This is an optimization exercise on Yosys and OpenROAD, whose aim is small area and a short achievable clock period, not a production implementation. RTL that was checked went through simulation tests only; none was proved equivalent to the original. The series may have gaps, and a smaller design here may also do less where the tests do not look. No functional check of the RTL was part of runs 3 to 14. Power figures rest on the tool's default switching activity, not on a simulated workload.

Run 1, signal wires on met1:
Scale: 1 px per µm. Supply wires on this layer in grey.
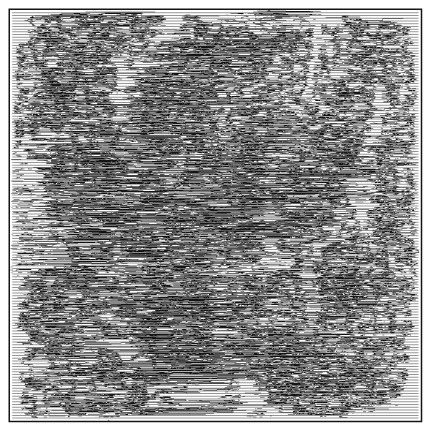
Run 1, M2 wires:
Scale: 1 px per µm.
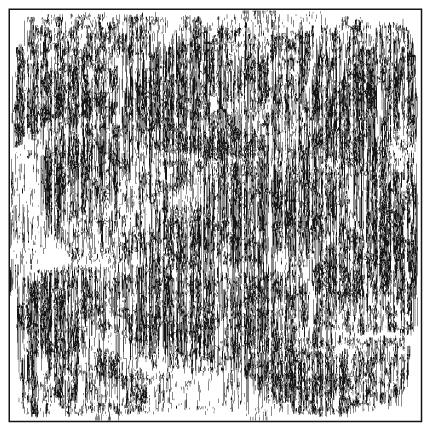
Run 1, the metal 3 layer:
Scale: 1 px per µm.
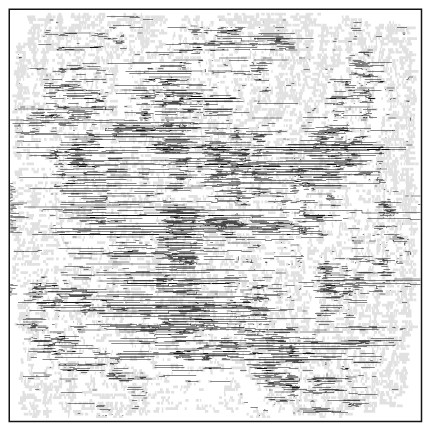
==> design.v <==
module flip_flop(Q,clk,D,rst);
input [31:0]Q;
input clk;
input rst;
output reg [31:0]D;
always@(posedge clk)
if(rst == 1)
begin
D <= 'd0;
end
else
begin
D<=Q;
end
endmodule
module fpu (ip1,ip2,result);
    input [31:0]ip1;
    input [31:0]ip2;
    output reg [31:0]result;
     wire sign1,sign2;
     wire [7:0] exp1;
     wire [7:0] exp2;
     reg [7:0] exp1out;
     reg [7:0] exp2out;
     reg [7:0] net_expout;
     reg [7:0] diff;
     reg   [7:0] net_exp;
     wire  [23:0] mantissa1;
     wire  [23:0] mantissa2;
     reg [23:0] new_mantissa;
     reg  [24:0] net_mantissa;
    integer i;
    assign sign1 = ip1[31] ;
    assign sign2 = ip2[31] ;
    assign exp1 = ip1[30:23] ;
    assign exp2 = ip2[30:23] ;
    assign mantissa1 = {1'b1,ip1[22:0]}; 
    assign mantissa2 = {1'b1,ip2[22:0]};
always @(*)
begin
result = 32'b0;
exp1out = 8'b0;
exp2out = 8'b0;
net_expout = 8'b0;
diff = 8'b0;
net_exp = 8'b0;
new_mantissa = 24'b0;
net_mantissa = 25'b0;
if(exp1==exp2) 
begin
    if(sign1 != sign2) 
    begin
        if(mantissa1>mantissa2) 
        begin
        exp1out = exp1;
        net_mantissa = mantissa1 - mantissa2; 
            for(i=0;i<24;i=i+1)     
            begin            
            if(net_mantissa[23] == 0)
            begin
            net_mantissa = net_mantissa<<1;
            exp1out = exp1out - 1'b1;
            end
            end
        result = {sign1,exp1out[7:0],net_mantissa[22:0]};
        end
        else if(mantissa1<mantissa2) 
        begin
        net_mantissa = mantissa2 - mantissa1;    
        exp2out = exp2;        
            for(i=0;i<24;i=i+1)                
            begin
            if(net_mantissa[23] == 0) 
            begin
            net_mantissa = net_mantissa<<1;
            exp2out = exp2out - 1'b1;
            end
            end
        result = {sign2,exp2out[7:0],net_mantissa[22:0]};
        end
        else if (mantissa2==mantissa1) 
        result = 32'b0;
    end
    else if(sign1 == sign2) 
    begin 
    net_mantissa = mantissa1 + mantissa2;
        if(net_mantissa[24] == 0) 
        result = {sign2,exp2[7:0],net_mantissa[22:0]};
        else if(net_mantissa[24] == 1)
        begin
            net_mantissa = net_mantissa>>1;
            exp2out = exp2 + 1'b1;
            result = {sign2,exp2out[7:0],net_mantissa[22:0]};
        end
    end
end
else if (exp2>exp1) 
begin
diff = exp2-exp1;
net_exp = exp2;
new_mantissa = (mantissa1 >> diff);
    if(sign1 == sign2) 
    begin
    net_mantissa = new_mantissa + mantissa2;
        if(net_mantissa[24] == 1) 
        begin
            net_mantissa = net_mantissa>>1;
            net_expout = net_exp+1'b1;
            result = {sign1,net_expout[7:0],net_mantissa[22:0]}; 
        end
        else if(net_mantissa[24] == 0) 
        begin
            net_expout = net_exp;
            result = {sign1,net_expout[7:0],net_mantissa[22:0]}; 
        end
    end
    else if(sign1 != sign2) 
    begin
        if(new_mantissa>mantissa2)
        begin
            net_mantissa = new_mantissa - mantissa2;
            for(i=0;i<24;i=i+1)
            begin
            if(net_mantissa[23] == 0) 
            begin
            net_mantissa = net_mantissa<<1;
            net_exp = net_exp - 1'b1;
            end            
            end
            result = {sign1,net_exp[7:0],net_mantissa[22:0]};
        end 
        else if(mantissa2>new_mantissa)
        begin
            net_mantissa = mantissa2 - new_mantissa ;          
            for(i=0;i<24;i=i+1)
            begin
            if(net_mantissa[23] == 0) 
            begin
            net_mantissa = net_mantissa<<1;
            net_exp = net_exp - 1'b1;
            end
            end
            result = {sign2,net_exp[7:0],net_mantissa[22:0]};
        end 
        else if(mantissa2==new_mantissa)
        begin
             net_mantissa = 25'b0 ;
            result = {sign2,net_exp[7:0],net_mantissa[22:0]};
        end 
    end
end
else if (exp1>exp2) 
begin
diff = exp1-exp2;
net_exp = exp1;
new_mantissa = (mantissa2 >> diff);
    if(sign1 == sign2) 
    begin
    net_mantissa = new_mantissa + mantissa1;
        if(net_mantissa[24] == 1) 
        begin
            net_mantissa = net_mantissa>>1;
            net_expout = net_exp + 1'b1;          
            result = {sign1,net_expout[7:0],net_mantissa[22:0]}; 
        end
        else if(net_mantissa[24] == 0) 
        begin
            net_expout = net_exp;         
            result = {sign1,net_expout[7:0],net_mantissa[22:0]}; 
        end
    end
    else if(sign1 != sign2) 
    begin
        if(mantissa1>new_mantissa)
        begin
            net_mantissa = mantissa1 - new_mantissa;           
            for(i=0;i<24;i=i+1)
            begin
            if(net_mantissa[23] == 0) 
            begin
            net_mantissa = net_mantissa<<1;
            net_exp = net_exp - 1'b1;
            end            
            end
            result = {sign1,net_exp[7:0],net_mantissa[22:0]};
        end 
        else if(new_mantissa>mantissa1)
        begin
            net_mantissa = new_mantissa - mantissa1 ;            
            for(i=0;i<24;i=i+1)
            begin
            if(net_mantissa[23] == 0) 
            begin
            net_mantissa = net_mantissa<<1;
            net_exp = net_exp - 1'b1;
            end        
            end
            result = {sign1,net_exp[7:0],net_mantissa[22:0]};
        end 
        else if(mantissa1==new_mantissa)
        begin
             net_mantissa = 24'b0 ;
            result = {sign1,net_exp[7:0],net_mantissa[22:0]};
        end 
    end
end
end
endmodule
module top_module(ip1,ip2,clk,rst,result);
    input [31:0]ip1;
    input [31:0]ip2;
    input clk;
    input rst;
    output reg [31:0]result;  
    wire [31:0] oop;
    wire [31:0] iip1;
    wire [31:0] iip2;
    wire [31:0] op1;
flip_flop flip_flop1 (ip1,clk,iip1,rst);
flip_flop flip_flop2 (ip2,clk,iip2,rst);
fpu fpu1 (iip1,iip2,oop);
flip_flop flip_flop3 (oop,clk,op1,rst);
always @ (posedge clk) begin 
    result <= op1;
end
endmodule
==> run.sh <==
#!/bin/bash
# synth_recipe.tcl (not shown) runs the flow's synth.tcl, then flattens the netlist and writes it again
# the make line also repeats each setting of config.mk as NAME=value (left out here)
make -C /OpenROAD-flow-scripts/flow DESIGN_CONFIG=/design/flow/config.mk WORK_HOME=/design/flow/orfs CLKGATE_MAP_FILE= SYNTH_SCRIPT=/design/flow/synth_recipe.tcl finish
==> config.mk <==
export PLATFORM = sky130hd
export DESIGN_NAME = top_module
export DESIGN_NICKNAME = top_module
export VERILOG_FILES = /design/flow/design.v
export SDC_FILE = /design/flow/constraint.sdc
export NUM_CORES = 4
export LEC_CHECK = 0
export CAP_MARGIN = 20
export CORE_MARGIN = 2
export CORE_UTILIZATION = 40
export SLEW_MARGIN = 20
==> constraint.sdc <==
create_clock -name core_clock -period 24.0 [get_ports {clk}]
set_input_delay 4.8000 -clock core_clock [delete_from_list [all_inputs] [get_ports {clk}]]
set_output_delay 4.8000 -clock core_clock [all_outputs]
set_load 0.01 [all_outputs]
==> impl_metrics.toml, run 1 <==
[timing]
finalSetupTns_ps = 0
rsz0062_at_grt = "no"
slew_violations = 0
setup_viol = 0
hold_ws_ps = 326.0
slew-limit-headroom_pct = 13.94

[layout]
layout_commonest_cell = "nand2_1"
fillCellCount = 17603
utilization_pct = 42.66
multi_input_area_share_pct = 85.80
regArea_um2 = 2565
num_antenna_cells = 9
layout_common_cells = "nand2_1 (1152), nor2_1 (1045), a21oi_1 (788)"
syn_to_final_growth_pct = 6.076
multi_input_cells = 9094

[floorplan]
die_w_um = 410.8
ios = 98
core-area_um2 = 164600
die_y_um = 410.8
rows = 149

[logic_synthesis]
synth_xor_area_share_pct = 12.47
synth_mux_area_share_pct = 5.857
ys_types = 140
synth_top_family_by_area = "compound AO/OA/AOI/OAI gates"
async_flop_share_pct = 0
synth.yosys.seq_area_share_pct = 3.871
synthCells = 10129
synth_seq_cells = 128
synth_edf_count = 0
netlist_area_um2 = 66200
yosysWarnings = 3
synth_fa_ha_area_share_pct = 7.193
synth-simple-area-share_pct = 30.10
synth_flop_cell = "dfxtp_1"
synth_area_leaders = "xnor2_1 (7.5%), ha_1 (6.8%), nand2_1 (6.5%)"

[global_route]
grt_remaining_overflow = 0
grt_pass1_vias = 75351
grt_max_degree = 65
grt_pass1_wl_um = 514000

[power_and_ir_drop]
p_seq_uw = 262
irDropWorstVdd_mv = 0.06534
swShare_pct = 63.21
intPower_mw = 1.818
power_leader = "combinational logic"
p_sw_mw = 3.125
p_per_area_nw_per_um2 = 70.39
p_leak_nw = 26.31
clock_power_uw = 289

[setup_path]
setup.worst_path.end = "flip_flop3.D[25]"
worstPathMaxFanout = 16
r2r_slack_ps = 1280
startpoint = "flip_flop1.D[24]"
r2r-end = "flip_flop3.D[25]"
cp.arrival_ps = 23110

[routing]
wl_per_cell_um = 29.13
viasPerCell = 6.888
drt-total-wl_um = 353000
drt_iter0_drc = 12249
drt_first_pass_iters = 6
vias = 83479
antenna_left = 0

[clocking]
cts_setup_buffers = 0
cts.sinks = 128
cts_buffers = 17
clk_latency_ps = 540
htreeDepth = 4
cts_tree = "built"

[placement]
routabilityCongestion = 1.106
placed_area_um2 = 69590
port_buffers = 97

[hold_path]
hold_path_class = "reg -> reg"

[status]
outcome = "finished clean"

[job]
maxCapViolCount = 0
## Picture notes: 'signal wires on met1'
The layer carries 152 mm of wire. The longest straight run is 134 µm. 9772 nets have wire on it. The wires run mostly horizontal.

## Picture notes: 'M2 wires'
8654 nets have wire on it. The wires run mostly vertical. The layer holds 41% of the routed length. The longest straight run is 132 µm.

## Picture notes: 'the metal 3 layer'
The layer carries 39.4 mm of wire. 1766 nets have wire on it. The longest straight run is 199 µm.

## run 1: routing by layer
metal	share of wire, %	vias to the layer above	GRT usage (%)
met5	0.022	-	0
met1	43	40064	55.57
met3	11	751	9.217
met2	41	5099	58.13
li1	-	37553	-
met4	4.7	12	15.76
## run 1: cell usage after synthesis (84+ instances only)
library cell and instances:
a211oi_1 182, a21o_1 103, a21oi_1 788, a31oi_1 161
and2_1 121, and3_1 147, buf_2 110, clkbuf_1 399
dfxtp_1 128, ha_1 359, inv_1 297, mux2_2 98
mux2i_1 234, nand2_1 1152, nand2b_1 84, nand3_1 377
nand4_1 171, nor2_1 1047, nor2b_1 115, nor3_1 362
nor4_1 104, o211ai_1 200, o21a_1 96, o21ai_0 657
o22ai_1 111, o31ai_1 88, or3_1 92, xnor2_1 567
xor2_1 189
## run 1: flip-flops by register name, summed over array words and instances (netlist names)
| signal | count |
|---|---|
| flip_flop1.D | 32 |
| flip_flop2.D | 32 |
| flip_flop3.D | 32 |
| result | 32 |
## run 1: logic make-up (layout without fill, tap and decap cells)
group,count (synthesis),after routing
xor+xnor,837,837
flops,128,128
compound gates,3425,3425
simple gates,4103,4103
buf+inv,907,699
other cells,0,9
mux,354,354
fa+ha+maj,375,375
Run 1, the metal 4 layer:
Scale: 1 px per µm. Supply wires on this layer in grey.
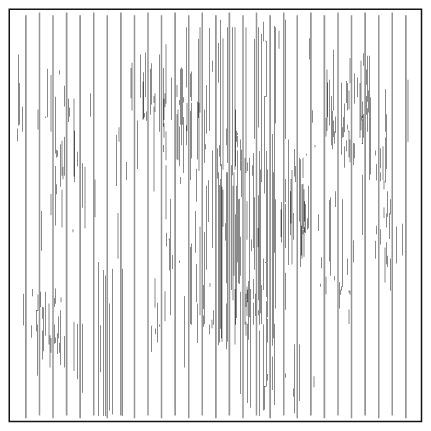

==> inputs of run 2 (changes only) <==
==> design.v (replaced) <==
module flip_flop #(parameter W = 32) (clk, d, q);
input clk;
input [W-1:0] d;
output reg [W-1:0] q;
always @(posedge clk)
    q <= d;
endmodule
module fpu_align_add (a, b, v, ep1, s);
    input  [31:0] a;
    input  [31:0] b;
    output [24:0] v;     
    output [7:0]  ep1;   
    output        s;     
    wire        swap = b[30:0] > a[30:0];
    wire [7:0]  eB   = swap ? b[30:23] : a[30:23];
    wire [7:0]  eS   = swap ? a[30:23] : b[30:23];
    wire [23:0] mB   = {1'b1, swap ? b[22:0] : a[22:0]};
    wire [23:0] mS   = {1'b1, swap ? a[22:0] : b[22:0]};
    wire [7:0]  d    = eB - eS;
    wire [23:0] mSs  = (d > 8'd23) ? 24'd0 : (mS >> d[4:0]);
    wire        sub  = a[31] ^ b[31];
    assign v   = sub ? ({1'b0, mB} - {1'b0, mSs}) : ({1'b0, mB} + {1'b0, mSs});
    assign ep1 = eB + 8'd1;
    assign s   = swap ? b[31] : a[31];
endmodule
module fpu_normalise (v, ep1, s, kill, set23, r);
    input  [24:0] v;
    input  [7:0]  ep1;
    input         s;
    input         kill;    
    input         set23;   
    output [31:0] r;
    reg [4:0] lz;
    integer i;
    always @(*) begin
        lz = 5'd0;
        for (i = 0; i < 25; i = i + 1)
            if (v[i]) lz = 5'd24 - i[4:0];
    end
    wire [24:0] sh   = v << lz;
    wire [7:0]  e    = ep1 - {3'b0, lz};
    wire        zero = kill | (v == 25'd0);
    assign r = ({s, e, sh[23:1]} & {32{~zero}}) | {8'b0, set23, 23'b0};
endmodule
module top_module(ip1,ip2,clk,rst,result);
    input [31:0]ip1;
    input [31:0]ip2;
    input clk;
    input rst;
    output reg [31:0]result;
    wire [31:0] a, b;
    reg         rst1;
    wire [24:0] v;
    wire [7:0]  ep1;
    wire        s;
    wire [31:0] r;
    flip_flop #(.W(32)) ff_a (.clk(clk), .d(ip1), .q(a));
    flip_flop #(.W(32)) ff_b (.clk(clk), .d(ip2), .q(b));
    always @(posedge clk) rst1 <= rst;
    fpu_align_add u1 (.a(a), .b(b), .v(v), .ep1(ep1), .s(s));
    reg  [24:0] v_q;
    reg  [7:0]  ep1_q;
    reg         s_q, kill_q, set_q;
    always @(posedge clk) begin
        v_q    <= v;
        ep1_q  <= ep1;
        s_q    <= s;
        kill_q <= rst | rst1;
        set_q  <= rst1 & ~rst;
    end
    fpu_normalise u2 (.v(v_q), .ep1(ep1_q), .s(s_q), .kill(kill_q), .set23(set_q), .r(r));
    always @(posedge clk) result <= r;
endmodule
Run 2, the metal 4 layer:
Scale: 3 px per µm. Supply wires on this layer in grey.
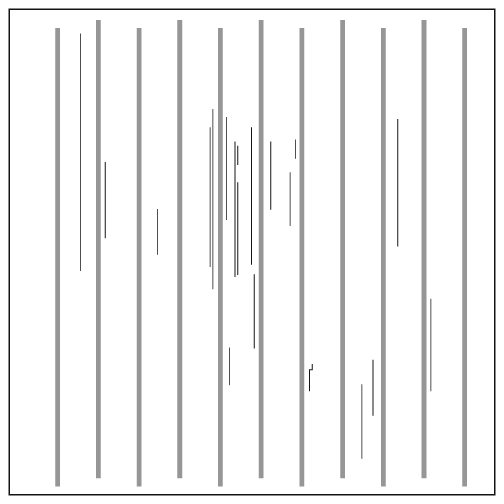
The wires run mostly vertical. The layer carries 595 µm of wire. The longest straight run is 78.9 µm. The layer holds 2.1% of the routed length.
aggregate routed wire length: 28720 µm
via count: 9065

Run 2, signal wires on met1:
Scale: 2 px per µm. Supply wires on this layer in grey.
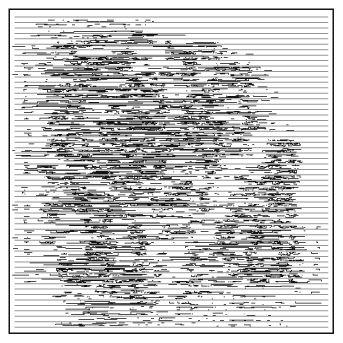
The layer holds 45% of the routed length. 1305 nets have wire on it. The wires run mostly horizontal. The layer carries 13000 µm of wire. The longest straight run is 79.6 µm.
met1 Track Usage GR: 28.89%

==> impl_metrics.toml, run 2 <==
[timing]
finalSetupTns_ps = 0
hold_ws_ps = 419.7
setup_slack_ps = 14300
fmax_mhz = 103.1
setup_viol = 0
hold_viol = 0
slew_violations = 0
finClkSkew_ps = 14.02
rsz0062_at_grt = "no"
slew-limit-headroom_pct = 38.33
layout_min_cycle_time_ps = 9697
min_period_over_period_pct = 40.40
worstMarginPinSlew_ps = 922.8

[placement]
port_buffers = 97
pre_cts_ws_ps = 14430
routabilityCongestion = 0.9227
dp.cells = 1575
placed_area_um2 = 11120
dp_hpwl_um = 22520

[setup_path]
endpoint_kind = "flop"
cp_top_family = "compound AO/OA/AOI/OAI gates"
worstPathMaxFanout = 40
worstPathRequired_ps = 24350
setup.worst_path.end = "v_q[24]"
crit_path_frequent_cell = "a21oi_1"
cp_num_buf_inv = 5
r2r_start = "ff_a.q[23]"
critical_path.startpoint_type = "flop"
cp.arrival_ps = 10050
slowest_delay_ps = 540
r2r-end = "v_q[24]"
startpoint = "ff_a.q[23]"
rr_worst_depth = 35
critPathKind = "reg -> reg"
crit_cells = 35
r2r_slack_ps = 14300
crit_slowest_cell = "mux4_2"

[job]
maxCapViolCount = 0

[clocking]
cts_resized = 0
cts_tree = "built"
clkTransAtPathRegs_ps = 70
htreeDepth = 4
cts_buffers = 17
cts-root-buf = "clkbuf_16"
cts_buffer_depth = 2
postCtsHoldBufs = 0
cts.sinks = 133
cts_setup_buffers = 0
clk_latency_ps = 430

[global_route]
busiest_layer = "met2"
antenna_found_initial = 0
grt_max_degree = 61
grt_pass1_vias = 8453
grt_pass1_wl_um = 45540
grt_remaining_overflow = 0
grt.met3_usage_pct = 4.314
gr-usage-all-layers_pct = 22.07

[layout]
final_nets = 1399
layout_common_cells = "dfxtp_1 (133), nand2_1 (124), mux2i_1 (103)"
layout_commonest_cell = "dfxtp_1"
reg_top3 = "ff_a.q: 32 flops, ff_b.q: 32 flops, result: 32 flops"
syn_to_final_growth_pct = 18.47
drive_gt1_share_pct = 8.418
fin_area_um2 = 11730
fillCellCount = 2381
final-instance-count-excl-fill = 1607
utilization_pct = 48.22
regArea_um2 = 2663
num_antenna_cells = 0
multiInputGateArea_um2 = 6720

[hold_path]
hold_end = "result[31]"
hold_path_class = "reg -> reg"
hp-start = "s_q"
hold_depth = 2

[floorplan]
rows = 57
die_w_um = 161.3
ios = 98
core-area_um2 = 24320
initial_utilization_pct = 40.70
die-area_um2 = 26020
die_y_um = 161.3

[power_and_ir_drop]
finalPower_mw = 1.307
p_leak_nw = 4.861
p_per_area_nw_per_um2 = 111.4
irDropWorstVdd_mv = 0.04950

[logic_synthesis]
synth_area_leaders = "dfxtp_1 (27%), mux2i_1 (10%), ha_1 (7.7%)"
synth_flop_cell = "dfxtp_1"
synth_edf_count = 0
netlist.top_cell.by_area = "dfxtp_1"
synthTopCellsByCount = "dfxtp_1 (133), nand2_1 (124), mux2i_1 (103), a21oi_1 (89), o21ai_0 (88)"
syn-num-nets = 1330
yosys.cell_count.top_type = "dfxtp_1"
synthCells = 1201
synth_area_per_cell_um2 = 8.242
synth.yosys.seq_area_share_pct = 26.90
netlist_area_um2 = 9898
async_flop_share_pct = 0
yosysWarnings = 3
ys_types = 90
synth.top_cell.area_share_pct = 26.90
synth_seq_cells = 133

[routing]
dr_wl_met3_um = 1641
route.met2.wl_um = 13500
antenna_left = 0
wl_per_cell_um = 17.87
viasPerCell = 5.641
dr.max_layer_used = "met4"
drt_first_pass_iters = 5
drt_iter0_drc = 709
drc = 0
wl_met1_um = 12980

[status]
outcome = "finished clean"
Run 2, M2 wires:
Scale: 3 px per µm.
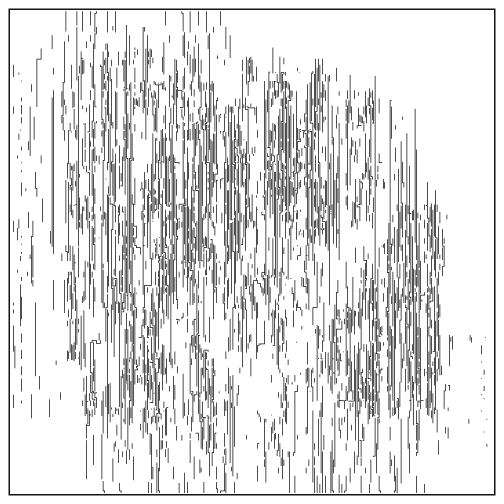
The layer carries 13500 µm of wire. The wires run mostly vertical. The layer holds 47% of the routed length.
GR Util met2: 36.60%

run 2: worst register-to-register path, delay by kind of cell, from the launching register on:
kind                     cells  cell delay [ps]
AO/OA/AOI/OAI               15             3440
flip-flops                   1              400
buffers and inverters        5             1380
AND/OR/NAND/NOR              8             2130
multiplexers                 2             1050
adder cells (fa/ha/maj)      4             1090
XOR/XNOR                     1              150
run 2: kinds of logic (layout without fill, tap and decap cells):
kind of cell / Yosys count / after routing / share of synthesized area (%)
DFF: 133 / 133 / 26.90
and+or+nand+nor: 355 / 355 / 17.22
adders and majority gates: 63 / 63 / 8.115
AOI/OAI and AO/OA: 347 / 347 / 23.56
buffers and inverters: 127 / 209 / 5.461
muxes: 123 / 123 / 14.06
xor gates and xnor gates: 53 / 53 / 4.690
run 2: layout make-up:
cell class	instances	area share [%]
Inverter	65	2.081
Tap cell	324	3.457
Sequential cell	133	22.71
Clock buffer	17	3.628
Clock inverter	15	1.579
Multi-Input combinational cell	941	57.31
Timing Repair Buffer	112	9.240
run 2: report_power, final:
| part | internal, mW | leakage [nW] | switching [mW] |
|---|---|---|---|
| registers | 0.272 | 1.12 | 0.0479 |
| clock network | 0.141 | 0.293 | 0.124 |
| logic | 0.304 | 3.45 | 0.418 |
Run 2, the metal 3 layer:
Scale: 2 px per µm.
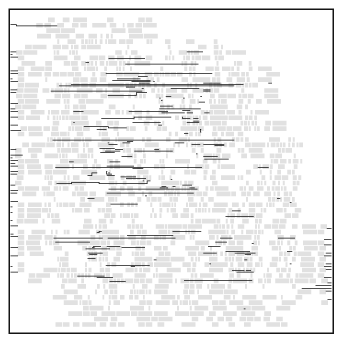

--- run 3 (changed files replaced; the others as in run 2) ---
==> design.v <==
module flip_flop #(parameter W = 32) (clk, d, q);
input clk;
input [W-1:0] d;
output reg [W-1:0] q;
always @(posedge clk)
    q <= d;
endmodule
module cmp_gt #(parameter W = 23) (a, b, gt);
    input  [W-1:0] a;
    input  [W-1:0] b;
    output gt;
    localparam N = 32;   
    wire [N-1:0] ax = {{(N-W){1'b0}}, a};
    wire [N-1:0] bx = {{(N-W){1'b0}}, b};
    wire [2*N-1:0] g, e;
    assign g[N-1:0] = ax & ~bx;
    assign e[N-1:0] = ~(ax ^ bx);
    genvar k, j;
    generate
        for (k = 1; (N >> k) >= 1; k = k + 1) begin : lvl
            localparam IN  = 2*N - (2*N >> (k - 1));   
            localparam OUT = 2*N - (2*N >> k);         
            for (j = 0; j < (N >> k); j = j + 1) begin : node
                assign g[OUT+j] = g[IN+2*j+1] | (e[IN+2*j+1] & g[IN+2*j]);
                assign e[OUT+j] = e[IN+2*j+1] & e[IN+2*j];
            end
        end
    endgenerate
    assign gt = g[2*N-2];
    assign e[2*N-1] = 1'b0;
    assign g[2*N-1] = 1'b0;
endmodule
module add_pfx #(parameter W = 24) (a, b, cin, s, cout);
    input  [W-1:0] a;
    input  [W-1:0] b;
    input          cin;
    output [W-1:0] s;
    output         cout;
    localparam N = W + 1;   
    localparam L = $clog2(N);
    wire [W-1:0] p = a ^ b;
    wire [N*(L+1)-1:0] G, P;
    assign G[N-1:0] = {a & b, cin};
    assign P[N-1:0] = {p, 1'b0};
    genvar k, i;
    generate
        for (k = 0; k < L; k = k + 1) begin : lvl
            for (i = 0; i < N; i = i + 1) begin : pos
                if ((i >> k) & 1) begin : comb
                    localparam J = ((i >> k) << k) - 1;
                    assign G[(k+1)*N+i] = G[k*N+i] | (P[k*N+i] & G[k*N+J]);
                    assign P[(k+1)*N+i] = P[k*N+i] & P[k*N+J];
                end else begin : pass
                    assign G[(k+1)*N+i] = G[k*N+i];
                    assign P[(k+1)*N+i] = P[k*N+i];
                end
            end
        end
    endgenerate
    wire [N-1:0] c = G[L*N +: N];   
    assign s    = p ^ c[W-1:0];
    assign cout = c[W];
endmodule
module fpu_align_add (a, b, v, ep1, s);
    input  [31:0] a;
    input  [31:0] b;
    output [24:0] v;     
    output [7:0]  ep1;   
    output        s;     
    wire [7:0] ea = a[30:23];
    wire [7:0] eb = b[30:23];
    wire [8:0] dab = {1'b0, ea} - {1'b0, eb};
    wire [7:0] dba = eb - ea;
    wire       egt = dab[8];             
    wire       eeq = (ea == eb);
    wire       mgt;
    cmp_gt #(23) u_cmp (.a(b[22:0]), .b(a[22:0]), .gt(mgt));
    wire       swap = egt | (eeq & mgt);
    wire [7:0]  eB = swap ? eb : ea;
    wire [22:0] mB = swap ? b[22:0] : a[22:0];
    wire [22:0] mS = swap ? a[22:0] : b[22:0];
    wire [7:0]  d  = egt ? dba : dab[7:0];
    wire        big = d[7] | d[6] | d[5] | (d[4] & d[3]);
    wire [23:0] mSs = big ? 24'd0 : ({1'b1, mS} >> d[4:0]);
    wire        sub = a[31] ^ b[31];
    wire [23:0] sm;
    wire        co;
    add_pfx #(24) u_add (.a({1'b1, mB}), .b(mSs ^ {24{sub}}), .cin(sub), .s(sm), .cout(co));
    assign v   = {co & ~sub, sm};
    assign ep1 = eB + 8'd1;
    assign s   = swap ? b[31] : a[31];
endmodule
module fpu_normalise (v, ep1, s, kill, set23, r);
    input  [24:0] v;
    input  [7:0]  ep1;
    input         s;
    input         kill;    
    input         set23;   
    output [31:0] r;
    wire        z16 = ~|v[24:9];
    wire [24:0] x1  = z16 ? {v[8:0], 16'd0} : v;
    wire        z8  = ~|x1[24:17];
    wire [24:0] x2  = z8 ? {x1[16:0], 8'd0} : x1;
    wire        z4  = ~|x2[24:21];
    wire [24:0] x3  = z4 ? {x2[20:0], 4'd0} : x2;
    wire        z2  = ~|x3[24:23];
    wire [24:0] x4  = z2 ? {x3[22:0], 2'd0} : x3;
    wire        z1  = ~x4[24];
    wire [23:0] x5  = z1 ? x4[22:0] : x4[23:1];
    wire [4:0]  lz  = {z16, z8, z4, z2, z1};
    wire [7:0]  e    = ep1 - {3'b0, lz};
    wire        zero = kill | ~x4[24] & ~x4[23];
    assign r = ({s, e, x5[22:0]} & {32{~zero}}) | {8'b0, set23, 23'b0};
endmodule
module top_module(ip1,ip2,clk,rst,result);
    input [31:0]ip1;
    input [31:0]ip2;
    input clk;
    input rst;
    output reg [31:0]result;
    wire [31:0] a, b;
    reg         rst1;
    wire [24:0] v;
    wire [7:0]  ep1;
    wire        s;
    wire [31:0] r;
    flip_flop #(.W(32)) ff_a (.clk(clk), .d(ip1), .q(a));
    flip_flop #(.W(32)) ff_b (.clk(clk), .d(ip2), .q(b));
    always @(posedge clk) rst1 <= rst;
    fpu_align_add u1 (.a(a), .b(b), .v(v), .ep1(ep1), .s(s));
    reg  [24:0] v_q;
    reg  [7:0]  ep1_q;
    reg         s_q, kill_q, set_q;
    always @(posedge clk) begin
        v_q    <= v;
        ep1_q  <= ep1;
        s_q    <= s;
        kill_q <= rst | rst1;
        set_q  <= rst1 & ~rst;
    end
    fpu_normalise u2 (.v(v_q), .ep1(ep1_q), .s(s_q), .kill(kill_q), .set23(set_q), .r(r));
    always @(posedge clk) result <= r;
endmodule
Run 3, the metal 3 layer:
Scale: 2 px per µm.
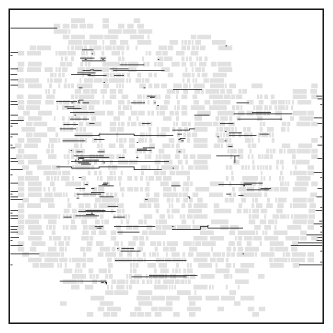
The wires run mostly horizontal. The layer holds 4.8% of the routed length. 140 nets have wire on it. The longest straight run is 48.8 µm. The layer carries 1200 µm of wire.
via count: 8246
aggregate routed wire length: 24920 µm
met3 Use GR: 3.323%

Run 3, the metal 4 layer:
Scale: 3 px per µm. Supply wires on this layer in grey.
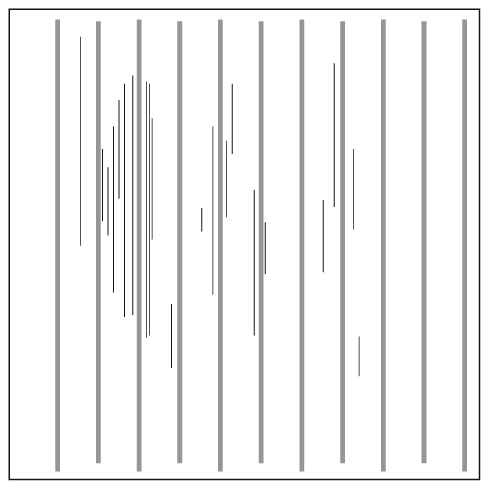
The longest straight run is 85.0 µm. The wires run mostly vertical. The layer carries 878 µm of wire. 18 nets have wire on it.

==> impl_metrics.toml, run 3 <==
[status]
outcome = "finished clean"

[timing]
min_period_over_period_pct = 27.91
hold_viol = 0
finalSetupTns_ps = 0
slew_violations = 0
hold_ws_ps = 408.8
slew-limit-headroom_pct = 27.48
setup_viol = 0
finClkSkew_ps = 13.07
fmax_mhz = 149.3
layout_min_cycle_time_ps = 6700
worstMarginPinSlew_ps = 1079
rsz0062_at_grt = "no"
setup_slack_ps = 17300

[setup_path]
setup.worst_path.end = "result[29]"
crit_cells = 21
r2r-end = "result[29]"
startpoint = "v_q[19]"
worstPathMaxFanout = 35
crit_chain = "or4_1 > or3_1 > nor2_2 > a21oi_2 > inv_1 > o21ai_0 > or2_1 > nor3_4 > inv_1 > nor2_1 > o31a_1 > buf_4 > ha_1 > inv_1 > fa_1 > a21o_1 > a21oi_1 > nor2b_1 > nor3_1 > xnor2_1 > nor2_1"
endpoint_kind = "flop"
cp.arrival_ps = 6970
slowest_delay_ps = 880
cp_num_buf_inv = 4
crit_path_frequent_cell = "inv_1"
critPathKind = "reg -> reg"
crit_slowest_cell = "nor3_4"
critical_path.startpoint_type = "flop"
worstPathRequired_ps = 24270
r2r_slack_ps = 17300
cp_top_family = "simple AND/OR/NAND/NOR gates"
r2r_start = "v_q[19]"
rr_worst_depth = 21

[logic_synthesis]
synth_area_per_cell_um2 = 8.447
netlist.top_cell.by_area = "dfxtp_1"
synth_compound_area_share_pct = 23.67
synth_seq_cells = 133
synthTopCellsByCount = "dfxtp_1 (133), a21oi_1 (98), nor2_1 (87), nand2_1 (86), inv_1 (69)"
synth_flop_cell = "dfxtp_1"
synth_fa_ha_area_share_pct = 10.06
ys_types = 94
yosys.cell_count.top_type = "dfxtp_1"
synth_mux_area_share_pct = 8.876
synth_xor_area_share_pct = 5.571
syn-num-nets = 1235
synthCells = 1098
synth.top_cell.area_share_pct = 28.71
synth-simple-area-share_pct = 17.08
synth_edf_count = 0
synth_area_leaders = "dfxtp_1 (29%), ha_1 (8.8%), mux2i_1 (5.7%)"
synth.yosys.seq_area_share_pct = 28.71
yosysWarnings = 2
async_flop_share_pct = 0
netlist_area_um2 = 9275
synth_top_family_by_area = "compound AO/OA/AOI/OAI gates"

[layout]
num_antenna_cells = 0
final_nets = 1304
layout_common_cells = "dfxtp_1 (133), a21oi_1 (98), clkdlybuf4s50_1 (97)"
multiInputGateArea_um2 = 6061
utilization_pct = 48.35
reg_top3 = "ff_a.q: 32 flops, ff_b.q: 32 flops, result: 32 flops"
syn_to_final_growth_pct = 18.37
fillCellCount = 2218
drive_gt1_share_pct = 9.153
fin_area_um2 = 10980
regArea_um2 = 2663
layout_commonest_cell = "dfxtp_1"

[clocking]
cts_resized = 0
postCtsHoldBufs = 0
cts_setup_buffers = 0
cts_tree = "built"
clk_latency_ps = 430
cts_buffers = 17
clkTransAtPathRegs_ps = 60
cts.sinks = 133
cts-root-buf = "clkbuf_16"
cts_buffer_depth = 2
htreeDepth = 4

[global_route]
grt_pass1_wl_um = 39840
gr-usage-all-layers_pct = 20.54
grt_max_degree = 57
grtUsageMet2_pct = 32.75
busiest_layer = "met2"
antenna_found_initial = 0
grt_pass1_vias = 7580
grt_remaining_overflow = 0

[floorplan]
die_w_um = 156.3
die-area_um2 = 24420
initial_utilization_pct = 40.84
die_y_um = 156.3
ios = 98
rows = 55
core-area_um2 = 22710

[routing]
viasPerCell = 5.629
drc = 0
drt_iter0_drc = 711
wl_per_cell_um = 17.01
antenna_left = 0
drt_first_pass_iters = 5

[hold_path]
hold_path_class = "reg -> reg"
hold_depth = 2
hp-start = "s_q"
hold_end = "result[31]"

[placement]
port_buffers = 97
dp_hpwl_um = 19210
routabilityCongestion = 0.9277
placed_area_um2 = 10400
pre_cts_ws_ps = 17360

[power_and_ir_drop]
p_leak_nw = 4.535
p_per_area_nw_per_um2 = 102.0
irDropWorstVdd_mv = 0.04566

[job]
maxCapViolCount = 0
Run 3, signal wires on met1:
Scale: 2 px per µm. Supply wires on this layer in grey.
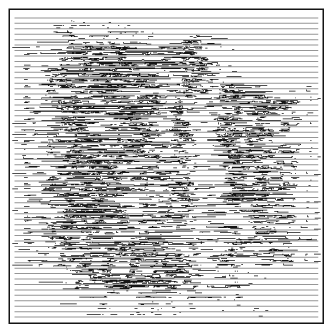
1203 nets have wire on it. The wires run mostly horizontal. The longest straight run is 52.4 µm.
met1 Track Usage GR: 27.32%

run 3: changes by cell type after synthesis, sizes merged, moves of 7 or more:
cell / change
a21oi: +15
a221o: +7
mux2i: -50
nand2: -40
nand2b: -8
nor2: +9
nor2b: -8
nor3: +12
o211ai: -11
o21ai: -24
run 3: final cells by class:
| class | instances | area share (%) |
|---|---|---|
| Clock buffer | 19 | 4.034 |
| Clock inverter | 13 | 1.276 |
| Sequential cell | 133 | 24.25 |
| Multi-Input combinational cell | 837 | 55.20 |
| Inverter | 70 | 2.393 |
| Tap cell | 285 | 3.248 |
| Timing Repair Buffer | 108 | 9.595 |
run 3: through the flow:
stage,power (mW),instances
2_1_floorplan,0.7126,1098
3_3_place_gp,0.8597,1433
3_5_place_dp,0.8614,1433
4_1_cts,1.123,1465
5_1_grt,1.200,1465
6_report,1.120,1465
run 3: per-layer routing:
| metal | share of wire [%] | wire, µm |
|---|---|---|
| met1 | 46 | 11520 |
| met5 | 0 | 0 |
| met3 | 4.8 | 1200 |
| met2 | 45 | 11320 |
| met4 | 3.5 | 877 |
run 3: power breakdown:
group / switching, mW / internal, mW
combinational: 0.311 / 0.237
sequential: 0.0435 / 0.271
clock: 0.109 / 0.149
Run 3, M2 wires:
Scale: 3 px per µm.
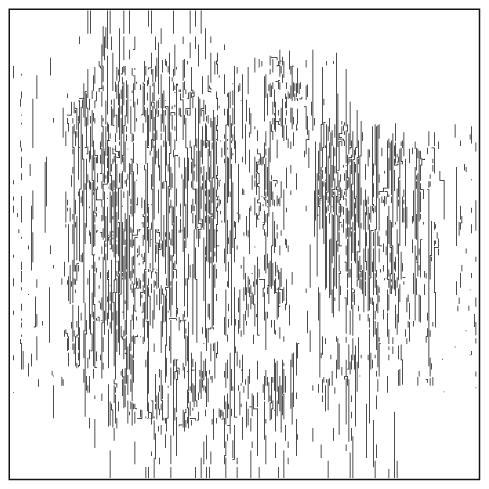

==> inputs of run 4 (changes only) <==
--- a/config.mk
+++ b/config.mk
@@ -7,2 +7,3 @@
 export LEC_CHECK = 0
+export ABC_AREA = 1
 export CAP_MARGIN = 20
Run 4, M2 wires:
Scale: 3 px per µm.
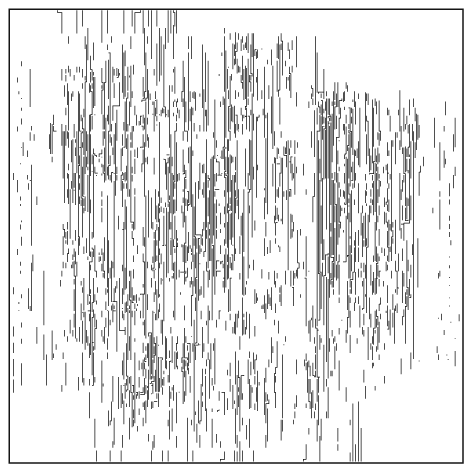
The layer carries 10100 µm of wire. The longest straight run is 75.8 µm. The layer holds 47% of the routed length. 1088 nets have wire on it.
aggregate routed wire length: 21480 µm
via count: 7899
GR Util met2: 33.20%

Run 4, the metal 4 layer:
Scale: 3 px per µm. Supply wires on this layer in grey.
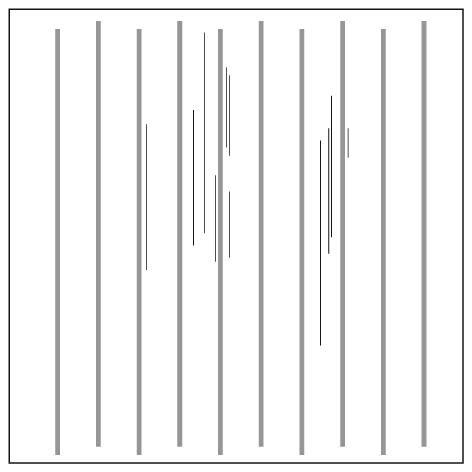
The layer carries 429 µm of wire. The wires run mostly vertical.

Run 4, the metal 3 layer:
Scale: 2 px per µm.
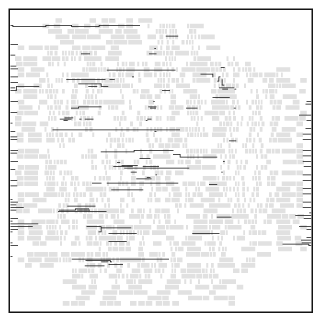
The layer carries 946 µm of wire. The layer holds 4.4% of the routed length. The longest straight run is 63.5 µm.
met3 Use GR: 3.343%

==> impl_metrics.toml, run 4 <==
[status]
outcome = "finished clean"

[timing]
hold_viol = 0
setup_viol = 0
layout_min_cycle_time_ps = 6170
fmax_mhz = 162.1
min_period_over_period_pct = 25.71
worstMarginPinSlew_ps = 739.9
rsz0062_at_grt = "no"
slew_violations = 0

[clocking]
cts_buffer_depth = 2
htreeDepth = 4
cts_setup_buffers = 0
cts.sinks = 133

[logic_synthesis]
synth_flop_cell = "dfxtp_1"
synth_fa_ha_area_share_pct = 10.83
async_flop_share_pct = 0
syn-num-nets = 1367
synthTopCellsByCount = "nand2_1 (291), dfxtp_1 (133), nand3_1 (121), inv_1 (118), o21ai_0 (102)"
yosys.cell_count.top_type = "nand2_1"
synth_top_family_by_area = "simple AND/OR/NAND/NOR gates"
ys_types = 48
synth-simple-area-share_pct = 27.14
synth.top_cell.area_share_pct = 30.90
yosysWarnings = 2
synth_seq_cells = 133
synth_edf_count = 0
synth.yosys.seq_area_share_pct = 30.90

[floorplan]
die-area_um2 = 22730
nWellTaps = 275
ios = 98
core-area_um2 = 21090

[setup_path]
slowest_delay_ps = 550
cp.arrival_ps = 6460
crit_path_frequent_cell = "nor2_1"
crit_slowest_cell = "nor2_1"
endpoint_kind = "flop"
worstPathRequired_ps = 24290
r2r_slack_ps = 17830
setup.worst_path.end = "v_q[24]"

[power_and_ir_drop]
power_leader = "combinational logic"
p_seq_uw = 298
p_sw_uw = 407.7
irDropWorstVdd_mv = 0.04903
comb_cell_power_uw = 455
power_frac_seq_pct = 28.9
p_per_area_nw_per_um2 = 99.66

[global_route]
grt_pass1_vias = 7300
grt_remaining_overflow = 0
gr-usage-all-layers_pct = 19.58
grt_max_degree = 89

[hold_path]
hold_depth = 2
hold_path_class = "reg -> reg"

[routing]
drt_first_pass_iters = 5
drt_iter0_drc = 417
wl_per_cell_um = 13.54
drc = 0
antenna_left = 0

[layout]
multi_input_cells = 912
nClkBuffers = 17
buf_share_pct = 9.964
utilization_pct = 49.07
sh_seq_area_pct = 25.73
largest_class = "multi-input gates"
nNonClkInverters = 130

[placement]
dp_hpwl_um = 17230
==> run 4: worst max-delay path, delay by kind of cell (launching register included) <==
kind,cells,cell delay (ps)
AOI/OAI and AO/OA,7,1360
xor gates and xnor gates,2,320
adders and majority gates,3,970
buffers and inverters,8,1170
DFF,1,350
muxes,1,260
and+or+nand+nor,11,1580
==> run 4: metrics by stage <==
| step | hold slack [ps] | std cells |
|---|---|---|
| after floorplan | 393.6 | 1230 |
| after global placement | 410.0 | 1555 |
| after CTS | 419.9 | 1586 |
| after global routing | 439.9 | 1586 |
| after detailed placement | 405.8 | 1555 |
| final | 415.8 | 1586 |
==> run 4: layer usage <==
metal / vias to the layer above / share of wire, % / routed length [µm]
met2: 178 / 47 / 10070
met1: 3507 / 47 / 10030
li1: 4187 / - / -
met5: - / 0 / 0
met4: 0 / 2.0 / 429
met3: 27 / 4.4 / 945
==> run 4: cells by family after synthesis <==
| kind of cell | count (synthesis) |
|---|---|
| XOR/XNOR | 50 |
| multiplexers | 3 |
| adder cells (fa/ha/maj) | 71 |
| AO/OA/AOI/OAI | 248 |
| buffers and inverters | 185 |
| AND/OR/NAND/NOR | 540 |
| flip-flops | 133 |
==> inputs of run 5 (changes only) <==
==> flow/run.sh (new file) <==
#!/bin/bash
# probe: run the standard flow unchanged
bash standard.sh > standard.log 2>&1
==> standard.sh (new file) <==
#!/bin/bash
# synth_recipe.tcl (not shown) runs the flow's synth.tcl, then flattens the netlist and writes it again
# the make line also repeats each setting of config.mk as NAME=value (left out here)
make -C /OpenROAD-flow-scripts/flow DESIGN_CONFIG=/design/flow/config.mk WORK_HOME=/design/flow/orfs CLKGATE_MAP_FILE= SYNTH_SCRIPT=/design/flow/synth_recipe.tcl "${@:-finish}"
--- a/config.mk
+++ b/config.mk
@@ -7,3 +7,2 @@
 export LEC_CHECK = 0
-export ABC_AREA = 1
 export CAP_MARGIN = 20
removed: run.sh
==> impl_metrics.toml, run 5 <==
[global_route]
antenna_found_initial = 0
grtUsageMet2_pct = 32.75
busiest_layer = "met2"
grt.met3_usage_pct = 3.323
grt_max_degree = 57
use_met1_pct = 27.32
grt_pass1_wl_um = 39840
grt_pass1_vias = 7580

[timing]
slew_violations = 0
finalSetupTns_ps = 0
setup_slack_ps = 17300
slew-limit-headroom_pct = 27.48
rsz0062_at_grt = "no"
finClkSkew_ps = 13.07
hold_viol = 0
setup_viol = 0
worstMarginPinSlew_ps = 1079
fmax_mhz = 149.3
layout_min_cycle_time_ps = 6700
min_period_over_period_pct = 27.91

[setup_path]
cp_num_buf_inv = 4
startpoint = "v_q[19]"
crit_cells = 21
setup.worst_path.end = "result[29]"
endpoint_kind = "flop"
crit_chain = "or4_1 > or3_1 > nor2_2 > a21oi_2 > inv_1 > o21ai_0 > or2_1 > nor3_4 > inv_1 > nor2_1 > o31a_1 > buf_4 > ha_1 > inv_1 > fa_1 > a21o_1 > a21oi_1 > nor2b_1 > nor3_1 > xnor2_1 > nor2_1"
crit_slowest_cell = "nor3_4"
r2r-end = "result[29]"
cp_top_family = "simple AND/OR/NAND/NOR gates"
r2r_slack_ps = 17300
critPathKind = "reg -> reg"
worstPathMaxFanout = 35
slowest_delay_ps = 880
r2r_start = "v_q[19]"
worstPathRequired_ps = 24270
rr_worst_depth = 21

[floorplan]
rows = 55
die_y_um = 156.3
die-area_um2 = 24420
initial_utilization_pct = 40.84
core-area_um2 = 22710

[placement]
placed_area_um2 = 10400
pre_cts_ws_ps = 17360
dp_hpwl_um = 19210
port_buffers = 97
routabilityCongestion = 0.9277

[job]
maxCapViolCount = 0

[logic_synthesis]
synth_area_per_cell_um2 = 8.447
yosys.cell_count.top_type = "dfxtp_1"
synthCells = 1098
synth_area_leaders = "dfxtp_1 (29%), ha_1 (8.8%), mux2i_1 (5.7%)"
synth_edf_count = 0
synthTopCellsByCount = "dfxtp_1 (133), a21oi_1 (98), nor2_1 (87), nand2_1 (86), inv_1 (69)"
syn-num-nets = 1235
netlist.top_cell.by_area = "dfxtp_1"
synth.top_cell.area_share_pct = 28.71
synth.yosys.seq_area_share_pct = 28.71
synth_flop_cell = "dfxtp_1"
async_flop_share_pct = 0
synth_seq_cells = 133
ys_types = 94
yosysWarnings = 2

[clocking]
clkTransAtPathRegs_ps = 60
cts_resized = 0
clk_latency_ps = 430
cts_setup_buffers = 0
cts_tree = "built"
postCtsHoldBufs = 0
cts_buffers = 17
htreeDepth = 4
cts-root-buf = "clkbuf_16"
cts_buffer_depth = 2

[routing]
drt_first_pass_iters = 5
drt-total-wl_um = 24920
dr_wl_met3_um = 1200
drt_iter0_drc = 711
drc = 0
vias = 8246
antenna_left = 0
wl_met1_um = 11520
route.met2.wl_um = 11320
wl_per_cell_um = 17.01
dr.max_layer_used = "met4"

[layout]
fillCellCount = 2218
layout_common_cells = "dfxtp_1 (133), a21oi_1 (98), clkdlybuf4s50_1 (97)"
reg_top3 = "ff_a.q: 32 flops, ff_b.q: 32 flops, result: 32 flops"
num_antenna_cells = 0
final_nets = 1304
drive_gt1_share_pct = 9.153
syn_to_final_growth_pct = 18.37
layout_commonest_cell = "dfxtp_1"

[hold_path]
hold_depth = 2
hp-start = "s_q"
hold_end = "result[31]"

[power_and_ir_drop]
irDropWorstVdd_mv = 0.04566
p_leak_nw = 4.535
finalPower_mw = 1.120
p_per_area_nw_per_um2 = 102.0

[status]
outcome = "finished clean"
[run 5: per-stage QoR]
stage          hold WS, ps  std cells
6_report             408.8       1465
5_1_grt              418.0       1465
4_1_cts              412.7       1465
3_5_place_dp         402.2       1433
3_3_place_gp         403.4       1433
2_1_floorplan        393.6       1098
[run 5: final cells by class]
class                           count  area (µm²)  area share (%)
Tap cell                          285       356.6           3.248
Timing Repair Buffer              108        1054           9.595
Clock buffer                       19       442.9           4.034
Inverter                           70       262.8           2.393
Sequential cell                   133        2663           24.25
Multi-Input combinational cell    837        6061           55.20
Clock inverter                     13       140.1           1.276
[run 5: cells by family (layout without fill, tap and decap cells)]
logic type | count (synthesis) | in the layout | share of synthesized area (%)
mux | 67 | 67 | 8.876
buf+inv | 128 | 210 | 6.030
simple gates | 322 | 322 | 17.08
flops | 133 | 133 | 28.71
compound gates | 318 | 318 | 23.68
xor+xnor | 59 | 59 | 5.571
fa+ha+maj | 71 | 71 | 10.06
[run 5: where the power goes]
part	internal, mW	switching (mW)
clock	0.149	0.109
sequential	0.271	0.0435
combinational	0.237	0.311
total	0.656	0.464
[run 5: tightest hold or removal path, stage by stage (launching register included)]
cell and delay (ps):
dfxtp_1 290, inv_1 40, nor2_1 30
==> inputs of run 6 (changes only) <==
==> flow/run.sh (replaced) <==
#!/bin/bash
# Standard flow, with timing repair aimed at a 18.5 ns setup margin and
# plain buffers (instead of delay buffers) on the ports.
set -euo pipefail
bash standard.sh SETUP_SLACK_MARGIN=18.5 "BUFFER_PORTS_ARGS=-buffer_cell sky130_fd_sc_hd__buf_2" finish > standard.log 2>&1
--- a/config.mk
+++ b/config.mk
@@ -7,2 +7,3 @@
 export LEC_CHECK = 0
+export ABC_AREA = 1
 export CAP_MARGIN = 20
Run 6, the metal 4 layer:
Scale: 3 px per µm. Supply wires on this layer in grey.
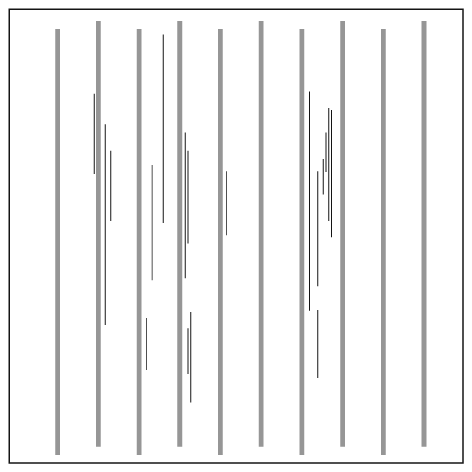
The layer holds 2.8% of the routed length. The layer carries 616 µm of wire. The longest straight run is 72.8 µm. 16 nets have wire on it.

Run 6, the metal 3 layer:
Scale: 2 px per µm.
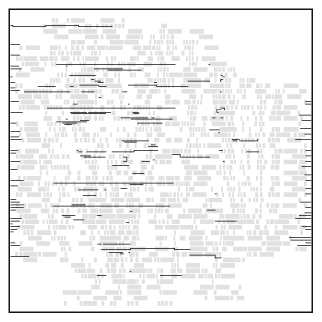
The layer carries 1140 µm of wire. The longest straight run is 63.9 µm. 127 nets have wire on it.
aggregate routed wire length: 22440 µm
met3 Use GR: 4.217%
via count: 8071

Run 6, M2 wires:
Scale: 3 px per µm.
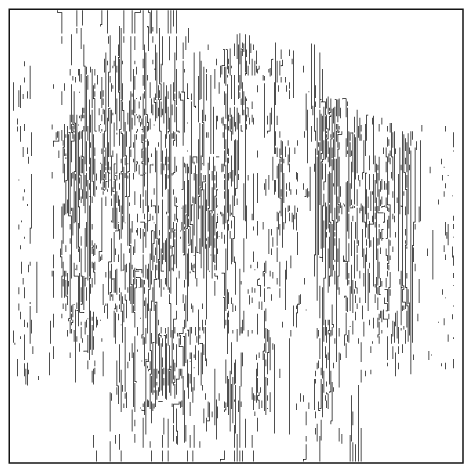
The longest straight run is 74.5 µm. The layer holds 47% of the routed length. 1115 nets have wire on it. The layer carries 10600 µm of wire. The wires run mostly vertical.

==> impl_metrics.toml, run 6 <==
[power_and_ir_drop]
pwr-share-comb_pct = 44.5
p_leak_nw = 5.058
p_per_area_nw_per_um2 = 100.9
power_frac_seq_pct = 29.4
intPower_uw = 600.2
swShare_pct = 41.40
finalPower_mw = 1.024
p_clk_share_pct = 26.1
irDropWorstVdd_mv = 0.04968

[floorplan]
ios = 98
die-area_um2 = 22730
rows = 53
die_y_um = 150.8
die_w_um = 150.8

[routing]
antenna_left = 0
drc = 0
drt_first_pass_iters = 5
viasPerCell = 5.057
wl_per_cell_um = 14.06

[clocking]
cts_buffers = 17
clkTransAtPathRegs_ps = 60
cts-root-buf = "clkbuf_16"
postCtsHoldBufs = 0
cts_resized = 12
clk_latency_ps = 430
cts_setup_buffers = 0
cts_buffer_depth = 2
cts_tree = "built"

[layout]
fin_area_um2 = 10150
final_nets = 1445
reg_top3 = "ff_a.q: 32 flops, ff_b.q: 32 flops, result: 32 flops"
utilization_pct = 48.15

[logic_synthesis]
synthTopCellsByCount = "nand2_1 (291), dfxtp_1 (133), nand3_1 (121), inv_1 (118), o21ai_0 (102)"
synth_top_family_by_area = "simple AND/OR/NAND/NOR gates"
synth-simple-area-share_pct = 27.14
netlist_area_um2 = 8617
synth_fa_ha_area_share_pct = 10.83
synth_seq_cells = 133
synth_area_per_cell_um2 = 7.006
yosysWarnings = 2
ys_types = 48
synthCells = 1230
synth.yosys.seq_area_share_pct = 30.90
synth.top_cell.area_share_pct = 30.90
syn-num-nets = 1367
synth_xor_area_share_pct = 5.256
async_flop_share_pct = 0
synth_mux_area_share_pct = 0.4937
netlist.top_cell.by_area = "dfxtp_1"

[timing]
rsz0062_at_grt = "yes"
finClkSkew_ps = 10.92
slew_violations = 0
setup_slack_ps = 18340
setup_viol = 0
fmax_mhz = 176.7
hold_ws_ps = 413.4
layout_min_cycle_time_ps = 5659
slew-limit-headroom_pct = 49.48

[setup_path]
cp_top_family = "flip-flops"
critical_path.startpoint_type = "flop"
r2r_start = "ff_a.q[23]"
startpoint = "result[25]"
setup.worst_path.end = "result[25]"
critPathKind = "reg -> out"
slowest_delay_ps = 330
worstPathMaxFanout = 1
crit_cells = 1
worstPathRequired_ps = 19200

[hold_path]
hold_depth = 2
hold_path_class = "reg -> reg"

[status]
outcome = "finished clean"

[job]
maxCapViolCount = 0

[placement]
routabilityCongestion = 0.9134
dp_hpwl_um = 17020
dp.cells = 1554

[global_route]
grt_pass1_wl_um = 35970
grt_pass1_vias = 7320
run 6: power by group through the flow:
stage	Combinational [mW]	Sequential, mW	Clock, mW
global placement	0.425	0.302	0
global route	0.520	0.306	0.285
detailed placement	0.426	0.303	0
CTS	0.434	0.298	0.274
finish	0.456	0.301	0.267
floorplan	0.321	0.304	0
run 6: final cells by class:
| type | count | area (µm²) |
|---|---|---|
| Sequential cell | 133 | 2676 |
| Clock buffer | 18 | 439.2 |
| Tap cell | 275 | 344.1 |
| Fill cell | 2197 | 10930 |
| Inverter | 130 | 490.5 |
| Multi-Input combinational cell | 916 | 5350 |
| Timing Repair Buffer | 110 | 688.2 |
| Clock inverter | 14 | 166.4 |
run 6: logic make-up (layout without fill, tap and decap cells):
kind of cell,count (synthesis),after routing
AOI/OAI and AO/OA,248,249
xor gates and xnor gates,50,50
adders and majority gates,71,71
buffers and inverters,185,272
DFF,133,133
muxes,3,3
and+or+nand+nor,540,543
run 6: metal layers:
layer / GRT usage (%) / share of wire, % / vias up
met1: 26.04 / 45 / 3598
met5: 0 / 0 / -
met4: 6.869 / 2.7 / 0
met2: 33.09 / 47 / 221
met3: 4.217 / 5.1 / 41
li1: - / - / 4211
Run 6, signal wires on met1:
Scale: 2 px per µm. Supply wires on this layer in grey.
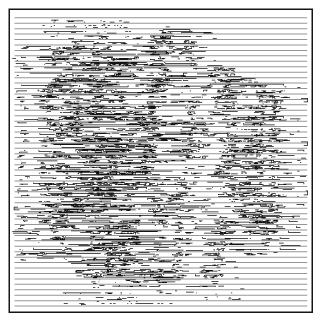

==> inputs of run 7 (changes only) <==
==> flow/run.sh (replaced) <==
#!/bin/bash
# Standard flow, with timing repair aimed at a 18.0 ns setup margin and
# plain buffers (instead of delay buffers) on the ports.
set -euo pipefail
bash standard.sh SETUP_SLACK_MARGIN=18.0 "BUFFER_PORTS_ARGS=-buffer_cell sky130_fd_sc_hd__buf_2" finish > standard.log 2>&1
Run 7, signal wires on met1:
Scale: 2 px per µm. Supply wires on this layer in grey.
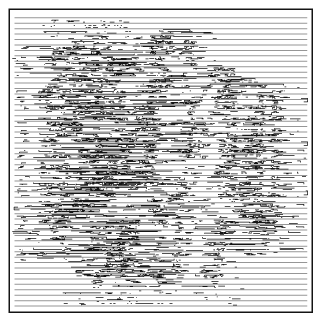
The longest straight run is 67.6 µm. The wires run mostly horizontal.
via count: 8037
met1 Track Usage GR: 26.00%
aggregate routed wire length: 22020 µm

Run 7, the metal 3 layer:
Scale: 2 px per µm.
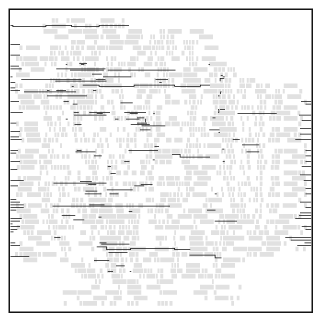
The layer carries 1100 µm of wire. 128 nets have wire on it. The longest straight run is 58.4 µm. The layer holds 5.0% of the routed length. The wires run mostly horizontal.

Run 7, M2 wires:
Scale: 3 px per µm.
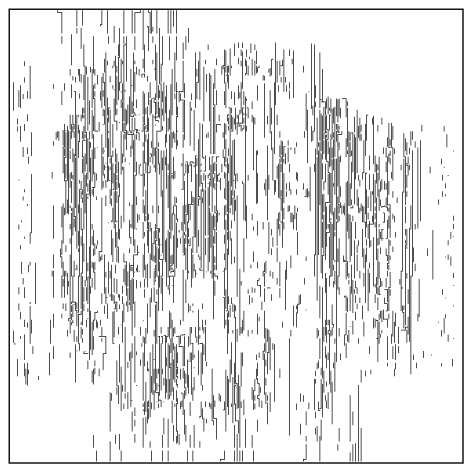
The layer holds 47% of the routed length. The longest straight run is 51.3 µm. 1107 nets have wire on it. The layer carries 10300 µm of wire.
GR Util met2: 33.00%

==> impl_metrics.toml, run 7 <==
[layout]
final_nets = 1440
nNonClkInverters = 130
clk_share_pct = 6.081
buf_share_pct = 5.742
layout_common_cells = "nand2_1 (290), dfxtp_1 (133), nand3_1 (121)"
final-instance-count-excl-fill = 1591
utilization_pct = 47.22
numSequentialCells = 133
layout_commonest_cell = "nand2_1"
multiInputGateArea_um2 = 5284
non_clock_buffer_count = 107
fin_area_um2 = 9958
regArea_um2 = 2663
syn_to_final_growth_pct = 15.57
largest_class = "multi-input gates"
nClkBuffers = 18
fillCellCount = 2217
sh_seq_area_pct = 26.74
multi_input_cells = 914
multi_input_area_share_pct = 53.06
drive_gt1_share_pct = 15.12
reg_top3 = "ff_a.q: 32 flops, ff_b.q: 32 flops, result: 32 flops"
num_antenna_cells = 0

[setup_path]
crit_slowest_cell = "dfxtp_1"
cp_top_family = "flip-flops"
worstPathRequired_ps = 19200
cp.arrival_ps = 890
critPathKind = "reg -> out"
endpoint_kind = "primary output"
critical_path.startpoint_type = "flop"
slowest_delay_ps = 330
crit_chain = "buf_2"
cp_num_buf_inv = 1
worstPathMaxFanout = 1

[timing]
finalSetupTns_ps = 0
hold_ws_ps = 413.5
finClkSkew_ps = 11.48
layout_min_cycle_time_ps = 5686
worstMarginPinSlew_ps = 754.8
hold_viol = 0
fmax_mhz = 175.9
setup_viol = 0
slew_violations = 0
slew-limit-headroom_pct = 49.15
setup_slack_ps = 18310
rsz0062_at_grt = "no"
min_period_over_period_pct = 23.69

[floorplan]
core-area_um2 = 21090
die_w_um = 150.8
nWellTaps = 275
rows = 53
die-area_um2 = 22730
die_y_um = 150.8
ios = 98
initial_utilization_pct = 40.86

[logic_synthesis]
synth_area_per_cell_um2 = 7.006
netlist.top_cell.by_area = "dfxtp_1"
synth_flop_cell = "dfxtp_1"
synth_mux_area_share_pct = 0.4937
synthTopCellsByCount = "nand2_1 (291), dfxtp_1 (133), nand3_1 (121), inv_1 (118), o21ai_0 (102)"
synth_fa_ha_area_share_pct = 10.83
synth.yosys.seq_area_share_pct = 30.90
synth_xor_area_share_pct = 5.256
synth_area_leaders = "dfxtp_1 (31%), nand2_1 (13%), ha_1 (9.4%)"
async_flop_share_pct = 0
synth_top_family_by_area = "simple AND/OR/NAND/NOR gates"
ys_types = 48
yosys.cell_count.top_type = "nand2_1"
synth_seq_cells = 133
synth_compound_area_share_pct = 16.47
netlist_area_um2 = 8617
synth-simple-area-share_pct = 27.14
synth_edf_count = 0
synthCells = 1230
synth.top_cell.area_share_pct = 30.90
syn-num-nets = 1367
yosysWarnings = 2

[global_route]
antenna_found_initial = 0
grt_pass1_vias = 7267
grt_max_degree = 89
grt_remaining_overflow = 0
gr-usage-all-layers_pct = 19.78
grt_pass1_wl_um = 35600

[routing]
antenna_left = 0
viasPerCell = 5.052
drt_first_pass_iters = 5
drt_iter0_drc = 523
wl_per_cell_um = 13.84
drc = 0

[clocking]
postCtsHoldBufs = 0
cts_tree = "built"
cts.sinks = 133
cts_buffer_depth = 2
cts-root-buf = "clkbuf_16"
clk_latency_ps = 430
clkTransAtPathRegs_ps = 60
cts_buffers = 17
htreeDepth = 4

[job]
maxCapViolCount = 0

[hold_path]
hold_path_class = "reg -> reg"

[power_and_ir_drop]
p_per_area_nw_per_um2 = 100.7
p_leak_nw = 5.026
finalPower_mw = 1.003
irDropWorstVdd_mv = 0.04966

[placement]
placed_area_um2 = 9234
dp_hpwl_um = 17020
dp.cells = 1554
pre_cts_ws_ps = 18100
port_buffers = 97
routabilityCongestion = 0.9134

[status]
outcome = "finished clean"
## run 7: path summary, 6_finish.rpt
check             start  cells after the start  slack, ps         end
min                rst1                      2        410       set_q
max          result[25]                      1      18310  result[25]
max reg2reg  ff_a.q[23]                     33      18610     v_q[24]
min reg2reg        rst1                      2        410       set_q
## run 7: tightest hold or removal path, delay by kind of cell (launching register included)
| kind | cells | cell delay, ps |
|---|---|---|
| flip-flops | 1 | 300 |
| buffers and inverters | 1 | 40 |
| AND/OR/NAND/NOR | 1 | 30 |
## run 7: power by group
part           internal [mW]  switching, mW
combinational          0.155          0.283
sequential             0.272         0.0259
clock                  0.159          0.108
## run 7: routing by layer
| metal | wire length [µm] | GRT usage, % |
|---|---|---|
| met5 | 0 | 0 |
| met4 | 533 | 6.121 |
| met1 | 10040 | 26.00 |
| met2 | 10340 | 33.00 |
| met3 | 1100 | 3.645 |
## run 7: repair_timing
action                     4_1_cts  5_1_grt
gates resized for setup          0       19
setup buffers                    0        3
setup endpoints to repair        0       18
Run 7, the metal 4 layer:
Scale: 3 px per µm. Supply wires on this layer in grey.
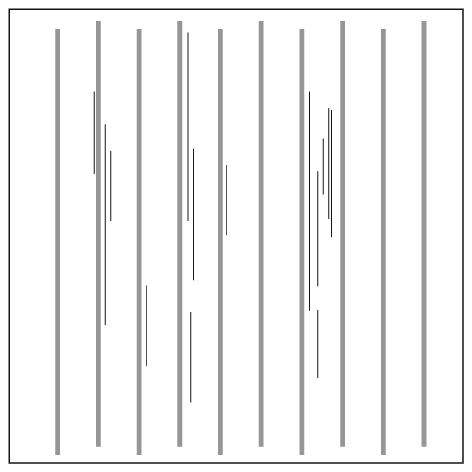

==> inputs of run 8 (changes only) <==
--- a/config.mk
+++ b/config.mk
@@ -11,2 +11,3 @@
 export CORE_UTILIZATION = 40
+export CTS_BUF_LIST = sky130_fd_sc_hd__clkbuf_8
 export SLEW_MARGIN = 20
Run 8, the metal 4 layer:
Scale: 3 px per µm. Supply wires on this layer in grey.
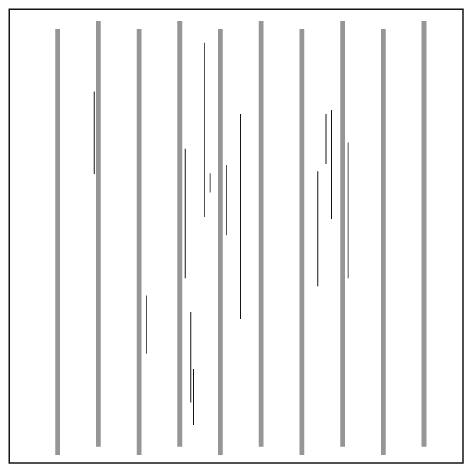
The layer carries 428 µm of wire. The layer holds 1.9% of the routed length. 11 nets have wire on it. The wires run mostly vertical. The longest straight run is 68.0 µm.
via count: 7950
aggregate routed wire length: 22050 µm

Run 8, signal wires on met1:
Scale: 2 px per µm. Supply wires on this layer in grey.
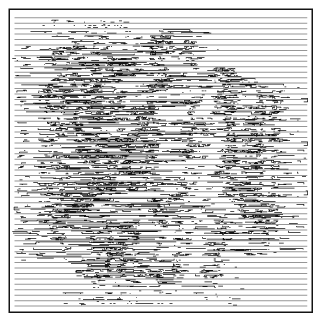
1319 nets have wire on it. The layer carries 10200 µm of wire. The wires run mostly horizontal.

==> impl_metrics.toml, run 8 <==
[layout]
multiInputGateArea_um2 = 5288
largest_class = "multi-input gates"
fillCellCount = 2243
drive_gt1_share_pct = 15.20
utilization_pct = 46.33
numSequentialCells = 133
multi_input_area_share_pct = 54.12
final_nets = 1440
reg_top3 = "ff_a.q: 32 flops, ff_b.q: 32 flops, result: 32 flops"
syn_to_final_growth_pct = 13.39
num_antenna_cells = 0
layout_commonest_cell = "nand2_1"
clk_share_pct = 4.239
nClkBuffers = 18
non_clock_buffer_count = 107
fin_area_um2 = 9771
nNonClkInverters = 130
sh_seq_area_pct = 27.25
final-instance-count-excl-fill = 1591
layout_common_cells = "nand2_1 (290), dfxtp_1 (133), nand3_1 (121)"
regArea_um2 = 2663
multi_input_cells = 914
buf_share_pct = 5.852

[timing]
fmax_mhz = 174.7
layout_min_cycle_time_ps = 5724
setup_slack_ps = 18280
slew_violations = 0
worstMarginPinSlew_ps = 751.2
finalSetupTns_ps = 0
slew-limit-headroom_pct = 49.39
setup_viol = 0
rsz0062_at_grt = "no"
hold_ws_ps = 415.9
hold_viol = 0
min_period_over_period_pct = 23.85
finClkSkew_ps = 16.62

[clocking]
cts.sinks = 133
clkTransAtPathRegs_ps = 80
clk_latency_ps = 460
cts_buffers = 17
cts_buffer_depth = 2
cts-root-buf = "clkbuf_8"
cts_tree = "built"
postCtsHoldBufs = 0
htreeDepth = 4

[routing]
dr.max_layer_used = "met4"
antenna_left = 0
dr_wl_met3_um = 1017
viasPerCell = 4.997
drc = 0
drt_first_pass_iters = 7
drt_iter0_drc = 532
wl_per_cell_um = 13.86
wl_met1_um = 10190
route.met2.wl_um = 10410

[global_route]
grt.met3_usage_pct = 3.404
grt_pass1_wl_um = 35500
busiest_layer = "met2"
grt_pass1_vias = 7238
use_met1_pct = 26.00
gr-usage-all-layers_pct = 19.70
grt_max_degree = 89
antenna_found_initial = 0
grt_remaining_overflow = 0

[setup_path]
slowest_delay_ps = 340
endpoint_kind = "primary output"
cp.arrival_ps = 920
startpoint = "result[25]"
r2r_start = "ff_a.q[23]"
critical_path.startpoint_type = "flop"
crit_chain = "buf_2"
cp_num_buf_inv = 1
crit_slowest_cell = "dfxtp_1"
worstPathRequired_ps = 19200
worstPathMaxFanout = 1
critPathKind = "reg -> out"
cp_top_family = "flip-flops"

[floorplan]
die_w_um = 150.8
die_y_um = 150.8
ios = 98
rows = 53
die-area_um2 = 22730
nWellTaps = 275
core-area_um2 = 21090
initial_utilization_pct = 40.86

[job]
maxCapViolCount = 0

[logic_synthesis]
synth_edf_count = 0
yosysWarnings = 2
netlist_area_um2 = 8617
synth_flop_cell = "dfxtp_1"
ys_types = 48
synth.top_cell.area_share_pct = 30.90
syn-num-nets = 1367
yosys.cell_count.top_type = "nand2_1"
synth.yosys.seq_area_share_pct = 30.90
synth_area_per_cell_um2 = 7.006
synthTopCellsByCount = "nand2_1 (291), dfxtp_1 (133), nand3_1 (121), inv_1 (118), o21ai_0 (102)"
netlist.top_cell.by_area = "dfxtp_1"
synth_area_leaders = "dfxtp_1 (31%), nand2_1 (13%), ha_1 (9.4%)"
synth_seq_cells = 133
synthCells = 1230
async_flop_share_pct = 0

[power_and_ir_drop]
comb_cell_power_uw = 438
clock_power_uw = 199
p_clk_share_pct = 21.3
power_frac_seq_pct = 31.9
intPower_uw = 524.7
swShare_pct = 43.82
pwr-share-comb_pct = 46.9
p_leak_nw = 4.938
irDropWorstVdd_mv = 0.03543
p_sw_uw = 409.3
p_per_area_nw_per_um2 = 95.59
p_seq_uw = 297
finalPower_uw = 934.0
power_leader = "combinational logic"

[placement]
dp.cells = 1554
routabilityCongestion = 0.9134
placed_area_um2 = 9234
dp_hpwl_um = 17020
pre_cts_ws_ps = 18100
port_buffers = 97

[status]
outcome = "finished clean"

[hold_path]
hp-start = "rst1"
hold_path_class = "reg -> reg"
Run 8, M2 wires:
Scale: 3 px per µm.
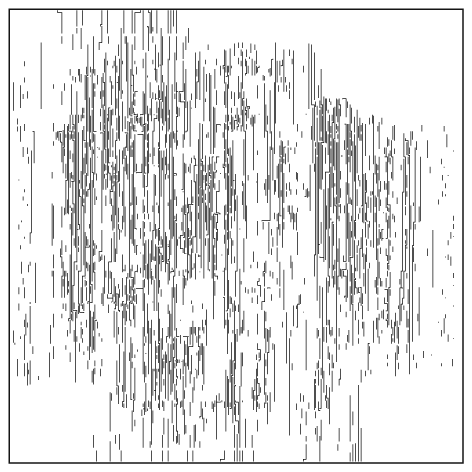
The longest straight run is 72.9 µm. The layer carries 10400 µm of wire. 1108 nets have wire on it. The layer holds 47% of the routed length. The wires run mostly vertical.
GR Util met2: 32.91%

[run 8: cell counts after synthesis]
No cell type changed its count.
[run 8: logic make-up (layout without fill, tap and decap cells)]
family / Yosys count / in the layout / share of synthesized area [%]
and+or+nand+nor: 540 / 542 / 27.14
AOI/OAI and AO/OA: 248 / 248 / 16.47
buffers and inverters: 185 / 269 / 8.915
DFF: 133 / 133 / 30.90
adders and majority gates: 71 / 71 / 10.83
xor gates and xnor gates: 50 / 50 / 5.256
muxes: 3 / 3 / 0.4937
[run 8: final timing paths]
path | endpoint | slack [ps] | cells past startpoint
setup / recovery | result[25] | 18280 | 1
hold / removal | set_q | 420 | 2
setup reg to reg | v_q[24] | 18600 | 33
hold reg to reg | set_q | 420 | 2
[run 8: timing repair]
item,4_1_cts,5_1_grt
setup endpoints to repair,0,19
resized for setup,0,18
buffers inserted,0,3
[run 8: worst register-to-register path: cells and delay by family (launching register included)]
kind	cells	cell delay (ps)
DFF	1	360
and+or+nand+nor	14	1580
AOI/OAI and AO/OA	6	1110
buffers and inverters	8	970
xor gates and xnor gates	2	330
adders and majority gates	3	930
Run 8, the metal 3 layer:
Scale: 2 px per µm.
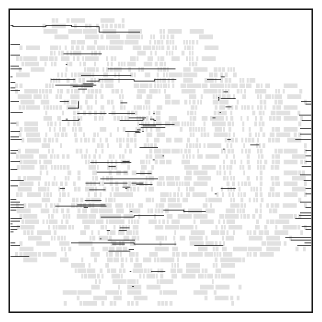

==> inputs of run 9 (changes only) <==
==> flow/run.sh (replaced) <==
#!/bin/bash
# Standard flow with: timing repair aimed at a 18.0 ns setup margin, plain
# buffers on the ports, and a clock tree with fewer, larger clusters.
set -euo pipefail
F=$PWD/flow
bash standard.sh SETUP_SLACK_MARGIN=18.0 \
  "BUFFER_PORTS_ARGS=-inputs -buffer_cell sky130_fd_sc_hd__buf_1" POST_GLOBAL_PLACE_TCL=$F/post_gp.tcl \
  "CTS_ARGS=-sink_clustering_enable -repair_clock_nets -dont_use_dummy_load -buf_list sky130_fd_sc_hd__clkbuf_8 -sink_clustering_size 30 -sink_clustering_max_diameter 100" \
  finish > standard.log 2>&1
==> flow/post_gp.tcl (new file) <==
# Output ports get buf_2 buffers (inputs got buf_1 through BUFFER_PORTS_ARGS).
buffer_ports -outputs -buffer_cell sky130_fd_sc_hd__buf_2
--- a/config.mk
+++ b/config.mk
@@ -10,4 +10,3 @@
 export CORE_MARGIN = 2
-export CORE_UTILIZATION = 40
-export CTS_BUF_LIST = sky130_fd_sc_hd__clkbuf_8
+export CORE_UTILIZATION = 60
 export SLEW_MARGIN = 20
Run 9, the metal 3 layer:
Scale: 3 px per µm.
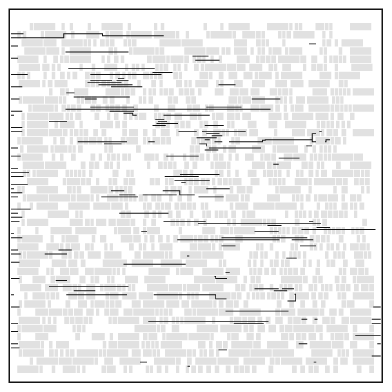
The wires run mostly horizontal. 105 nets have wire on it. The layer holds 5.5% of the routed length.
via count: 8006
aggregate routed wire length: 20850 µm
met3 Use GR: 5.495%

Run 9, signal wires on met1:
Scale: 3 px per µm. Supply wires on this layer in grey.
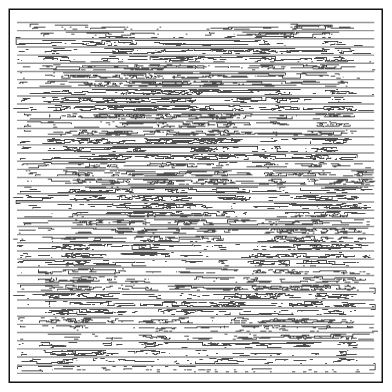
The wires run mostly horizontal. 1324 nets have wire on it. The layer holds 46% of the routed length. The layer carries 9600 µm of wire.
met1 Track Usage GR: 36.05%

==> impl_metrics.toml, run 9 <==
[power_and_ir_drop]
swShare_pct = 43.92
p_sw_uw = 381.2
irDropWorstVdd_mv = 0.05898
intPower_uw = 486.8
p_leak_nw = 4.644
finalPower_uw = 868.0
p_clk_share_pct = 15.2
power_frac_seq_pct = 34.8
p_per_area_nw_per_um2 = 92.87
pwr-share-comb_pct = 50.0

[layout]
final-instance-count-excl-fill = 1479
drive_gt1_share_pct = 8.853
num_antenna_cells = 0
layout_commonest_cell = "nand2_1"
fillCellCount = 1318
fin_area_um2 = 9346
syn_to_final_growth_pct = 8.465
layout_common_cells = "nand2_1 (290), dfxtp_1 (133), nand3_1 (121)"
reg_top3 = "ff_a.q: 32 flops, ff_b.q: 32 flops, result: 32 flops"
final_nets = 1438
utilization_pct = 67.07

[timing]
finClkSkew_ps = 23.13
finalSetupTns_ps = 0
hold_viol = 0
setup_viol = 0
worstMarginPinSlew_ps = 914.4
setup_slack_ps = 18300
layout_min_cycle_time_ps = 5702
slew-limit-headroom_pct = 38.97
slew_violations = 0
fmax_mhz = 175.4
rsz0062_at_grt = "no"
hold_ws_ps = 427.7
min_period_over_period_pct = 23.76

[logic_synthesis]
synth_compound_area_share_pct = 16.47
synthCells = 1230
synth_area_per_cell_um2 = 7.006
yosysWarnings = 2
synth.top_cell.area_share_pct = 30.90
synth_fa_ha_area_share_pct = 10.83
synth-simple-area-share_pct = 27.14
netlist_area_um2 = 8617
synthTopCellsByCount = "nand2_1 (291), dfxtp_1 (133), nand3_1 (121), inv_1 (118), o21ai_0 (102)"
synth_top_family_by_area = "simple AND/OR/NAND/NOR gates"
netlist.top_cell.by_area = "dfxtp_1"
yosys.cell_count.top_type = "nand2_1"
synth_flop_cell = "dfxtp_1"
synth_area_leaders = "dfxtp_1 (31%), nand2_1 (13%), ha_1 (9.4%)"
synth_mux_area_share_pct = 0.4937
synth_seq_cells = 133
syn-num-nets = 1367
synth_edf_count = 0
synth_xor_area_share_pct = 5.256
async_flop_share_pct = 0
ys_types = 48
synth.yosys.seq_area_share_pct = 30.90

[placement]
dp_hpwl_um = 16330
placed_area_um2 = 9026
port_buffers = 97
dp.cells = 1458
pre_cts_ws_ps = 17860

[routing]
drt_iter0_drc = 608
wl_per_cell_um = 14.09
dr.max_layer_used = "met4"
route.met2.wl_um = 9513
viasPerCell = 5.413
wl_met1_um = 9600
antenna_left = 0
drt_first_pass_iters = 6
dr_wl_met3_um = 1152
drc = 0

[global_route]
antenna_found_initial = 0
grtUsageMet2_pct = 45.16
grt_max_degree = 89
grt_remaining_overflow = 0
grt_pass1_wl_um = 32750
gr-usage-all-layers_pct = 27.70
busiest_layer = "met2"
grt_pass1_vias = 7090

[floorplan]
die-area_um2 = 15340
rows = 43
die_y_um = 123.8
ios = 98
die_w_um = 123.8
initial_utilization_pct = 61.84
core-area_um2 = 13930

[hold_path]
hp-start = "set_q"
hold_path_class = "reg -> reg"
hold_depth = 1
hold_end = "result[23]"

[setup_path]
r2r_slack_ps = 18520
slowest_delay_ps = 330
critical_path.startpoint_type = "flop"
worstPathMaxFanout = 1
cp_top_family = "flip-flops"
rr_worst_depth = 32
worstPathRequired_ps = 19200
crit_chain = "buf_2"
r2r-end = "v_q[24]"
crit_slowest_cell = "dfxtp_1"
cp_num_buf_inv = 1
r2r_start = "ff_a.q[23]"
cp.arrival_ps = 900
critPathKind = "reg -> out"
endpoint_kind = "primary output"

[clocking]
clk_latency_ps = 440
clkTransAtPathRegs_ps = 70
cts_buffers = 17
cts-root-buf = "clkbuf_8"
cts_setup_buffers = 0
cts_buffer_depth = 2
cts_tree = "built"
postCtsHoldBufs = 0
cts.sinks = 133
htreeDepth = 4
cts_resized = 1

[job]
maxCapViolCount = 0

[status]
outcome = "finished clean"
Run 9, M2 wires:
Scale: 4 px per µm.
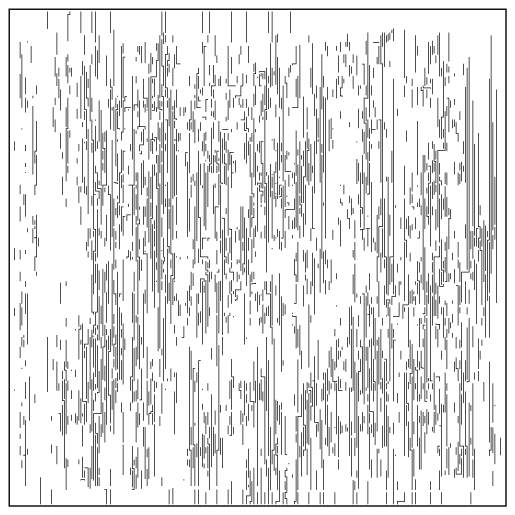
The layer carries 9510 µm of wire. 1152 nets have wire on it. The wires run mostly vertical. The longest straight run is 59.5 µm.

## run 9: cell counts after synthesis
Identical to the previous run, type by type.
## run 9: worst max path at each step
stage | from | to | slack [ps] | depth (start not counted)
6_report | result[10] | result[10] | 18300 | 1
2_1_floorplan | rst | kill_q | 18830 | 1
5_1_grt | ff_a.q[23] | v_q[24] | 17990 | 32
3_3_place_gp | ff_a.q[23] | v_q[24] | 18030 | 32
3_5_place_dp | ff_a.q[23] | v_q[24] | 17860 | 32
4_1_cts | ff_a.q[23] | v_q[24] | 18030 | 32
## run 9: power by group through the flow
stage | sequential [mW] | combinational [mW] | clock [mW]
floorplan | 0.304 | 0.321 | 0
detailed placement | 0.307 | 0.424 | 0
global route | 0.305 | 0.494 | 0.144
CTS | 0.302 | 0.426 | 0.137
finish | 0.302 | 0.434 | 0.132
global placement | 0.320 | 0.390 | 0
## run 9: layout make-up
type / count / area (µm²) / share of cell area, %
inverters: 130 / 488.0 / 5.221
multi-input cells: 915 / 5273 / 56.41
flip-flops and latches: 133 / 2663 / 28.49
clock buffers: 17 / 234.0 / 2.503
well taps: 180 / 225.2 / 2.410
repair buffers: 104 / 464.2 / 4.967
Run 9, the metal 4 layer:
Scale: 4 px per µm. Supply wires on this layer in grey.
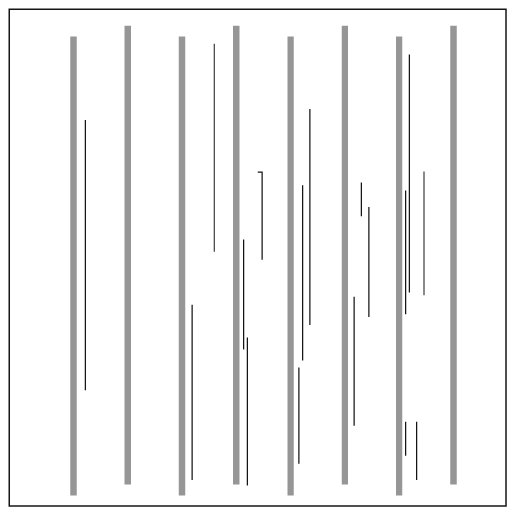

==> inputs of run 10 (changes only) <==
--- a/config.mk
+++ b/config.mk
@@ -10,3 +10,3 @@
 export CORE_MARGIN = 2
-export CORE_UTILIZATION = 60
+export CORE_UTILIZATION = 40
 export SLEW_MARGIN = 20
Run 10, the metal 4 layer:
Scale: 3 px per µm. Supply wires on this layer in grey.
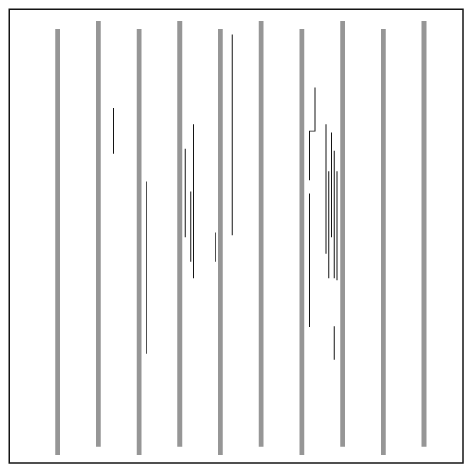
The layer carries 530 µm of wire. 11 nets have wire on it. The wires run mostly vertical. The longest straight run is 66.6 µm.
via count: 7809
aggregate routed wire length: 21050 µm

Run 10, signal wires on met1:
Scale: 2 px per µm. Supply wires on this layer in grey.
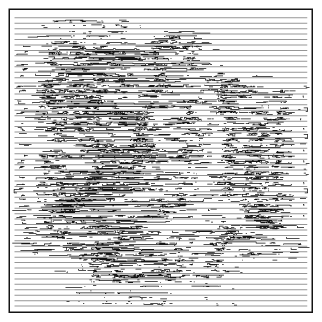
1321 nets have wire on it. The wires run mostly horizontal.

==> impl_metrics.toml, run 10 <==
[layout]
layout_common_cells = "nand2_1 (291), dfxtp_1 (133), nand3_1 (121)"
final-instance-count-excl-fill = 1575
fin_area_um2 = 9490
layout_commonest_cell = "nand2_1"
reg_top3 = "ff_a.q: 32 flops, ff_b.q: 32 flops, result: 32 flops"
num_antenna_cells = 0
drive_gt1_share_pct = 9.077
utilization_pct = 45.00
final_nets = 1439
fillCellCount = 2247
syn_to_final_growth_pct = 10.14

[timing]
finalSetupTns_ps = 0
hold_viol = 0
fmax_mhz = 174.7
finClkSkew_ps = 39.85
setup_slack_ps = 18280
rsz0062_at_grt = "no"
layout_min_cycle_time_ps = 5725
slew_violations = 0
slew-limit-headroom_pct = 52.67
worstMarginPinSlew_ps = 702.6
setup_viol = 0
min_period_over_period_pct = 23.85
hold_ws_ps = 416.6

[setup_path]
cp.arrival_ps = 920
slowest_delay_ps = 350
crit_slowest_cell = "dfxtp_1"
crit_chain = "buf_2"
endpoint_kind = "primary output"
cp_num_buf_inv = 1
cp_top_family = "flip-flops"
worstPathMaxFanout = 1
critical_path.startpoint_type = "flop"
worstPathRequired_ps = 19200
critPathKind = "reg -> out"
r2r_slack_ps = 18640

[global_route]
gr-usage-all-layers_pct = 18.98
antenna_found_initial = 0
grt_pass1_wl_um = 34150
grt_pass1_vias = 7187
grt_max_degree = 89
grt.met3_usage_pct = 2.741
use_met1_pct = 25.09
grt_remaining_overflow = 0
busiest_layer = "met2"
grtUsageMet2_pct = 31.32

[power_and_ir_drop]
irDropWorstVdd_mv = 0.03784
p_sw_uw = 375.3
p_clk_share_pct = 15.6
pwr-share-comb_pct = 49.9
p_leak_nw = 4.667
swShare_pct = 43.56
clock_power_uw = 135
p_seq_uw = 297
finalPower_uw = 861.7
power_frac_seq_pct = 34.5
p_per_area_nw_per_um2 = 90.79
comb_cell_power_uw = 430
intPower_uw = 486.3
power_leader = "combinational logic"

[logic_synthesis]
synth_flop_cell = "dfxtp_1"
synth_top_family_by_area = "simple AND/OR/NAND/NOR gates"
synth_mux_area_share_pct = 0.4937
synth_edf_count = 0
synthTopCellsByCount = "nand2_1 (291), dfxtp_1 (133), nand3_1 (121), inv_1 (118), o21ai_0 (102)"
yosysWarnings = 2
synthCells = 1230
yosys.cell_count.top_type = "nand2_1"
synth_area_per_cell_um2 = 7.006
synth_compound_area_share_pct = 16.47
synth.yosys.seq_area_share_pct = 30.90
ys_types = 48
synth_fa_ha_area_share_pct = 10.83
synth.top_cell.area_share_pct = 30.90
netlist_area_um2 = 8617
synth-simple-area-share_pct = 27.14
synth_area_leaders = "dfxtp_1 (31%), nand2_1 (13%), ha_1 (9.4%)"
async_flop_share_pct = 0
syn-num-nets = 1367
synth_seq_cells = 133
synth_xor_area_share_pct = 5.256
netlist.top_cell.by_area = "dfxtp_1"

[floorplan]
initial_utilization_pct = 40.86
ios = 98
core-area_um2 = 21090
die-area_um2 = 22730
die_y_um = 150.8
die_w_um = 150.8
rows = 53

[hold_path]
hold_path_class = "reg -> reg"

[status]
outcome = "finished clean"

[routing]
drt_iter0_drc = 394
antenna_left = 0
drc = 0
wl_met1_um = 10100
dr.max_layer_used = "met4"
route.met2.wl_um = 9588
wl_per_cell_um = 13.36
dr_wl_met3_um = 829
viasPerCell = 4.958
drt_first_pass_iters = 5

[clocking]
clkTransAtPathRegs_ps = 60
cts_tree = "built"
cts-root-buf = "clkbuf_8"
cts_buffers = 17
clk_latency_ps = 450
cts_buffer_depth = 2
cts.sinks = 133
htreeDepth = 4

[placement]
dp_hpwl_um = 16660
dp.cells = 1554
pre_cts_ws_ps = 18110
placed_area_um2 = 9153
port_buffers = 97

[job]
maxCapViolCount = 0
Run 10, M2 wires:
Scale: 3 px per µm.
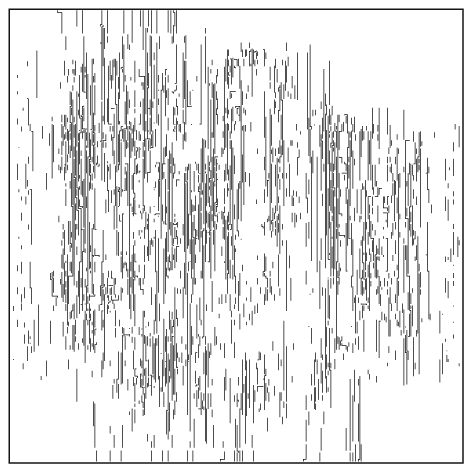
The layer carries 9590 µm of wire. 1080 nets have wire on it. The longest straight run is 59.2 µm. The wires run mostly vertical.

==> run 10: cell counts after synthesis <==
No cell type changed its count.
==> run 10: final timing paths <==
path | from | to | depth (start not counted)
worst min register to register | rst1 | set_q | 2
worst max register to register | ff_a.q[23] | v_q[24] | 32
worst max-delay path | result[25] | result[25] | 1
worst min-delay path | rst1 | set_q | 2
==> run 10: final cells by class <==
| class | instances | area [µm²] | area share [%] |
|---|---|---|---|
| Tap cell | 275 | 344.1 | 3.626 |
| Multi-Input combinational cell | 914 | 5279 | 55.62 |
| Timing Repair Buffer | 106 | 483.0 | 5.089 |
| Sequential cell | 133 | 2663 | 28.06 |
| Clock buffer | 17 | 234.0 | 2.465 |
| Inverter | 130 | 488.0 | 5.142 |
==> run 10: timing repair <==
action / 4_1_cts / 5_1_grt
endpoints found under the setup margin: 0 / 19
hold buffers: 0 / 0
buffers inserted: 0 / 2
gates resized for setup: 0 / 13
==> run 10: kinds of logic (layout without fill, tap and decap cells) <==
group           Yosys count  after routing
simple gates            540            542
compound gates          248            248
buf+inv                 185            253
flops                   133            133
fa+ha+maj                71             71
xor+xnor                 50             50
mux                       3              3
Run 10, the metal 3 layer:
Scale: 2 px per µm.
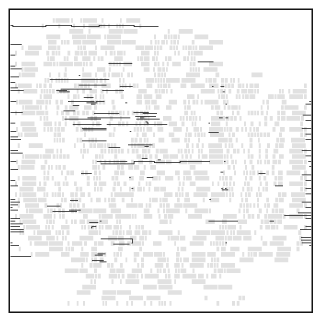

==> inputs of run 11 (changes only) <==
--- a/flow/run.sh
+++ b/flow/run.sh
@@ -1,3 +1,3 @@
 #!/bin/bash
-# Standard flow with: timing repair aimed at a 18.0 ns setup margin, plain
+# Standard flow with: timing repair aimed at a 17.5 ns setup margin, plain
 # buffers on the ports, and a clock tree with fewer, larger clusters.
@@ -5,3 +5,3 @@
 F=$PWD/flow
-bash standard.sh SETUP_SLACK_MARGIN=18.0 \
+bash standard.sh SETUP_SLACK_MARGIN=17.5 \
   "BUFFER_PORTS_ARGS=-inputs -buffer_cell sky130_fd_sc_hd__buf_1" POST_GLOBAL_PLACE_TCL=$F/post_gp.tcl \
--- a/config.mk
+++ b/config.mk
@@ -10,3 +10,3 @@
 export CORE_MARGIN = 2
-export CORE_UTILIZATION = 40
+export CORE_UTILIZATION = 60
 export SLEW_MARGIN = 20
Run 11, the metal 3 layer:
Scale: 3 px per µm.
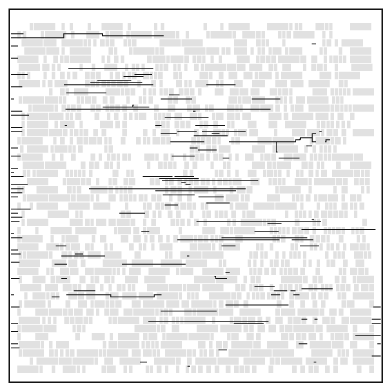
The wires run mostly horizontal. The longest straight run is 68.1 µm. 98 nets have wire on it. The layer carries 1100 µm of wire.

Run 11, M2 wires:
Scale: 4 px per µm.
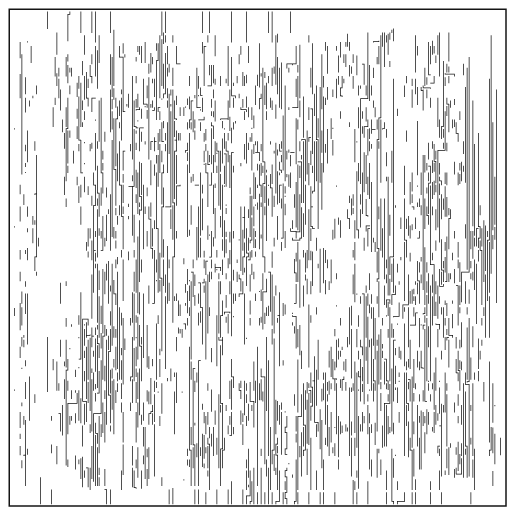
The layer holds 45% of the routed length. 1143 nets have wire on it.

Run 11, signal wires on met1:
Scale: 3 px per µm. Supply wires on this layer in grey.
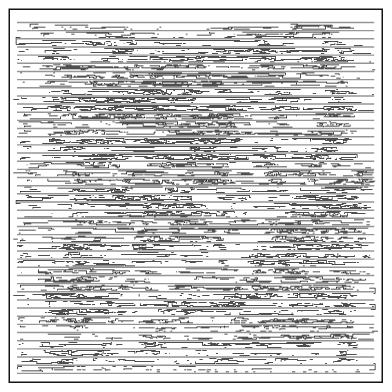
The wires run mostly horizontal. The longest straight run is 69.9 µm. 1317 nets have wire on it.
via count: 7896
aggregate routed wire length: 20350 µm

==> impl_metrics.toml, run 11 <==
[status]
outcome = "finished clean"

[power_and_ir_drop]
p_leak_nw = 4.620
p_per_area_nw_per_um2 = 92.99
finalPower_uw = 863.2
irDropWorstVdd_mv = 0.05887
power_leader = "combinational logic"
comb_cell_power_uw = 429
power_frac_seq_pct = 34.9
clock_power_uw = 132
pwr-share-comb_pct = 49.7
intPower_uw = 485.4
swShare_pct = 43.77
p_clk_share_pct = 15.3
p_seq_uw = 302
p_sw_uw = 377.8

[hold_path]
hold_path_class = "reg -> reg"

[routing]
viasPerCell = 5.353
drt_iter0_drc = 550
wl_per_cell_um = 13.79
drc = 0
antenna_left = 0
drt_first_pass_iters = 6

[clocking]
postCtsHoldBufs = 0
clk_latency_ps = 440
cts_buffer_depth = 2
cts-root-buf = "clkbuf_8"
cts_resized = 0
clkTransAtPathRegs_ps = 70
htreeDepth = 4
cts_buffers = 17
cts_setup_buffers = 0
cts.sinks = 133
cts_tree = "built"

[placement]
dp_hpwl_um = 16330
port_buffers = 97
placed_area_um2 = 9026
pre_cts_ws_ps = 17860

[logic_synthesis]
synth_xor_area_share_pct = 5.256
netlist_area_um2 = 8617
synthCells = 1230
ys_types = 48
synthTopCellsByCount = "nand2_1 (291), dfxtp_1 (133), nand3_1 (121), inv_1 (118), o21ai_0 (102)"
synth_compound_area_share_pct = 16.47
syn-num-nets = 1367
yosysWarnings = 2
synth_mux_area_share_pct = 0.4937
synth_fa_ha_area_share_pct = 10.83
synth_area_per_cell_um2 = 7.006
synth_top_family_by_area = "simple AND/OR/NAND/NOR gates"
synth_seq_cells = 133
synth_flop_cell = "dfxtp_1"
synth.yosys.seq_area_share_pct = 30.90
synth_edf_count = 0
netlist.top_cell.by_area = "dfxtp_1"
yosys.cell_count.top_type = "nand2_1"
async_flop_share_pct = 0
synth_area_leaders = "dfxtp_1 (31%), nand2_1 (13%), ha_1 (9.4%)"
synth.top_cell.area_share_pct = 30.90
synth-simple-area-share_pct = 27.14

[timing]
fmax_mhz = 171.5
slew-limit-headroom_pct = 40.59
setup_slack_ps = 18170
finClkSkew_ps = 23.75
worstMarginPinSlew_ps = 890.1
hold_viol = 0
rsz0062_at_grt = "no"
slew_violations = 0
layout_min_cycle_time_ps = 5832
setup_viol = 0
finalSetupTns_ps = 0
min_period_over_period_pct = 24.30

[floorplan]
initial_utilization_pct = 61.84
die-area_um2 = 15340
core-area_um2 = 13930
die_w_um = 123.8
ios = 98
rows = 43
die_y_um = 123.8

[global_route]
gr-usage-all-layers_pct = 27.70
grt_remaining_overflow = 0
antenna_found_initial = 0
grt.met3_usage_pct = 5.495
grt_pass1_vias = 7097
busiest_layer = "met2"
grt_max_degree = 89
grt_pass1_wl_um = 32750
grtUsageMet2_pct = 45.12
use_met1_pct = 36.05

[setup_path]
crit_cells = 32
critical_path.startpoint_type = "flop"
critPathKind = "reg -> reg"
startpoint = "ff_a.q[23]"
endpoint_kind = "flop"
r2r_slack_ps = 18170
crit_slowest_cell = "fa_1"
worstPathRequired_ps = 24300
cp.arrival_ps = 6130
cp_top_family = "compound AO/OA/AOI/OAI gates"
setup.worst_path.end = "v_q[24]"
worstPathMaxFanout = 29
r2r-end = "v_q[24]"
r2r_start = "ff_a.q[23]"
slowest_delay_ps = 440
crit_path_frequent_cell = "nor2_1"
cp_num_buf_inv = 8
rr_worst_depth = 32

[layout]
fin_area_um2 = 9283
layout_common_cells = "nand2_1 (290), dfxtp_1 (133), nand3_1 (121)"
syn_to_final_growth_pct = 7.725
drive_gt1_share_pct = 8.494
layout_commonest_cell = "nand2_1"
utilization_pct = 66.62
final_nets = 1434
reg_top3 = "ff_a.q: 32 flops, ff_b.q: 32 flops, result: 32 flops"
num_antenna_cells = 0

[job]
maxCapViolCount = 0
run 11: worst min-delay path by stage:
stage          cells after the start    endpoint  start
2_1_floorplan                      2  result[31]    s_q
3_3_place_gp                       2       set_q   rst1
3_5_place_dp                       1  result[23]  set_q
4_1_cts                            1  result[23]  set_q
5_1_grt                            2  result[31]    s_q
6_report                           1  result[23]  set_q
run 11: per-stage QoR:
step                std cells  hold WS (ps)
global placement         1426         411.7
CTS                      1475         430.8
detailed placement       1458         415.6
finish                   1475         427.7
floorplan                1230         393.6
global route             1475         447.7
run 11: cell families after synthesis:
kind of cell	count (synthesis)
compound gates	248
xor+xnor	50
fa+ha+maj	71
buf+inv	185
flops	133
mux	3
simple gates	540
run 11: per-layer routing:
metal  part of all wire, %  wire length [µm]
met1                    46              9412
met2                    45              9237
met3                   5.4              1101
met4                   2.9               594
met5                     0                 0
run 11: layout make-up:
class	instances	area, µm²
Clock buffer	17	234.0
Fill cell	1331	4652
Inverter	130	488.0
Multi-Input combinational cell	912	5224
Sequential cell	133	2663
Tap cell	180	225.2
Timing Repair Buffer	103	449.2
Run 11, the metal 4 layer:
Scale: 4 px per µm. Supply wires on this layer in grey.
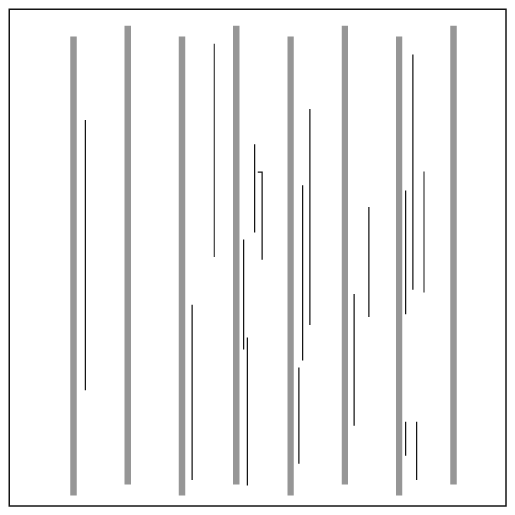

==> inputs of run 12 (changes only) <==
--- a/design.v
+++ b/design.v
@@ -87,3 +87,3 @@
     wire        co;
-    add_pfx #(24) u_add (.a({1'b1, mB}), .b(mSs ^ {24{sub}}), .cin(sub), .s(sm), .cout(co));
+    add_bk #(24) u_add (.a({1'b1, mB}), .b(mSs ^ {24{sub}}), .cin(sub), .s(sm), .cout(co));
     assign v   = {co & ~sub, sm};
@@ -113,2 +113,44 @@
     assign r = ({s, e, x5[22:0]} & {32{~zero}}) | {8'b0, set23, 23'b0};
+endmodule
+module add_bk #(parameter W = 24) (a, b, cin, s, cout);
+    input  [W-1:0] a;
+    input  [W-1:0] b;
+    input          cin;
+    output [W-1:0] s;
+    output         cout;
+    localparam N = W + 1;
+    localparam L = $clog2(N);
+    wire [W-1:0] p = a ^ b;
+    wire [N*(2*L+1)-1:0] G, P;
+    assign G[N-1:0] = {a & b, cin};
+    assign P[N-1:0] = {p, 1'b0};
+    genvar k, i;
+    generate
+        for (k = 0; k < L; k = k + 1) begin : up
+            for (i = 0; i < N; i = i + 1) begin : pos
+                if (((i + 1) % (1 << (k + 1))) == 0) begin : comb
+                    assign G[(k+1)*N+i] = G[k*N+i] | (P[k*N+i] & G[k*N+i-(1<<k)]);
+                    assign P[(k+1)*N+i] = P[k*N+i] & P[k*N+i-(1<<k)];
+                end else begin : pass
+                    assign G[(k+1)*N+i] = G[k*N+i];
+                    assign P[(k+1)*N+i] = P[k*N+i];
+                end
+            end
+        end
+        for (k = 0; k < L; k = k + 1) begin : dn
+            for (i = 0; i < N; i = i + 1) begin : pos
+                localparam S = 1 << (L - k - 1);
+                if (i >= 2*S && ((i + 1) % (2*S)) == S) begin : comb
+                    assign G[(L+k+1)*N+i] = G[(L+k)*N+i] | (P[(L+k)*N+i] & G[(L+k)*N+i-S]);
+                    assign P[(L+k+1)*N+i] = P[(L+k)*N+i] & P[(L+k)*N+i-S];
+                end else begin : pass
+                    assign G[(L+k+1)*N+i] = G[(L+k)*N+i];
+                    assign P[(L+k+1)*N+i] = P[(L+k)*N+i];
+                end
+            end
+        end
+    endgenerate
+    wire [N-1:0] c = G[2*L*N +: N];
+    assign s    = p ^ c[W-1:0];
+    assign cout = c[W];
 endmodule
--- a/flow/run.sh
+++ b/flow/run.sh
@@ -1,3 +1,3 @@
 #!/bin/bash
-# Standard flow with: timing repair aimed at a 17.5 ns setup margin, plain
+# Standard flow with: timing repair aimed at a 18.3 ns setup margin, plain
 # buffers on the ports, and a clock tree with fewer, larger clusters.
@@ -5,3 +5,3 @@
 F=$PWD/flow
-bash standard.sh SETUP_SLACK_MARGIN=17.5 \
+bash standard.sh SETUP_SLACK_MARGIN=18.3 \
   "BUFFER_PORTS_ARGS=-inputs -buffer_cell sky130_fd_sc_hd__buf_1" POST_GLOBAL_PLACE_TCL=$F/post_gp.tcl \
--- a/config.mk
+++ b/config.mk
@@ -10,3 +10,3 @@
 export CORE_MARGIN = 2
-export CORE_UTILIZATION = 60
+export CORE_UTILIZATION = 70
 export SLEW_MARGIN = 20
Run 12, the metal 4 layer:
Scale: 4 px per µm. Supply wires on this layer in grey.
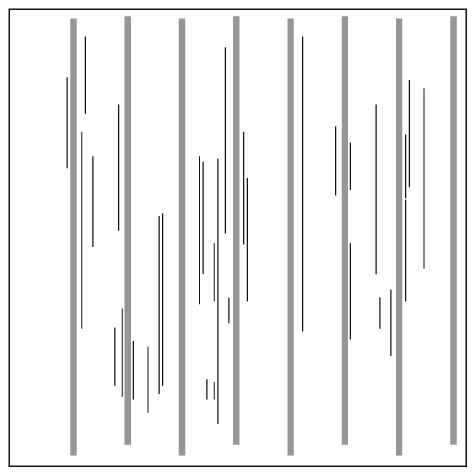
The layer holds 4.2% of the routed length. The longest straight run is 73.4 µm. 28 nets have wire on it.
aggregate routed wire length: 20670 µm
via count: 7870

Run 12, M2 wires:
Scale: 4 px per µm.
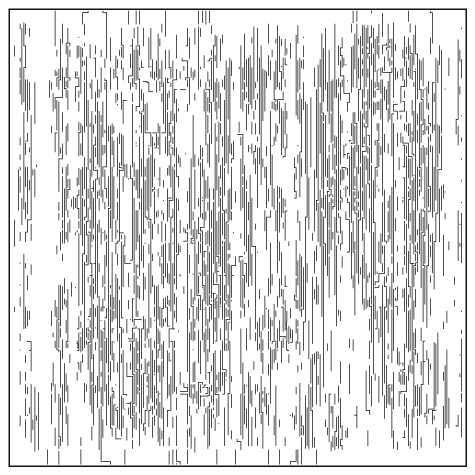
The layer carries 10100 µm of wire. The longest straight run is 42.5 µm. The layer holds 49% of the routed length. The wires run mostly vertical. 1127 nets have wire on it.
GR Util met2: 54.17%

==> impl_metrics.toml, run 12 <==
[timing]
slew_violations = 0
rsz0062_at_grt = "yes"
worstMarginPinSlew_ps = 767.0
slew-limit-headroom_pct = 48.81
hold_ws_ps = 414.0
min_period_over_period_pct = 23.81
finClkSkew_ps = 23.52
hold_viol = 0
finalSetupTns_ps = 0
layout_min_cycle_time_ps = 5715
setup_slack_ps = 18290
setup_viol = 0
fmax_mhz = 175.0

[routing]
wl_per_cell_um = 14.87
drt_first_pass_iters = 6
drt_iter0_drc = 688
drc = 0
antenna_left = 0
viasPerCell = 5.662

[layout]
final_nets = 1391
multiInputGateArea_um2 = 5223
regArea_um2 = 2674
drive_gt1_share_pct = 9.815
syn_to_final_growth_pct = 11.03
fillCellCount = 871
layout_common_cells = "nand2_1 (267), dfxtp_1 (124), inv_1 (121)"
utilization_pct = 78.76
num_antenna_cells = 0
reg_top3 = "ff_a.q: 32 flops, ff_b.q: 32 flops, result: 32 flops"
fin_area_um2 = 9382
final-instance-count-excl-fill = 1390
layout_commonest_cell = "nand2_1"

[placement]
dp.cells = 1362
dp_hpwl_um = 15400
pre_cts_ws_ps = 17670
port_buffers = 97
placed_area_um2 = 8828

[setup_path]
critical_path.startpoint_type = "flop"
slowest_delay_ps = 330
endpoint_kind = "primary output"
critPathKind = "reg -> out"
crit_slowest_cell = "dfxtp_1"
rr_worst_depth = 29
cp_num_buf_inv = 1
worstPathMaxFanout = 1
worstPathRequired_ps = 19200
crit_chain = "buf_2"
r2r_slack_ps = 18560
cp.arrival_ps = 910
cp_top_family = "flip-flops"
r2r_start = "ff_a.q[23]"
r2r-end = "v_q[22]"
crit_cells = 1
startpoint = "result[31]"
setup.worst_path.end = "result[31]"

[logic_synthesis]
synthCells = 1164
yosys.cell_count.top_type = "nand2_1"
synth_edf_count = 0
yosysWarnings = 2
synth.yosys.seq_area_share_pct = 31.51
async_flop_share_pct = 0
netlist.top_cell.by_area = "dfxtp_1"
synth_seq_cells = 133
ys_types = 52
synthTopCellsByCount = "nand2_1 (269), dfxtp_1 (133), inv_1 (121), o21ai_0 (106), nand3_1 (98)"
syn-num-nets = 1310
netlist_area_um2 = 8449
synth_area_per_cell_um2 = 7.259
synth.top_cell.area_share_pct = 31.51
synth_flop_cell = "dfxtp_1"
synth_area_leaders = "dfxtp_1 (32%), nand2_1 (12%), ha_1 (9.8%)"

[global_route]
grt_pass1_wl_um = 32270
grt_max_degree = 72
grt_remaining_overflow = 0
grt_pass1_vias = 7084
antenna_found_initial = 0
gr-usage-all-layers_pct = 31.51

[clocking]
clk_latency_ps = 450
cts_buffers = 17
cts_tree = "built"
cts.sinks = 133
clkTransAtPathRegs_ps = 80
htreeDepth = 4
cts-root-buf = "clkbuf_8"
postCtsHoldBufs = 0
cts_buffer_depth = 2

[floorplan]
die_w_um = 113.9
die_y_um = 113.9
initial_utilization_pct = 70.93
core-area_um2 = 11910
rows = 40
die-area_um2 = 12970
ios = 98

[hold_path]
hold_end = "result[31]"
hp-start = "s_q"
hold_depth = 2
hold_path_class = "reg -> reg"

[status]
outcome = "finished clean"

[power_and_ir_drop]
p_per_area_nw_per_um2 = 95.82
irDropWorstVdd_mv = 0.04589
finalPower_uw = 898.9
p_leak_nw = 4.568

[job]
maxCapViolCount = 0
Run 12, signal wires on met1:
Scale: 3 px per µm. Supply wires on this layer in grey.
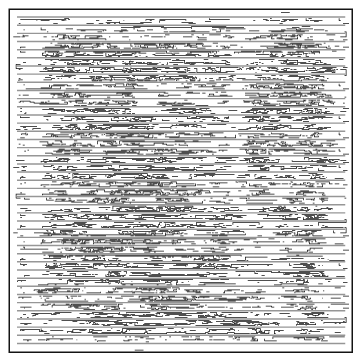
The longest straight run is 64.4 µm. The wires run mostly horizontal. The layer carries 8370 µm of wire. 1292 nets have wire on it. The layer holds 41% of the routed length.
met1 Track Usage GR: 37.98%

-- run 12: cell families after synthesis --
family,share of synthesized area (%)
AO/OA/AOI/OAI,16.85
adder cells (fa/ha/maj),13.09
AND/OR/NAND/NOR,23.93
XOR/XNOR,5.361
multiplexers,0.6367
flip-flops,31.51
buffers and inverters,8.619
-- run 12: per-layer routing --
layer,share of wire (%),global-route usage (%),vias to the layer above
met4,4.2,14.47,0
met3,6.4,6.536,75
met5,0,0,-
met2,49,54.17,325
li1,-,-,3978
met1,41,37.98,3492
-- run 12: layout make-up --
cell class | instances | share of cell area (%)
Tap cell | 147 | 1.961
Sequential cell | 133 | 28.50
Clock buffer | 17 | 2.494
Timing Repair Buffer | 107 | 6.108
Inverter | 131 | 5.268
Multi-Input combinational cell | 855 | 55.67
-- run 12: report_power, final --
part           total (mW)  internal, mW  leakage (nW)  switching, mW
Sequential          0.303         0.276          1.12         0.0273
Combinational       0.462         0.167          3.33          0.295
Clock               0.134        0.0620         0.122         0.0716
-- run 12: repair_timing --
action                                  4_1_cts  5_1_grt
setup buffers                                 2        4
gates cloned                                  2        3
endpoints found under the setup margin       29       46
gates resized for setup                      14       26
pin swaps                                     2        3
Run 12, the metal 3 layer:
Scale: 3 px per µm.
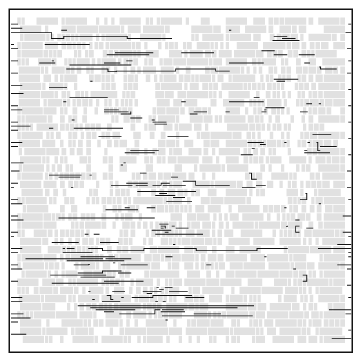

==> inputs of run 13 (changes only) <==
--- a/config.mk
+++ b/config.mk
@@ -10,3 +10,3 @@
 export CORE_MARGIN = 2
-export CORE_UTILIZATION = 70
+export CORE_UTILIZATION = 60
 export SLEW_MARGIN = 20
Run 13, the metal 3 layer:
Scale: 3 px per µm.
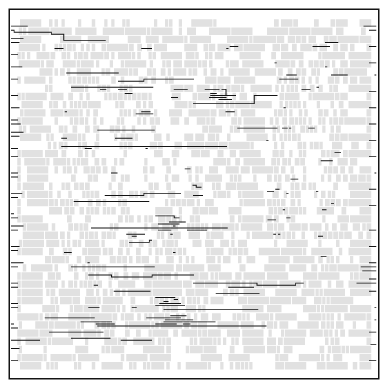
The layer carries 1030 µm of wire. The layer holds 5.1% of the routed length. The wires run mostly horizontal.

Run 13, the metal 4 layer:
Scale: 4 px per µm. Supply wires on this layer in grey.
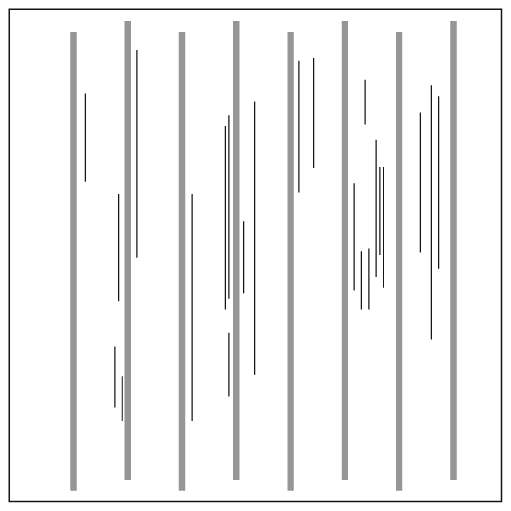
The longest straight run is 68.0 µm. The wires run mostly vertical.

Run 13, signal wires on met1:
Scale: 3 px per µm. Supply wires on this layer in grey.
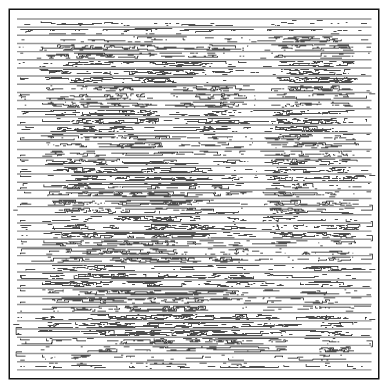
The layer holds 43% of the routed length. 1252 nets have wire on it. The layer carries 8680 µm of wire.

==> impl_metrics.toml, run 13 <==
[placement]
dp.cells = 1396
dp_hpwl_um = 15700
port_buffers = 97
placed_area_um2 = 8877
pre_cts_ws_ps = 17680

[global_route]
gr-usage-all-layers_pct = 27.67
grt_pass1_vias = 6829
antenna_found_initial = 0

[floorplan]
ios = 98
core-area_um2 = 13830
die-area_um2 = 15050
rows = 43
nWellTaps = 180
die_w_um = 122.7

[layout]
syn_to_final_growth_pct = 11.83
reg_top3 = "ff_a.q: 32 flops, ff_b.q: 32 flops, result: 32 flops"
multiInputGateArea_um2 = 5233
nClkBuffers = 17
non_clock_buffer_count = 107
buf_share_pct = 6.144
fillCellCount = 1219
largest_class = "multi-input gates"
num_antenna_cells = 0
layout_common_cells = "nand2_1 (267), inv_1 (121), dfxtp_1 (117)"
multi_input_cells = 854
final_nets = 1390
regArea_um2 = 2683
layout_commonest_cell = "nand2_1"
drive_gt1_share_pct = 10.63
final-instance-count-excl-fill = 1422
nNonClkInverters = 131
clk_share_pct = 2.476

[power_and_ir_drop]
p_per_area_nw_per_um2 = 94.77
p_sw_uw = 387.1
p_leak_nw = 4.571
swShare_pct = 43.23
p_clk_share_pct = 14.9
irDropWorstVdd_mv = 0.03473
pwr-share-comb_pct = 51.1
finalPower_uw = 895.4
power_frac_seq_pct = 34.1

[logic_synthesis]
syn-num-nets = 1310
netlist_area_um2 = 8449
synth.top_cell.area_share_pct = 31.51
yosys.cell_count.top_type = "nand2_1"
async_flop_share_pct = 0
synth_area_leaders = "dfxtp_1 (32%), nand2_1 (12%), ha_1 (9.8%)"
synth_flop_cell = "dfxtp_1"
synth_area_per_cell_um2 = 7.259
yosysWarnings = 2
synth.yosys.seq_area_share_pct = 31.51
netlist.top_cell.by_area = "dfxtp_1"
synthTopCellsByCount = "nand2_1 (269), dfxtp_1 (133), inv_1 (121), o21ai_0 (106), nand3_1 (98)"
synthCells = 1164
ys_types = 52

[timing]
slew-limit-headroom_pct = 49.61
rsz0062_at_grt = "yes"
finalSetupTns_ps = 0
setup_slack_ps = 18300
min_period_over_period_pct = 23.76
worstMarginPinSlew_ps = 747.9
slew_violations = 0
hold_viol = 0
finClkSkew_ps = 34.47
setup_viol = 0
fmax_mhz = 175.3
layout_min_cycle_time_ps = 5703
hold_ws_ps = 416.4

[clocking]
cts_buffer_depth = 2
postCtsHoldBufs = 0
cts_resized = 16
cts_setup_buffers = 0
htreeDepth = 4
clkTransAtPathRegs_ps = 80
cts_buffers = 17
cts-root-buf = "clkbuf_8"
cts_tree = "built"
cts.sinks = 133

[routing]
drt_first_pass_iters = 7
drc = 0
antenna_left = 0
wl_per_cell_um = 14.18
drt_iter0_drc = 585
vias = 7691
viasPerCell = 5.409

[setup_path]
worstPathRequired_ps = 19200
startpoint = "result[23]"
cp.arrival_ps = 900
crit_chain = "buf_2"
endpoint_kind = "primary output"
critical_path.startpoint_type = "flop"
cp_num_buf_inv = 1
crit_slowest_cell = "dfxtp_1"
worstPathMaxFanout = 1
critPathKind = "reg -> out"
r2r_start = "ff_a.q[28]"
slowest_delay_ps = 330
cp_top_family = "flip-flops"

[hold_path]
hold_path_class = "reg -> reg"
hp-start = "rst1"

[status]
outcome = "finished clean"
## run 13: worst paths after layout
path / end / cells past startpoint / slack (ps)
max: result[23] / 1 / 18300
min: set_q / 2 / 420
max reg2reg: v_q[22] / 31 / 18570
min reg2reg: set_q / 2 / 420
## run 13: metal layers
metal,share of wire [%],vias to the layer above,global-route usage (%)
met1,43,3435,34.48
met2,48,233,45.79
li1,-,3971,-
met4,3.6,0,12.21
met5,0,-,0
met3,5.1,52,6.087
## run 13: power groups by stage
| stage | sequential [mW] | clock (mW) | combinational (mW) |
|---|---|---|---|
| after floorplan | 0.308 | 0 | 0.320 |
| after global placement | 0.319 | 0 | 0.391 |
| after detailed placement | 0.305 | 0 | 0.427 |
| after CTS | 0.301 | 0.137 | 0.434 |
| after global routing | 0.311 | 0.145 | 0.522 |
| final | 0.305 | 0.133 | 0.457 |
## run 13: kinds of logic (layout without fill, tap and decap cells)
logic type	Yosys count	in the layout	share of synthesized area, %
adder cells (fa/ha/maj)	80	80	13.09
AO/OA/AOI/OAI	249	250	16.85
buffers and inverters	180	255	8.619
AND/OR/NAND/NOR	467	468	23.93
flip-flops	133	133	31.51
XOR/XNOR	50	51	5.361
multiplexers	5	5	0.6367
Run 13, M2 wires:
Scale: 4 px per µm.
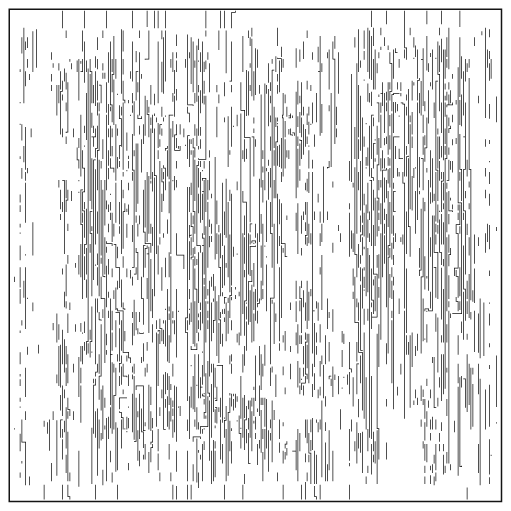

==> inputs of run 14 (changes only) <==
--- a/flow/run.sh
+++ b/flow/run.sh
@@ -1,3 +1,3 @@
 #!/bin/bash
-# Standard flow with: timing repair aimed at a 18.3 ns setup margin, plain
+# Standard flow with: timing repair aimed at a 18.0 ns setup margin, plain
 # buffers on the ports, and a clock tree with fewer, larger clusters.
@@ -5,3 +5,3 @@
 F=$PWD/flow
-bash standard.sh SETUP_SLACK_MARGIN=18.3 \
+bash standard.sh SETUP_SLACK_MARGIN=18.0 \
   "BUFFER_PORTS_ARGS=-inputs -buffer_cell sky130_fd_sc_hd__buf_1" POST_GLOBAL_PLACE_TCL=$F/post_gp.tcl \
Run 14, M2 wires:
Scale: 4 px per µm.
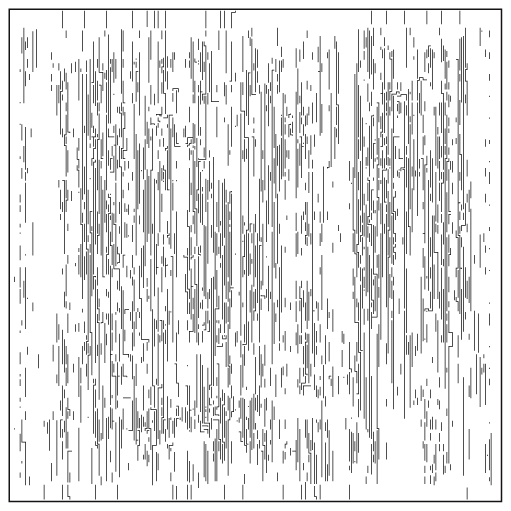
The wires run mostly vertical. 1094 nets have wire on it. The longest straight run is 57.5 µm. The layer holds 47% of the routed length. The layer carries 9250 µm of wire.

Run 14, the metal 4 layer:
Scale: 4 px per µm. Supply wires on this layer in grey.
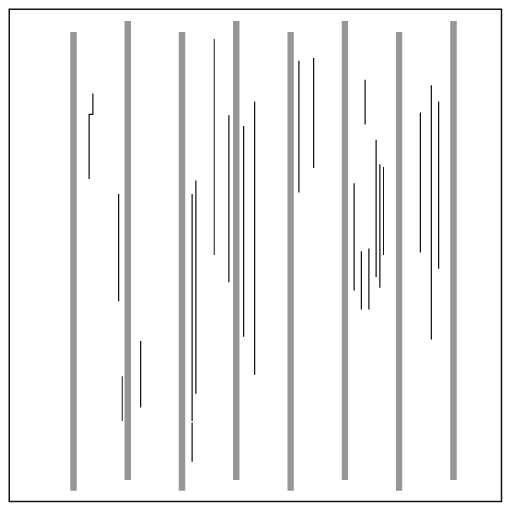
The layer holds 3.9% of the routed length. 20 nets have wire on it.
via count: 7626
aggregate routed wire length: 19570 µm

Run 14, the metal 3 layer:
Scale: 3 px per µm.
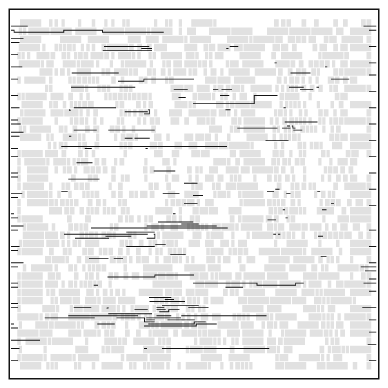
The layer carries 1100 µm of wire. 132 nets have wire on it. The longest straight run is 55.0 µm. The wires run mostly horizontal.
met3 Use GR: 5.716%

==> impl_metrics.toml, run 14 <==
[layout]
layout_common_cells = "nand2_1 (267), dfxtp_1 (133), inv_1 (121)"
syn_to_final_growth_pct = 9.374
final_nets = 1385
num_antenna_cells = 0
drive_gt1_share_pct = 8.488
final-instance-count-excl-fill = 1417
layout_commonest_cell = "nand2_1"
utilization_pct = 66.84
fin_area_um2 = 9241
reg_top3 = "ff_a.q: 32 flops, ff_b.q: 32 flops, result: 32 flops"

[routing]
drt_iter0_drc = 516
wl_per_cell_um = 13.81
route.met2.wl_um = 9254
viasPerCell = 5.382
antenna_left = 0
dr.max_layer_used = "met4"
drc = 0
drt_first_pass_iters = 6
dr_wl_met3_um = 1098
wl_met1_um = 8457

[timing]
setup_slack_ps = 18310
finClkSkew_ps = 32.59
slew_violations = 0
hold_viol = 0
slew-limit-headroom_pct = 49.59
finalSetupTns_ps = 0
min_period_over_period_pct = 23.71
hold_ws_ps = 411.6
setup_viol = 0
worstMarginPinSlew_ps = 748.2
layout_min_cycle_time_ps = 5690
fmax_mhz = 175.7
rsz0062_at_grt = "no"

[logic_synthesis]
synth.yosys.seq_area_share_pct = 31.51
netlist_area_um2 = 8449
synthCells = 1164
synth_seq_cells = 133
synth.top_cell.area_share_pct = 31.51
synth_area_leaders = "dfxtp_1 (32%), nand2_1 (12%), ha_1 (9.8%)"
synth_area_per_cell_um2 = 7.259
synthTopCellsByCount = "nand2_1 (269), dfxtp_1 (133), inv_1 (121), o21ai_0 (106), nand3_1 (98)"
synth_flop_cell = "dfxtp_1"
netlist.top_cell.by_area = "dfxtp_1"
yosysWarnings = 2
ys_types = 52
syn-num-nets = 1310
synth_edf_count = 0
yosys.cell_count.top_type = "nand2_1"
async_flop_share_pct = 0

[floorplan]
die-area_um2 = 15050
die_w_um = 122.7
core-area_um2 = 13830
die_y_um = 122.7
rows = 43
ios = 98
initial_utilization_pct = 61.11

[setup_path]
cp.arrival_ps = 890
critical_path.startpoint_type = "flop"
cp_num_buf_inv = 1
crit_chain = "buf_2"
rr_worst_depth = 36
setup.worst_path.end = "result[25]"
crit_cells = 1
r2r-end = "v_q[22]"
slowest_delay_ps = 320
r2r_start = "ff_a.q[29]"
crit_slowest_cell = "dfxtp_1"
startpoint = "result[25]"
r2r_slack_ps = 18440
cp_top_family = "flip-flops"
worstPathMaxFanout = 1
critPathKind = "reg -> out"
endpoint_kind = "primary output"
worstPathRequired_ps = 19200

[hold_path]
hold_end = "result[23]"
hold_path_class = "reg -> reg"
hp-start = "set_q"
hold_depth = 1

[power_and_ir_drop]
p_leak_nw = 4.507
finalPower_uw = 869.1
irDropWorstVdd_mv = 0.03463
p_per_area_nw_per_um2 = 94.05

[clocking]
cts_resized = 5
clk_latency_ps = 450
cts-root-buf = "clkbuf_8"
cts_tree = "built"
cts.sinks = 133
htreeDepth = 4
postCtsHoldBufs = 0
cts_buffer_depth = 2
cts_buffers = 17
clkTransAtPathRegs_ps = 80
cts_setup_buffers = 0

[placement]
dp_hpwl_um = 15700
pre_cts_ws_ps = 17680
port_buffers = 97
placed_area_um2 = 8877
dp.cells = 1396

[global_route]
grt_remaining_overflow = 0
busiest_layer = "met2"
grt_max_degree = 73
use_met1_pct = 34.32
grtUsageMet2_pct = 44.89
grt_pass1_vias = 6756
grt_pass1_wl_um = 31980
antenna_found_initial = 0
gr-usage-all-layers_pct = 27.28

[job]
maxCapViolCount = 0

[status]
outcome = "finished clean"
-- run 14: changes by cell type in the layout (fill, tap and decap cells not counted), moves of 4 or more --
cell	delta
dfxtp_2	-16
buf_6	-13
dfxtp_1	+16
buf_4	-4
buf_2	+13
-- run 14: kinds of logic (layout without fill, tap and decap cells) --
family / after synthesis / in the layout / synth area share, %
compound gates: 249 / 249 / 16.85
xor+xnor: 50 / 51 / 5.361
fa+ha+maj: 80 / 80 / 13.09
buf+inv: 180 / 251 / 8.619
flops: 133 / 133 / 31.51
mux: 5 / 5 / 0.6367
simple gates: 467 / 468 / 23.93
-- run 14: report_power, final --
group	total (mW)	switching [mW]	leakage, nW	internal [mW]
Sequential	0.300	0.0260	1.12	0.274
Clock	0.132	0.0703	0.122	0.0620
Combinational	0.437	0.280	3.27	0.156
-- run 14: final cells by class --
cell class	instances	area [µm²]
Inverter	131	494.2
Fill cell	1248	4586
Clock buffer	17	234.0
Sequential cell	133	2663
Timing Repair Buffer	103	461.7
Multi-Input combinational cell	853	5164
Tap cell	180	225.2

## afterwards: timing with drivers on the ports
No port has a modelled driver above. Below, the same layouts with a new extraction and two added sets of constraints.
Step 1 (the two cells are an assumption about what drives the block):
set clk [get_ports {clk}]
set_driving_cell -lib_cell sky130_fd_sc_hd__clkbuf_16 $clk
set_driving_cell -lib_cell sky130_fd_sc_hd__buf_2 [delete_from_list [all_inputs] $clk]
Step 2 times the ports against the registers' clock, not the clock port: input delays grow and output delays shrink by t, the midpoint of the rising clock arrivals with the driver on.
Three values: no drivers, after step 1, after step 2; two values: the first two.
run	shift t [ns]	slack for setup (ns)	slew at the worst register clock pin (ns)	cell pins on the clock port's net
run 1	0.589	1.285 / 1.285 / 1.285	0.09 / 0.09	1
run 2	0.474	14.303 / 14.303 / 14.303	0.07 / 0.07	1
run 3	0.469	17.300 / 17.300 / 17.300	0.07 / 0.07	1
run 4	0.471	17.830 / 17.830 / 17.830	0.07 / 0.07	1
run 5	0.469	17.300 / 17.300 / 17.300	0.07 / 0.07	1
run 6	0.469	18.341 / 18.293 / 18.691	0.07 / 0.07	1
run 7	0.470	18.314 / 18.268 / 18.614	0.07 / 0.07	1
run 8	0.491	18.276 / 18.234 / 18.605	0.10 / 0.10	1
run 9	0.466	18.298 / 18.259 / 18.519	0.07 / 0.07	1
run 10	0.478	18.275 / 18.232 / 18.640	0.08 / 0.08	1
run 11	0.464	18.168 / 18.168 / 18.168	0.07 / 0.07	1
run 12	0.480	18.286 / 18.249 / 18.557	0.08 / 0.08	1
run 13	0.477	18.297 / 18.256 / 18.573	0.08 / 0.08	1
run 14	0.471	18.310 / 18.272 / 18.440	0.08 / 0.08	1
After both steps setup and hold are still met in every run listed.
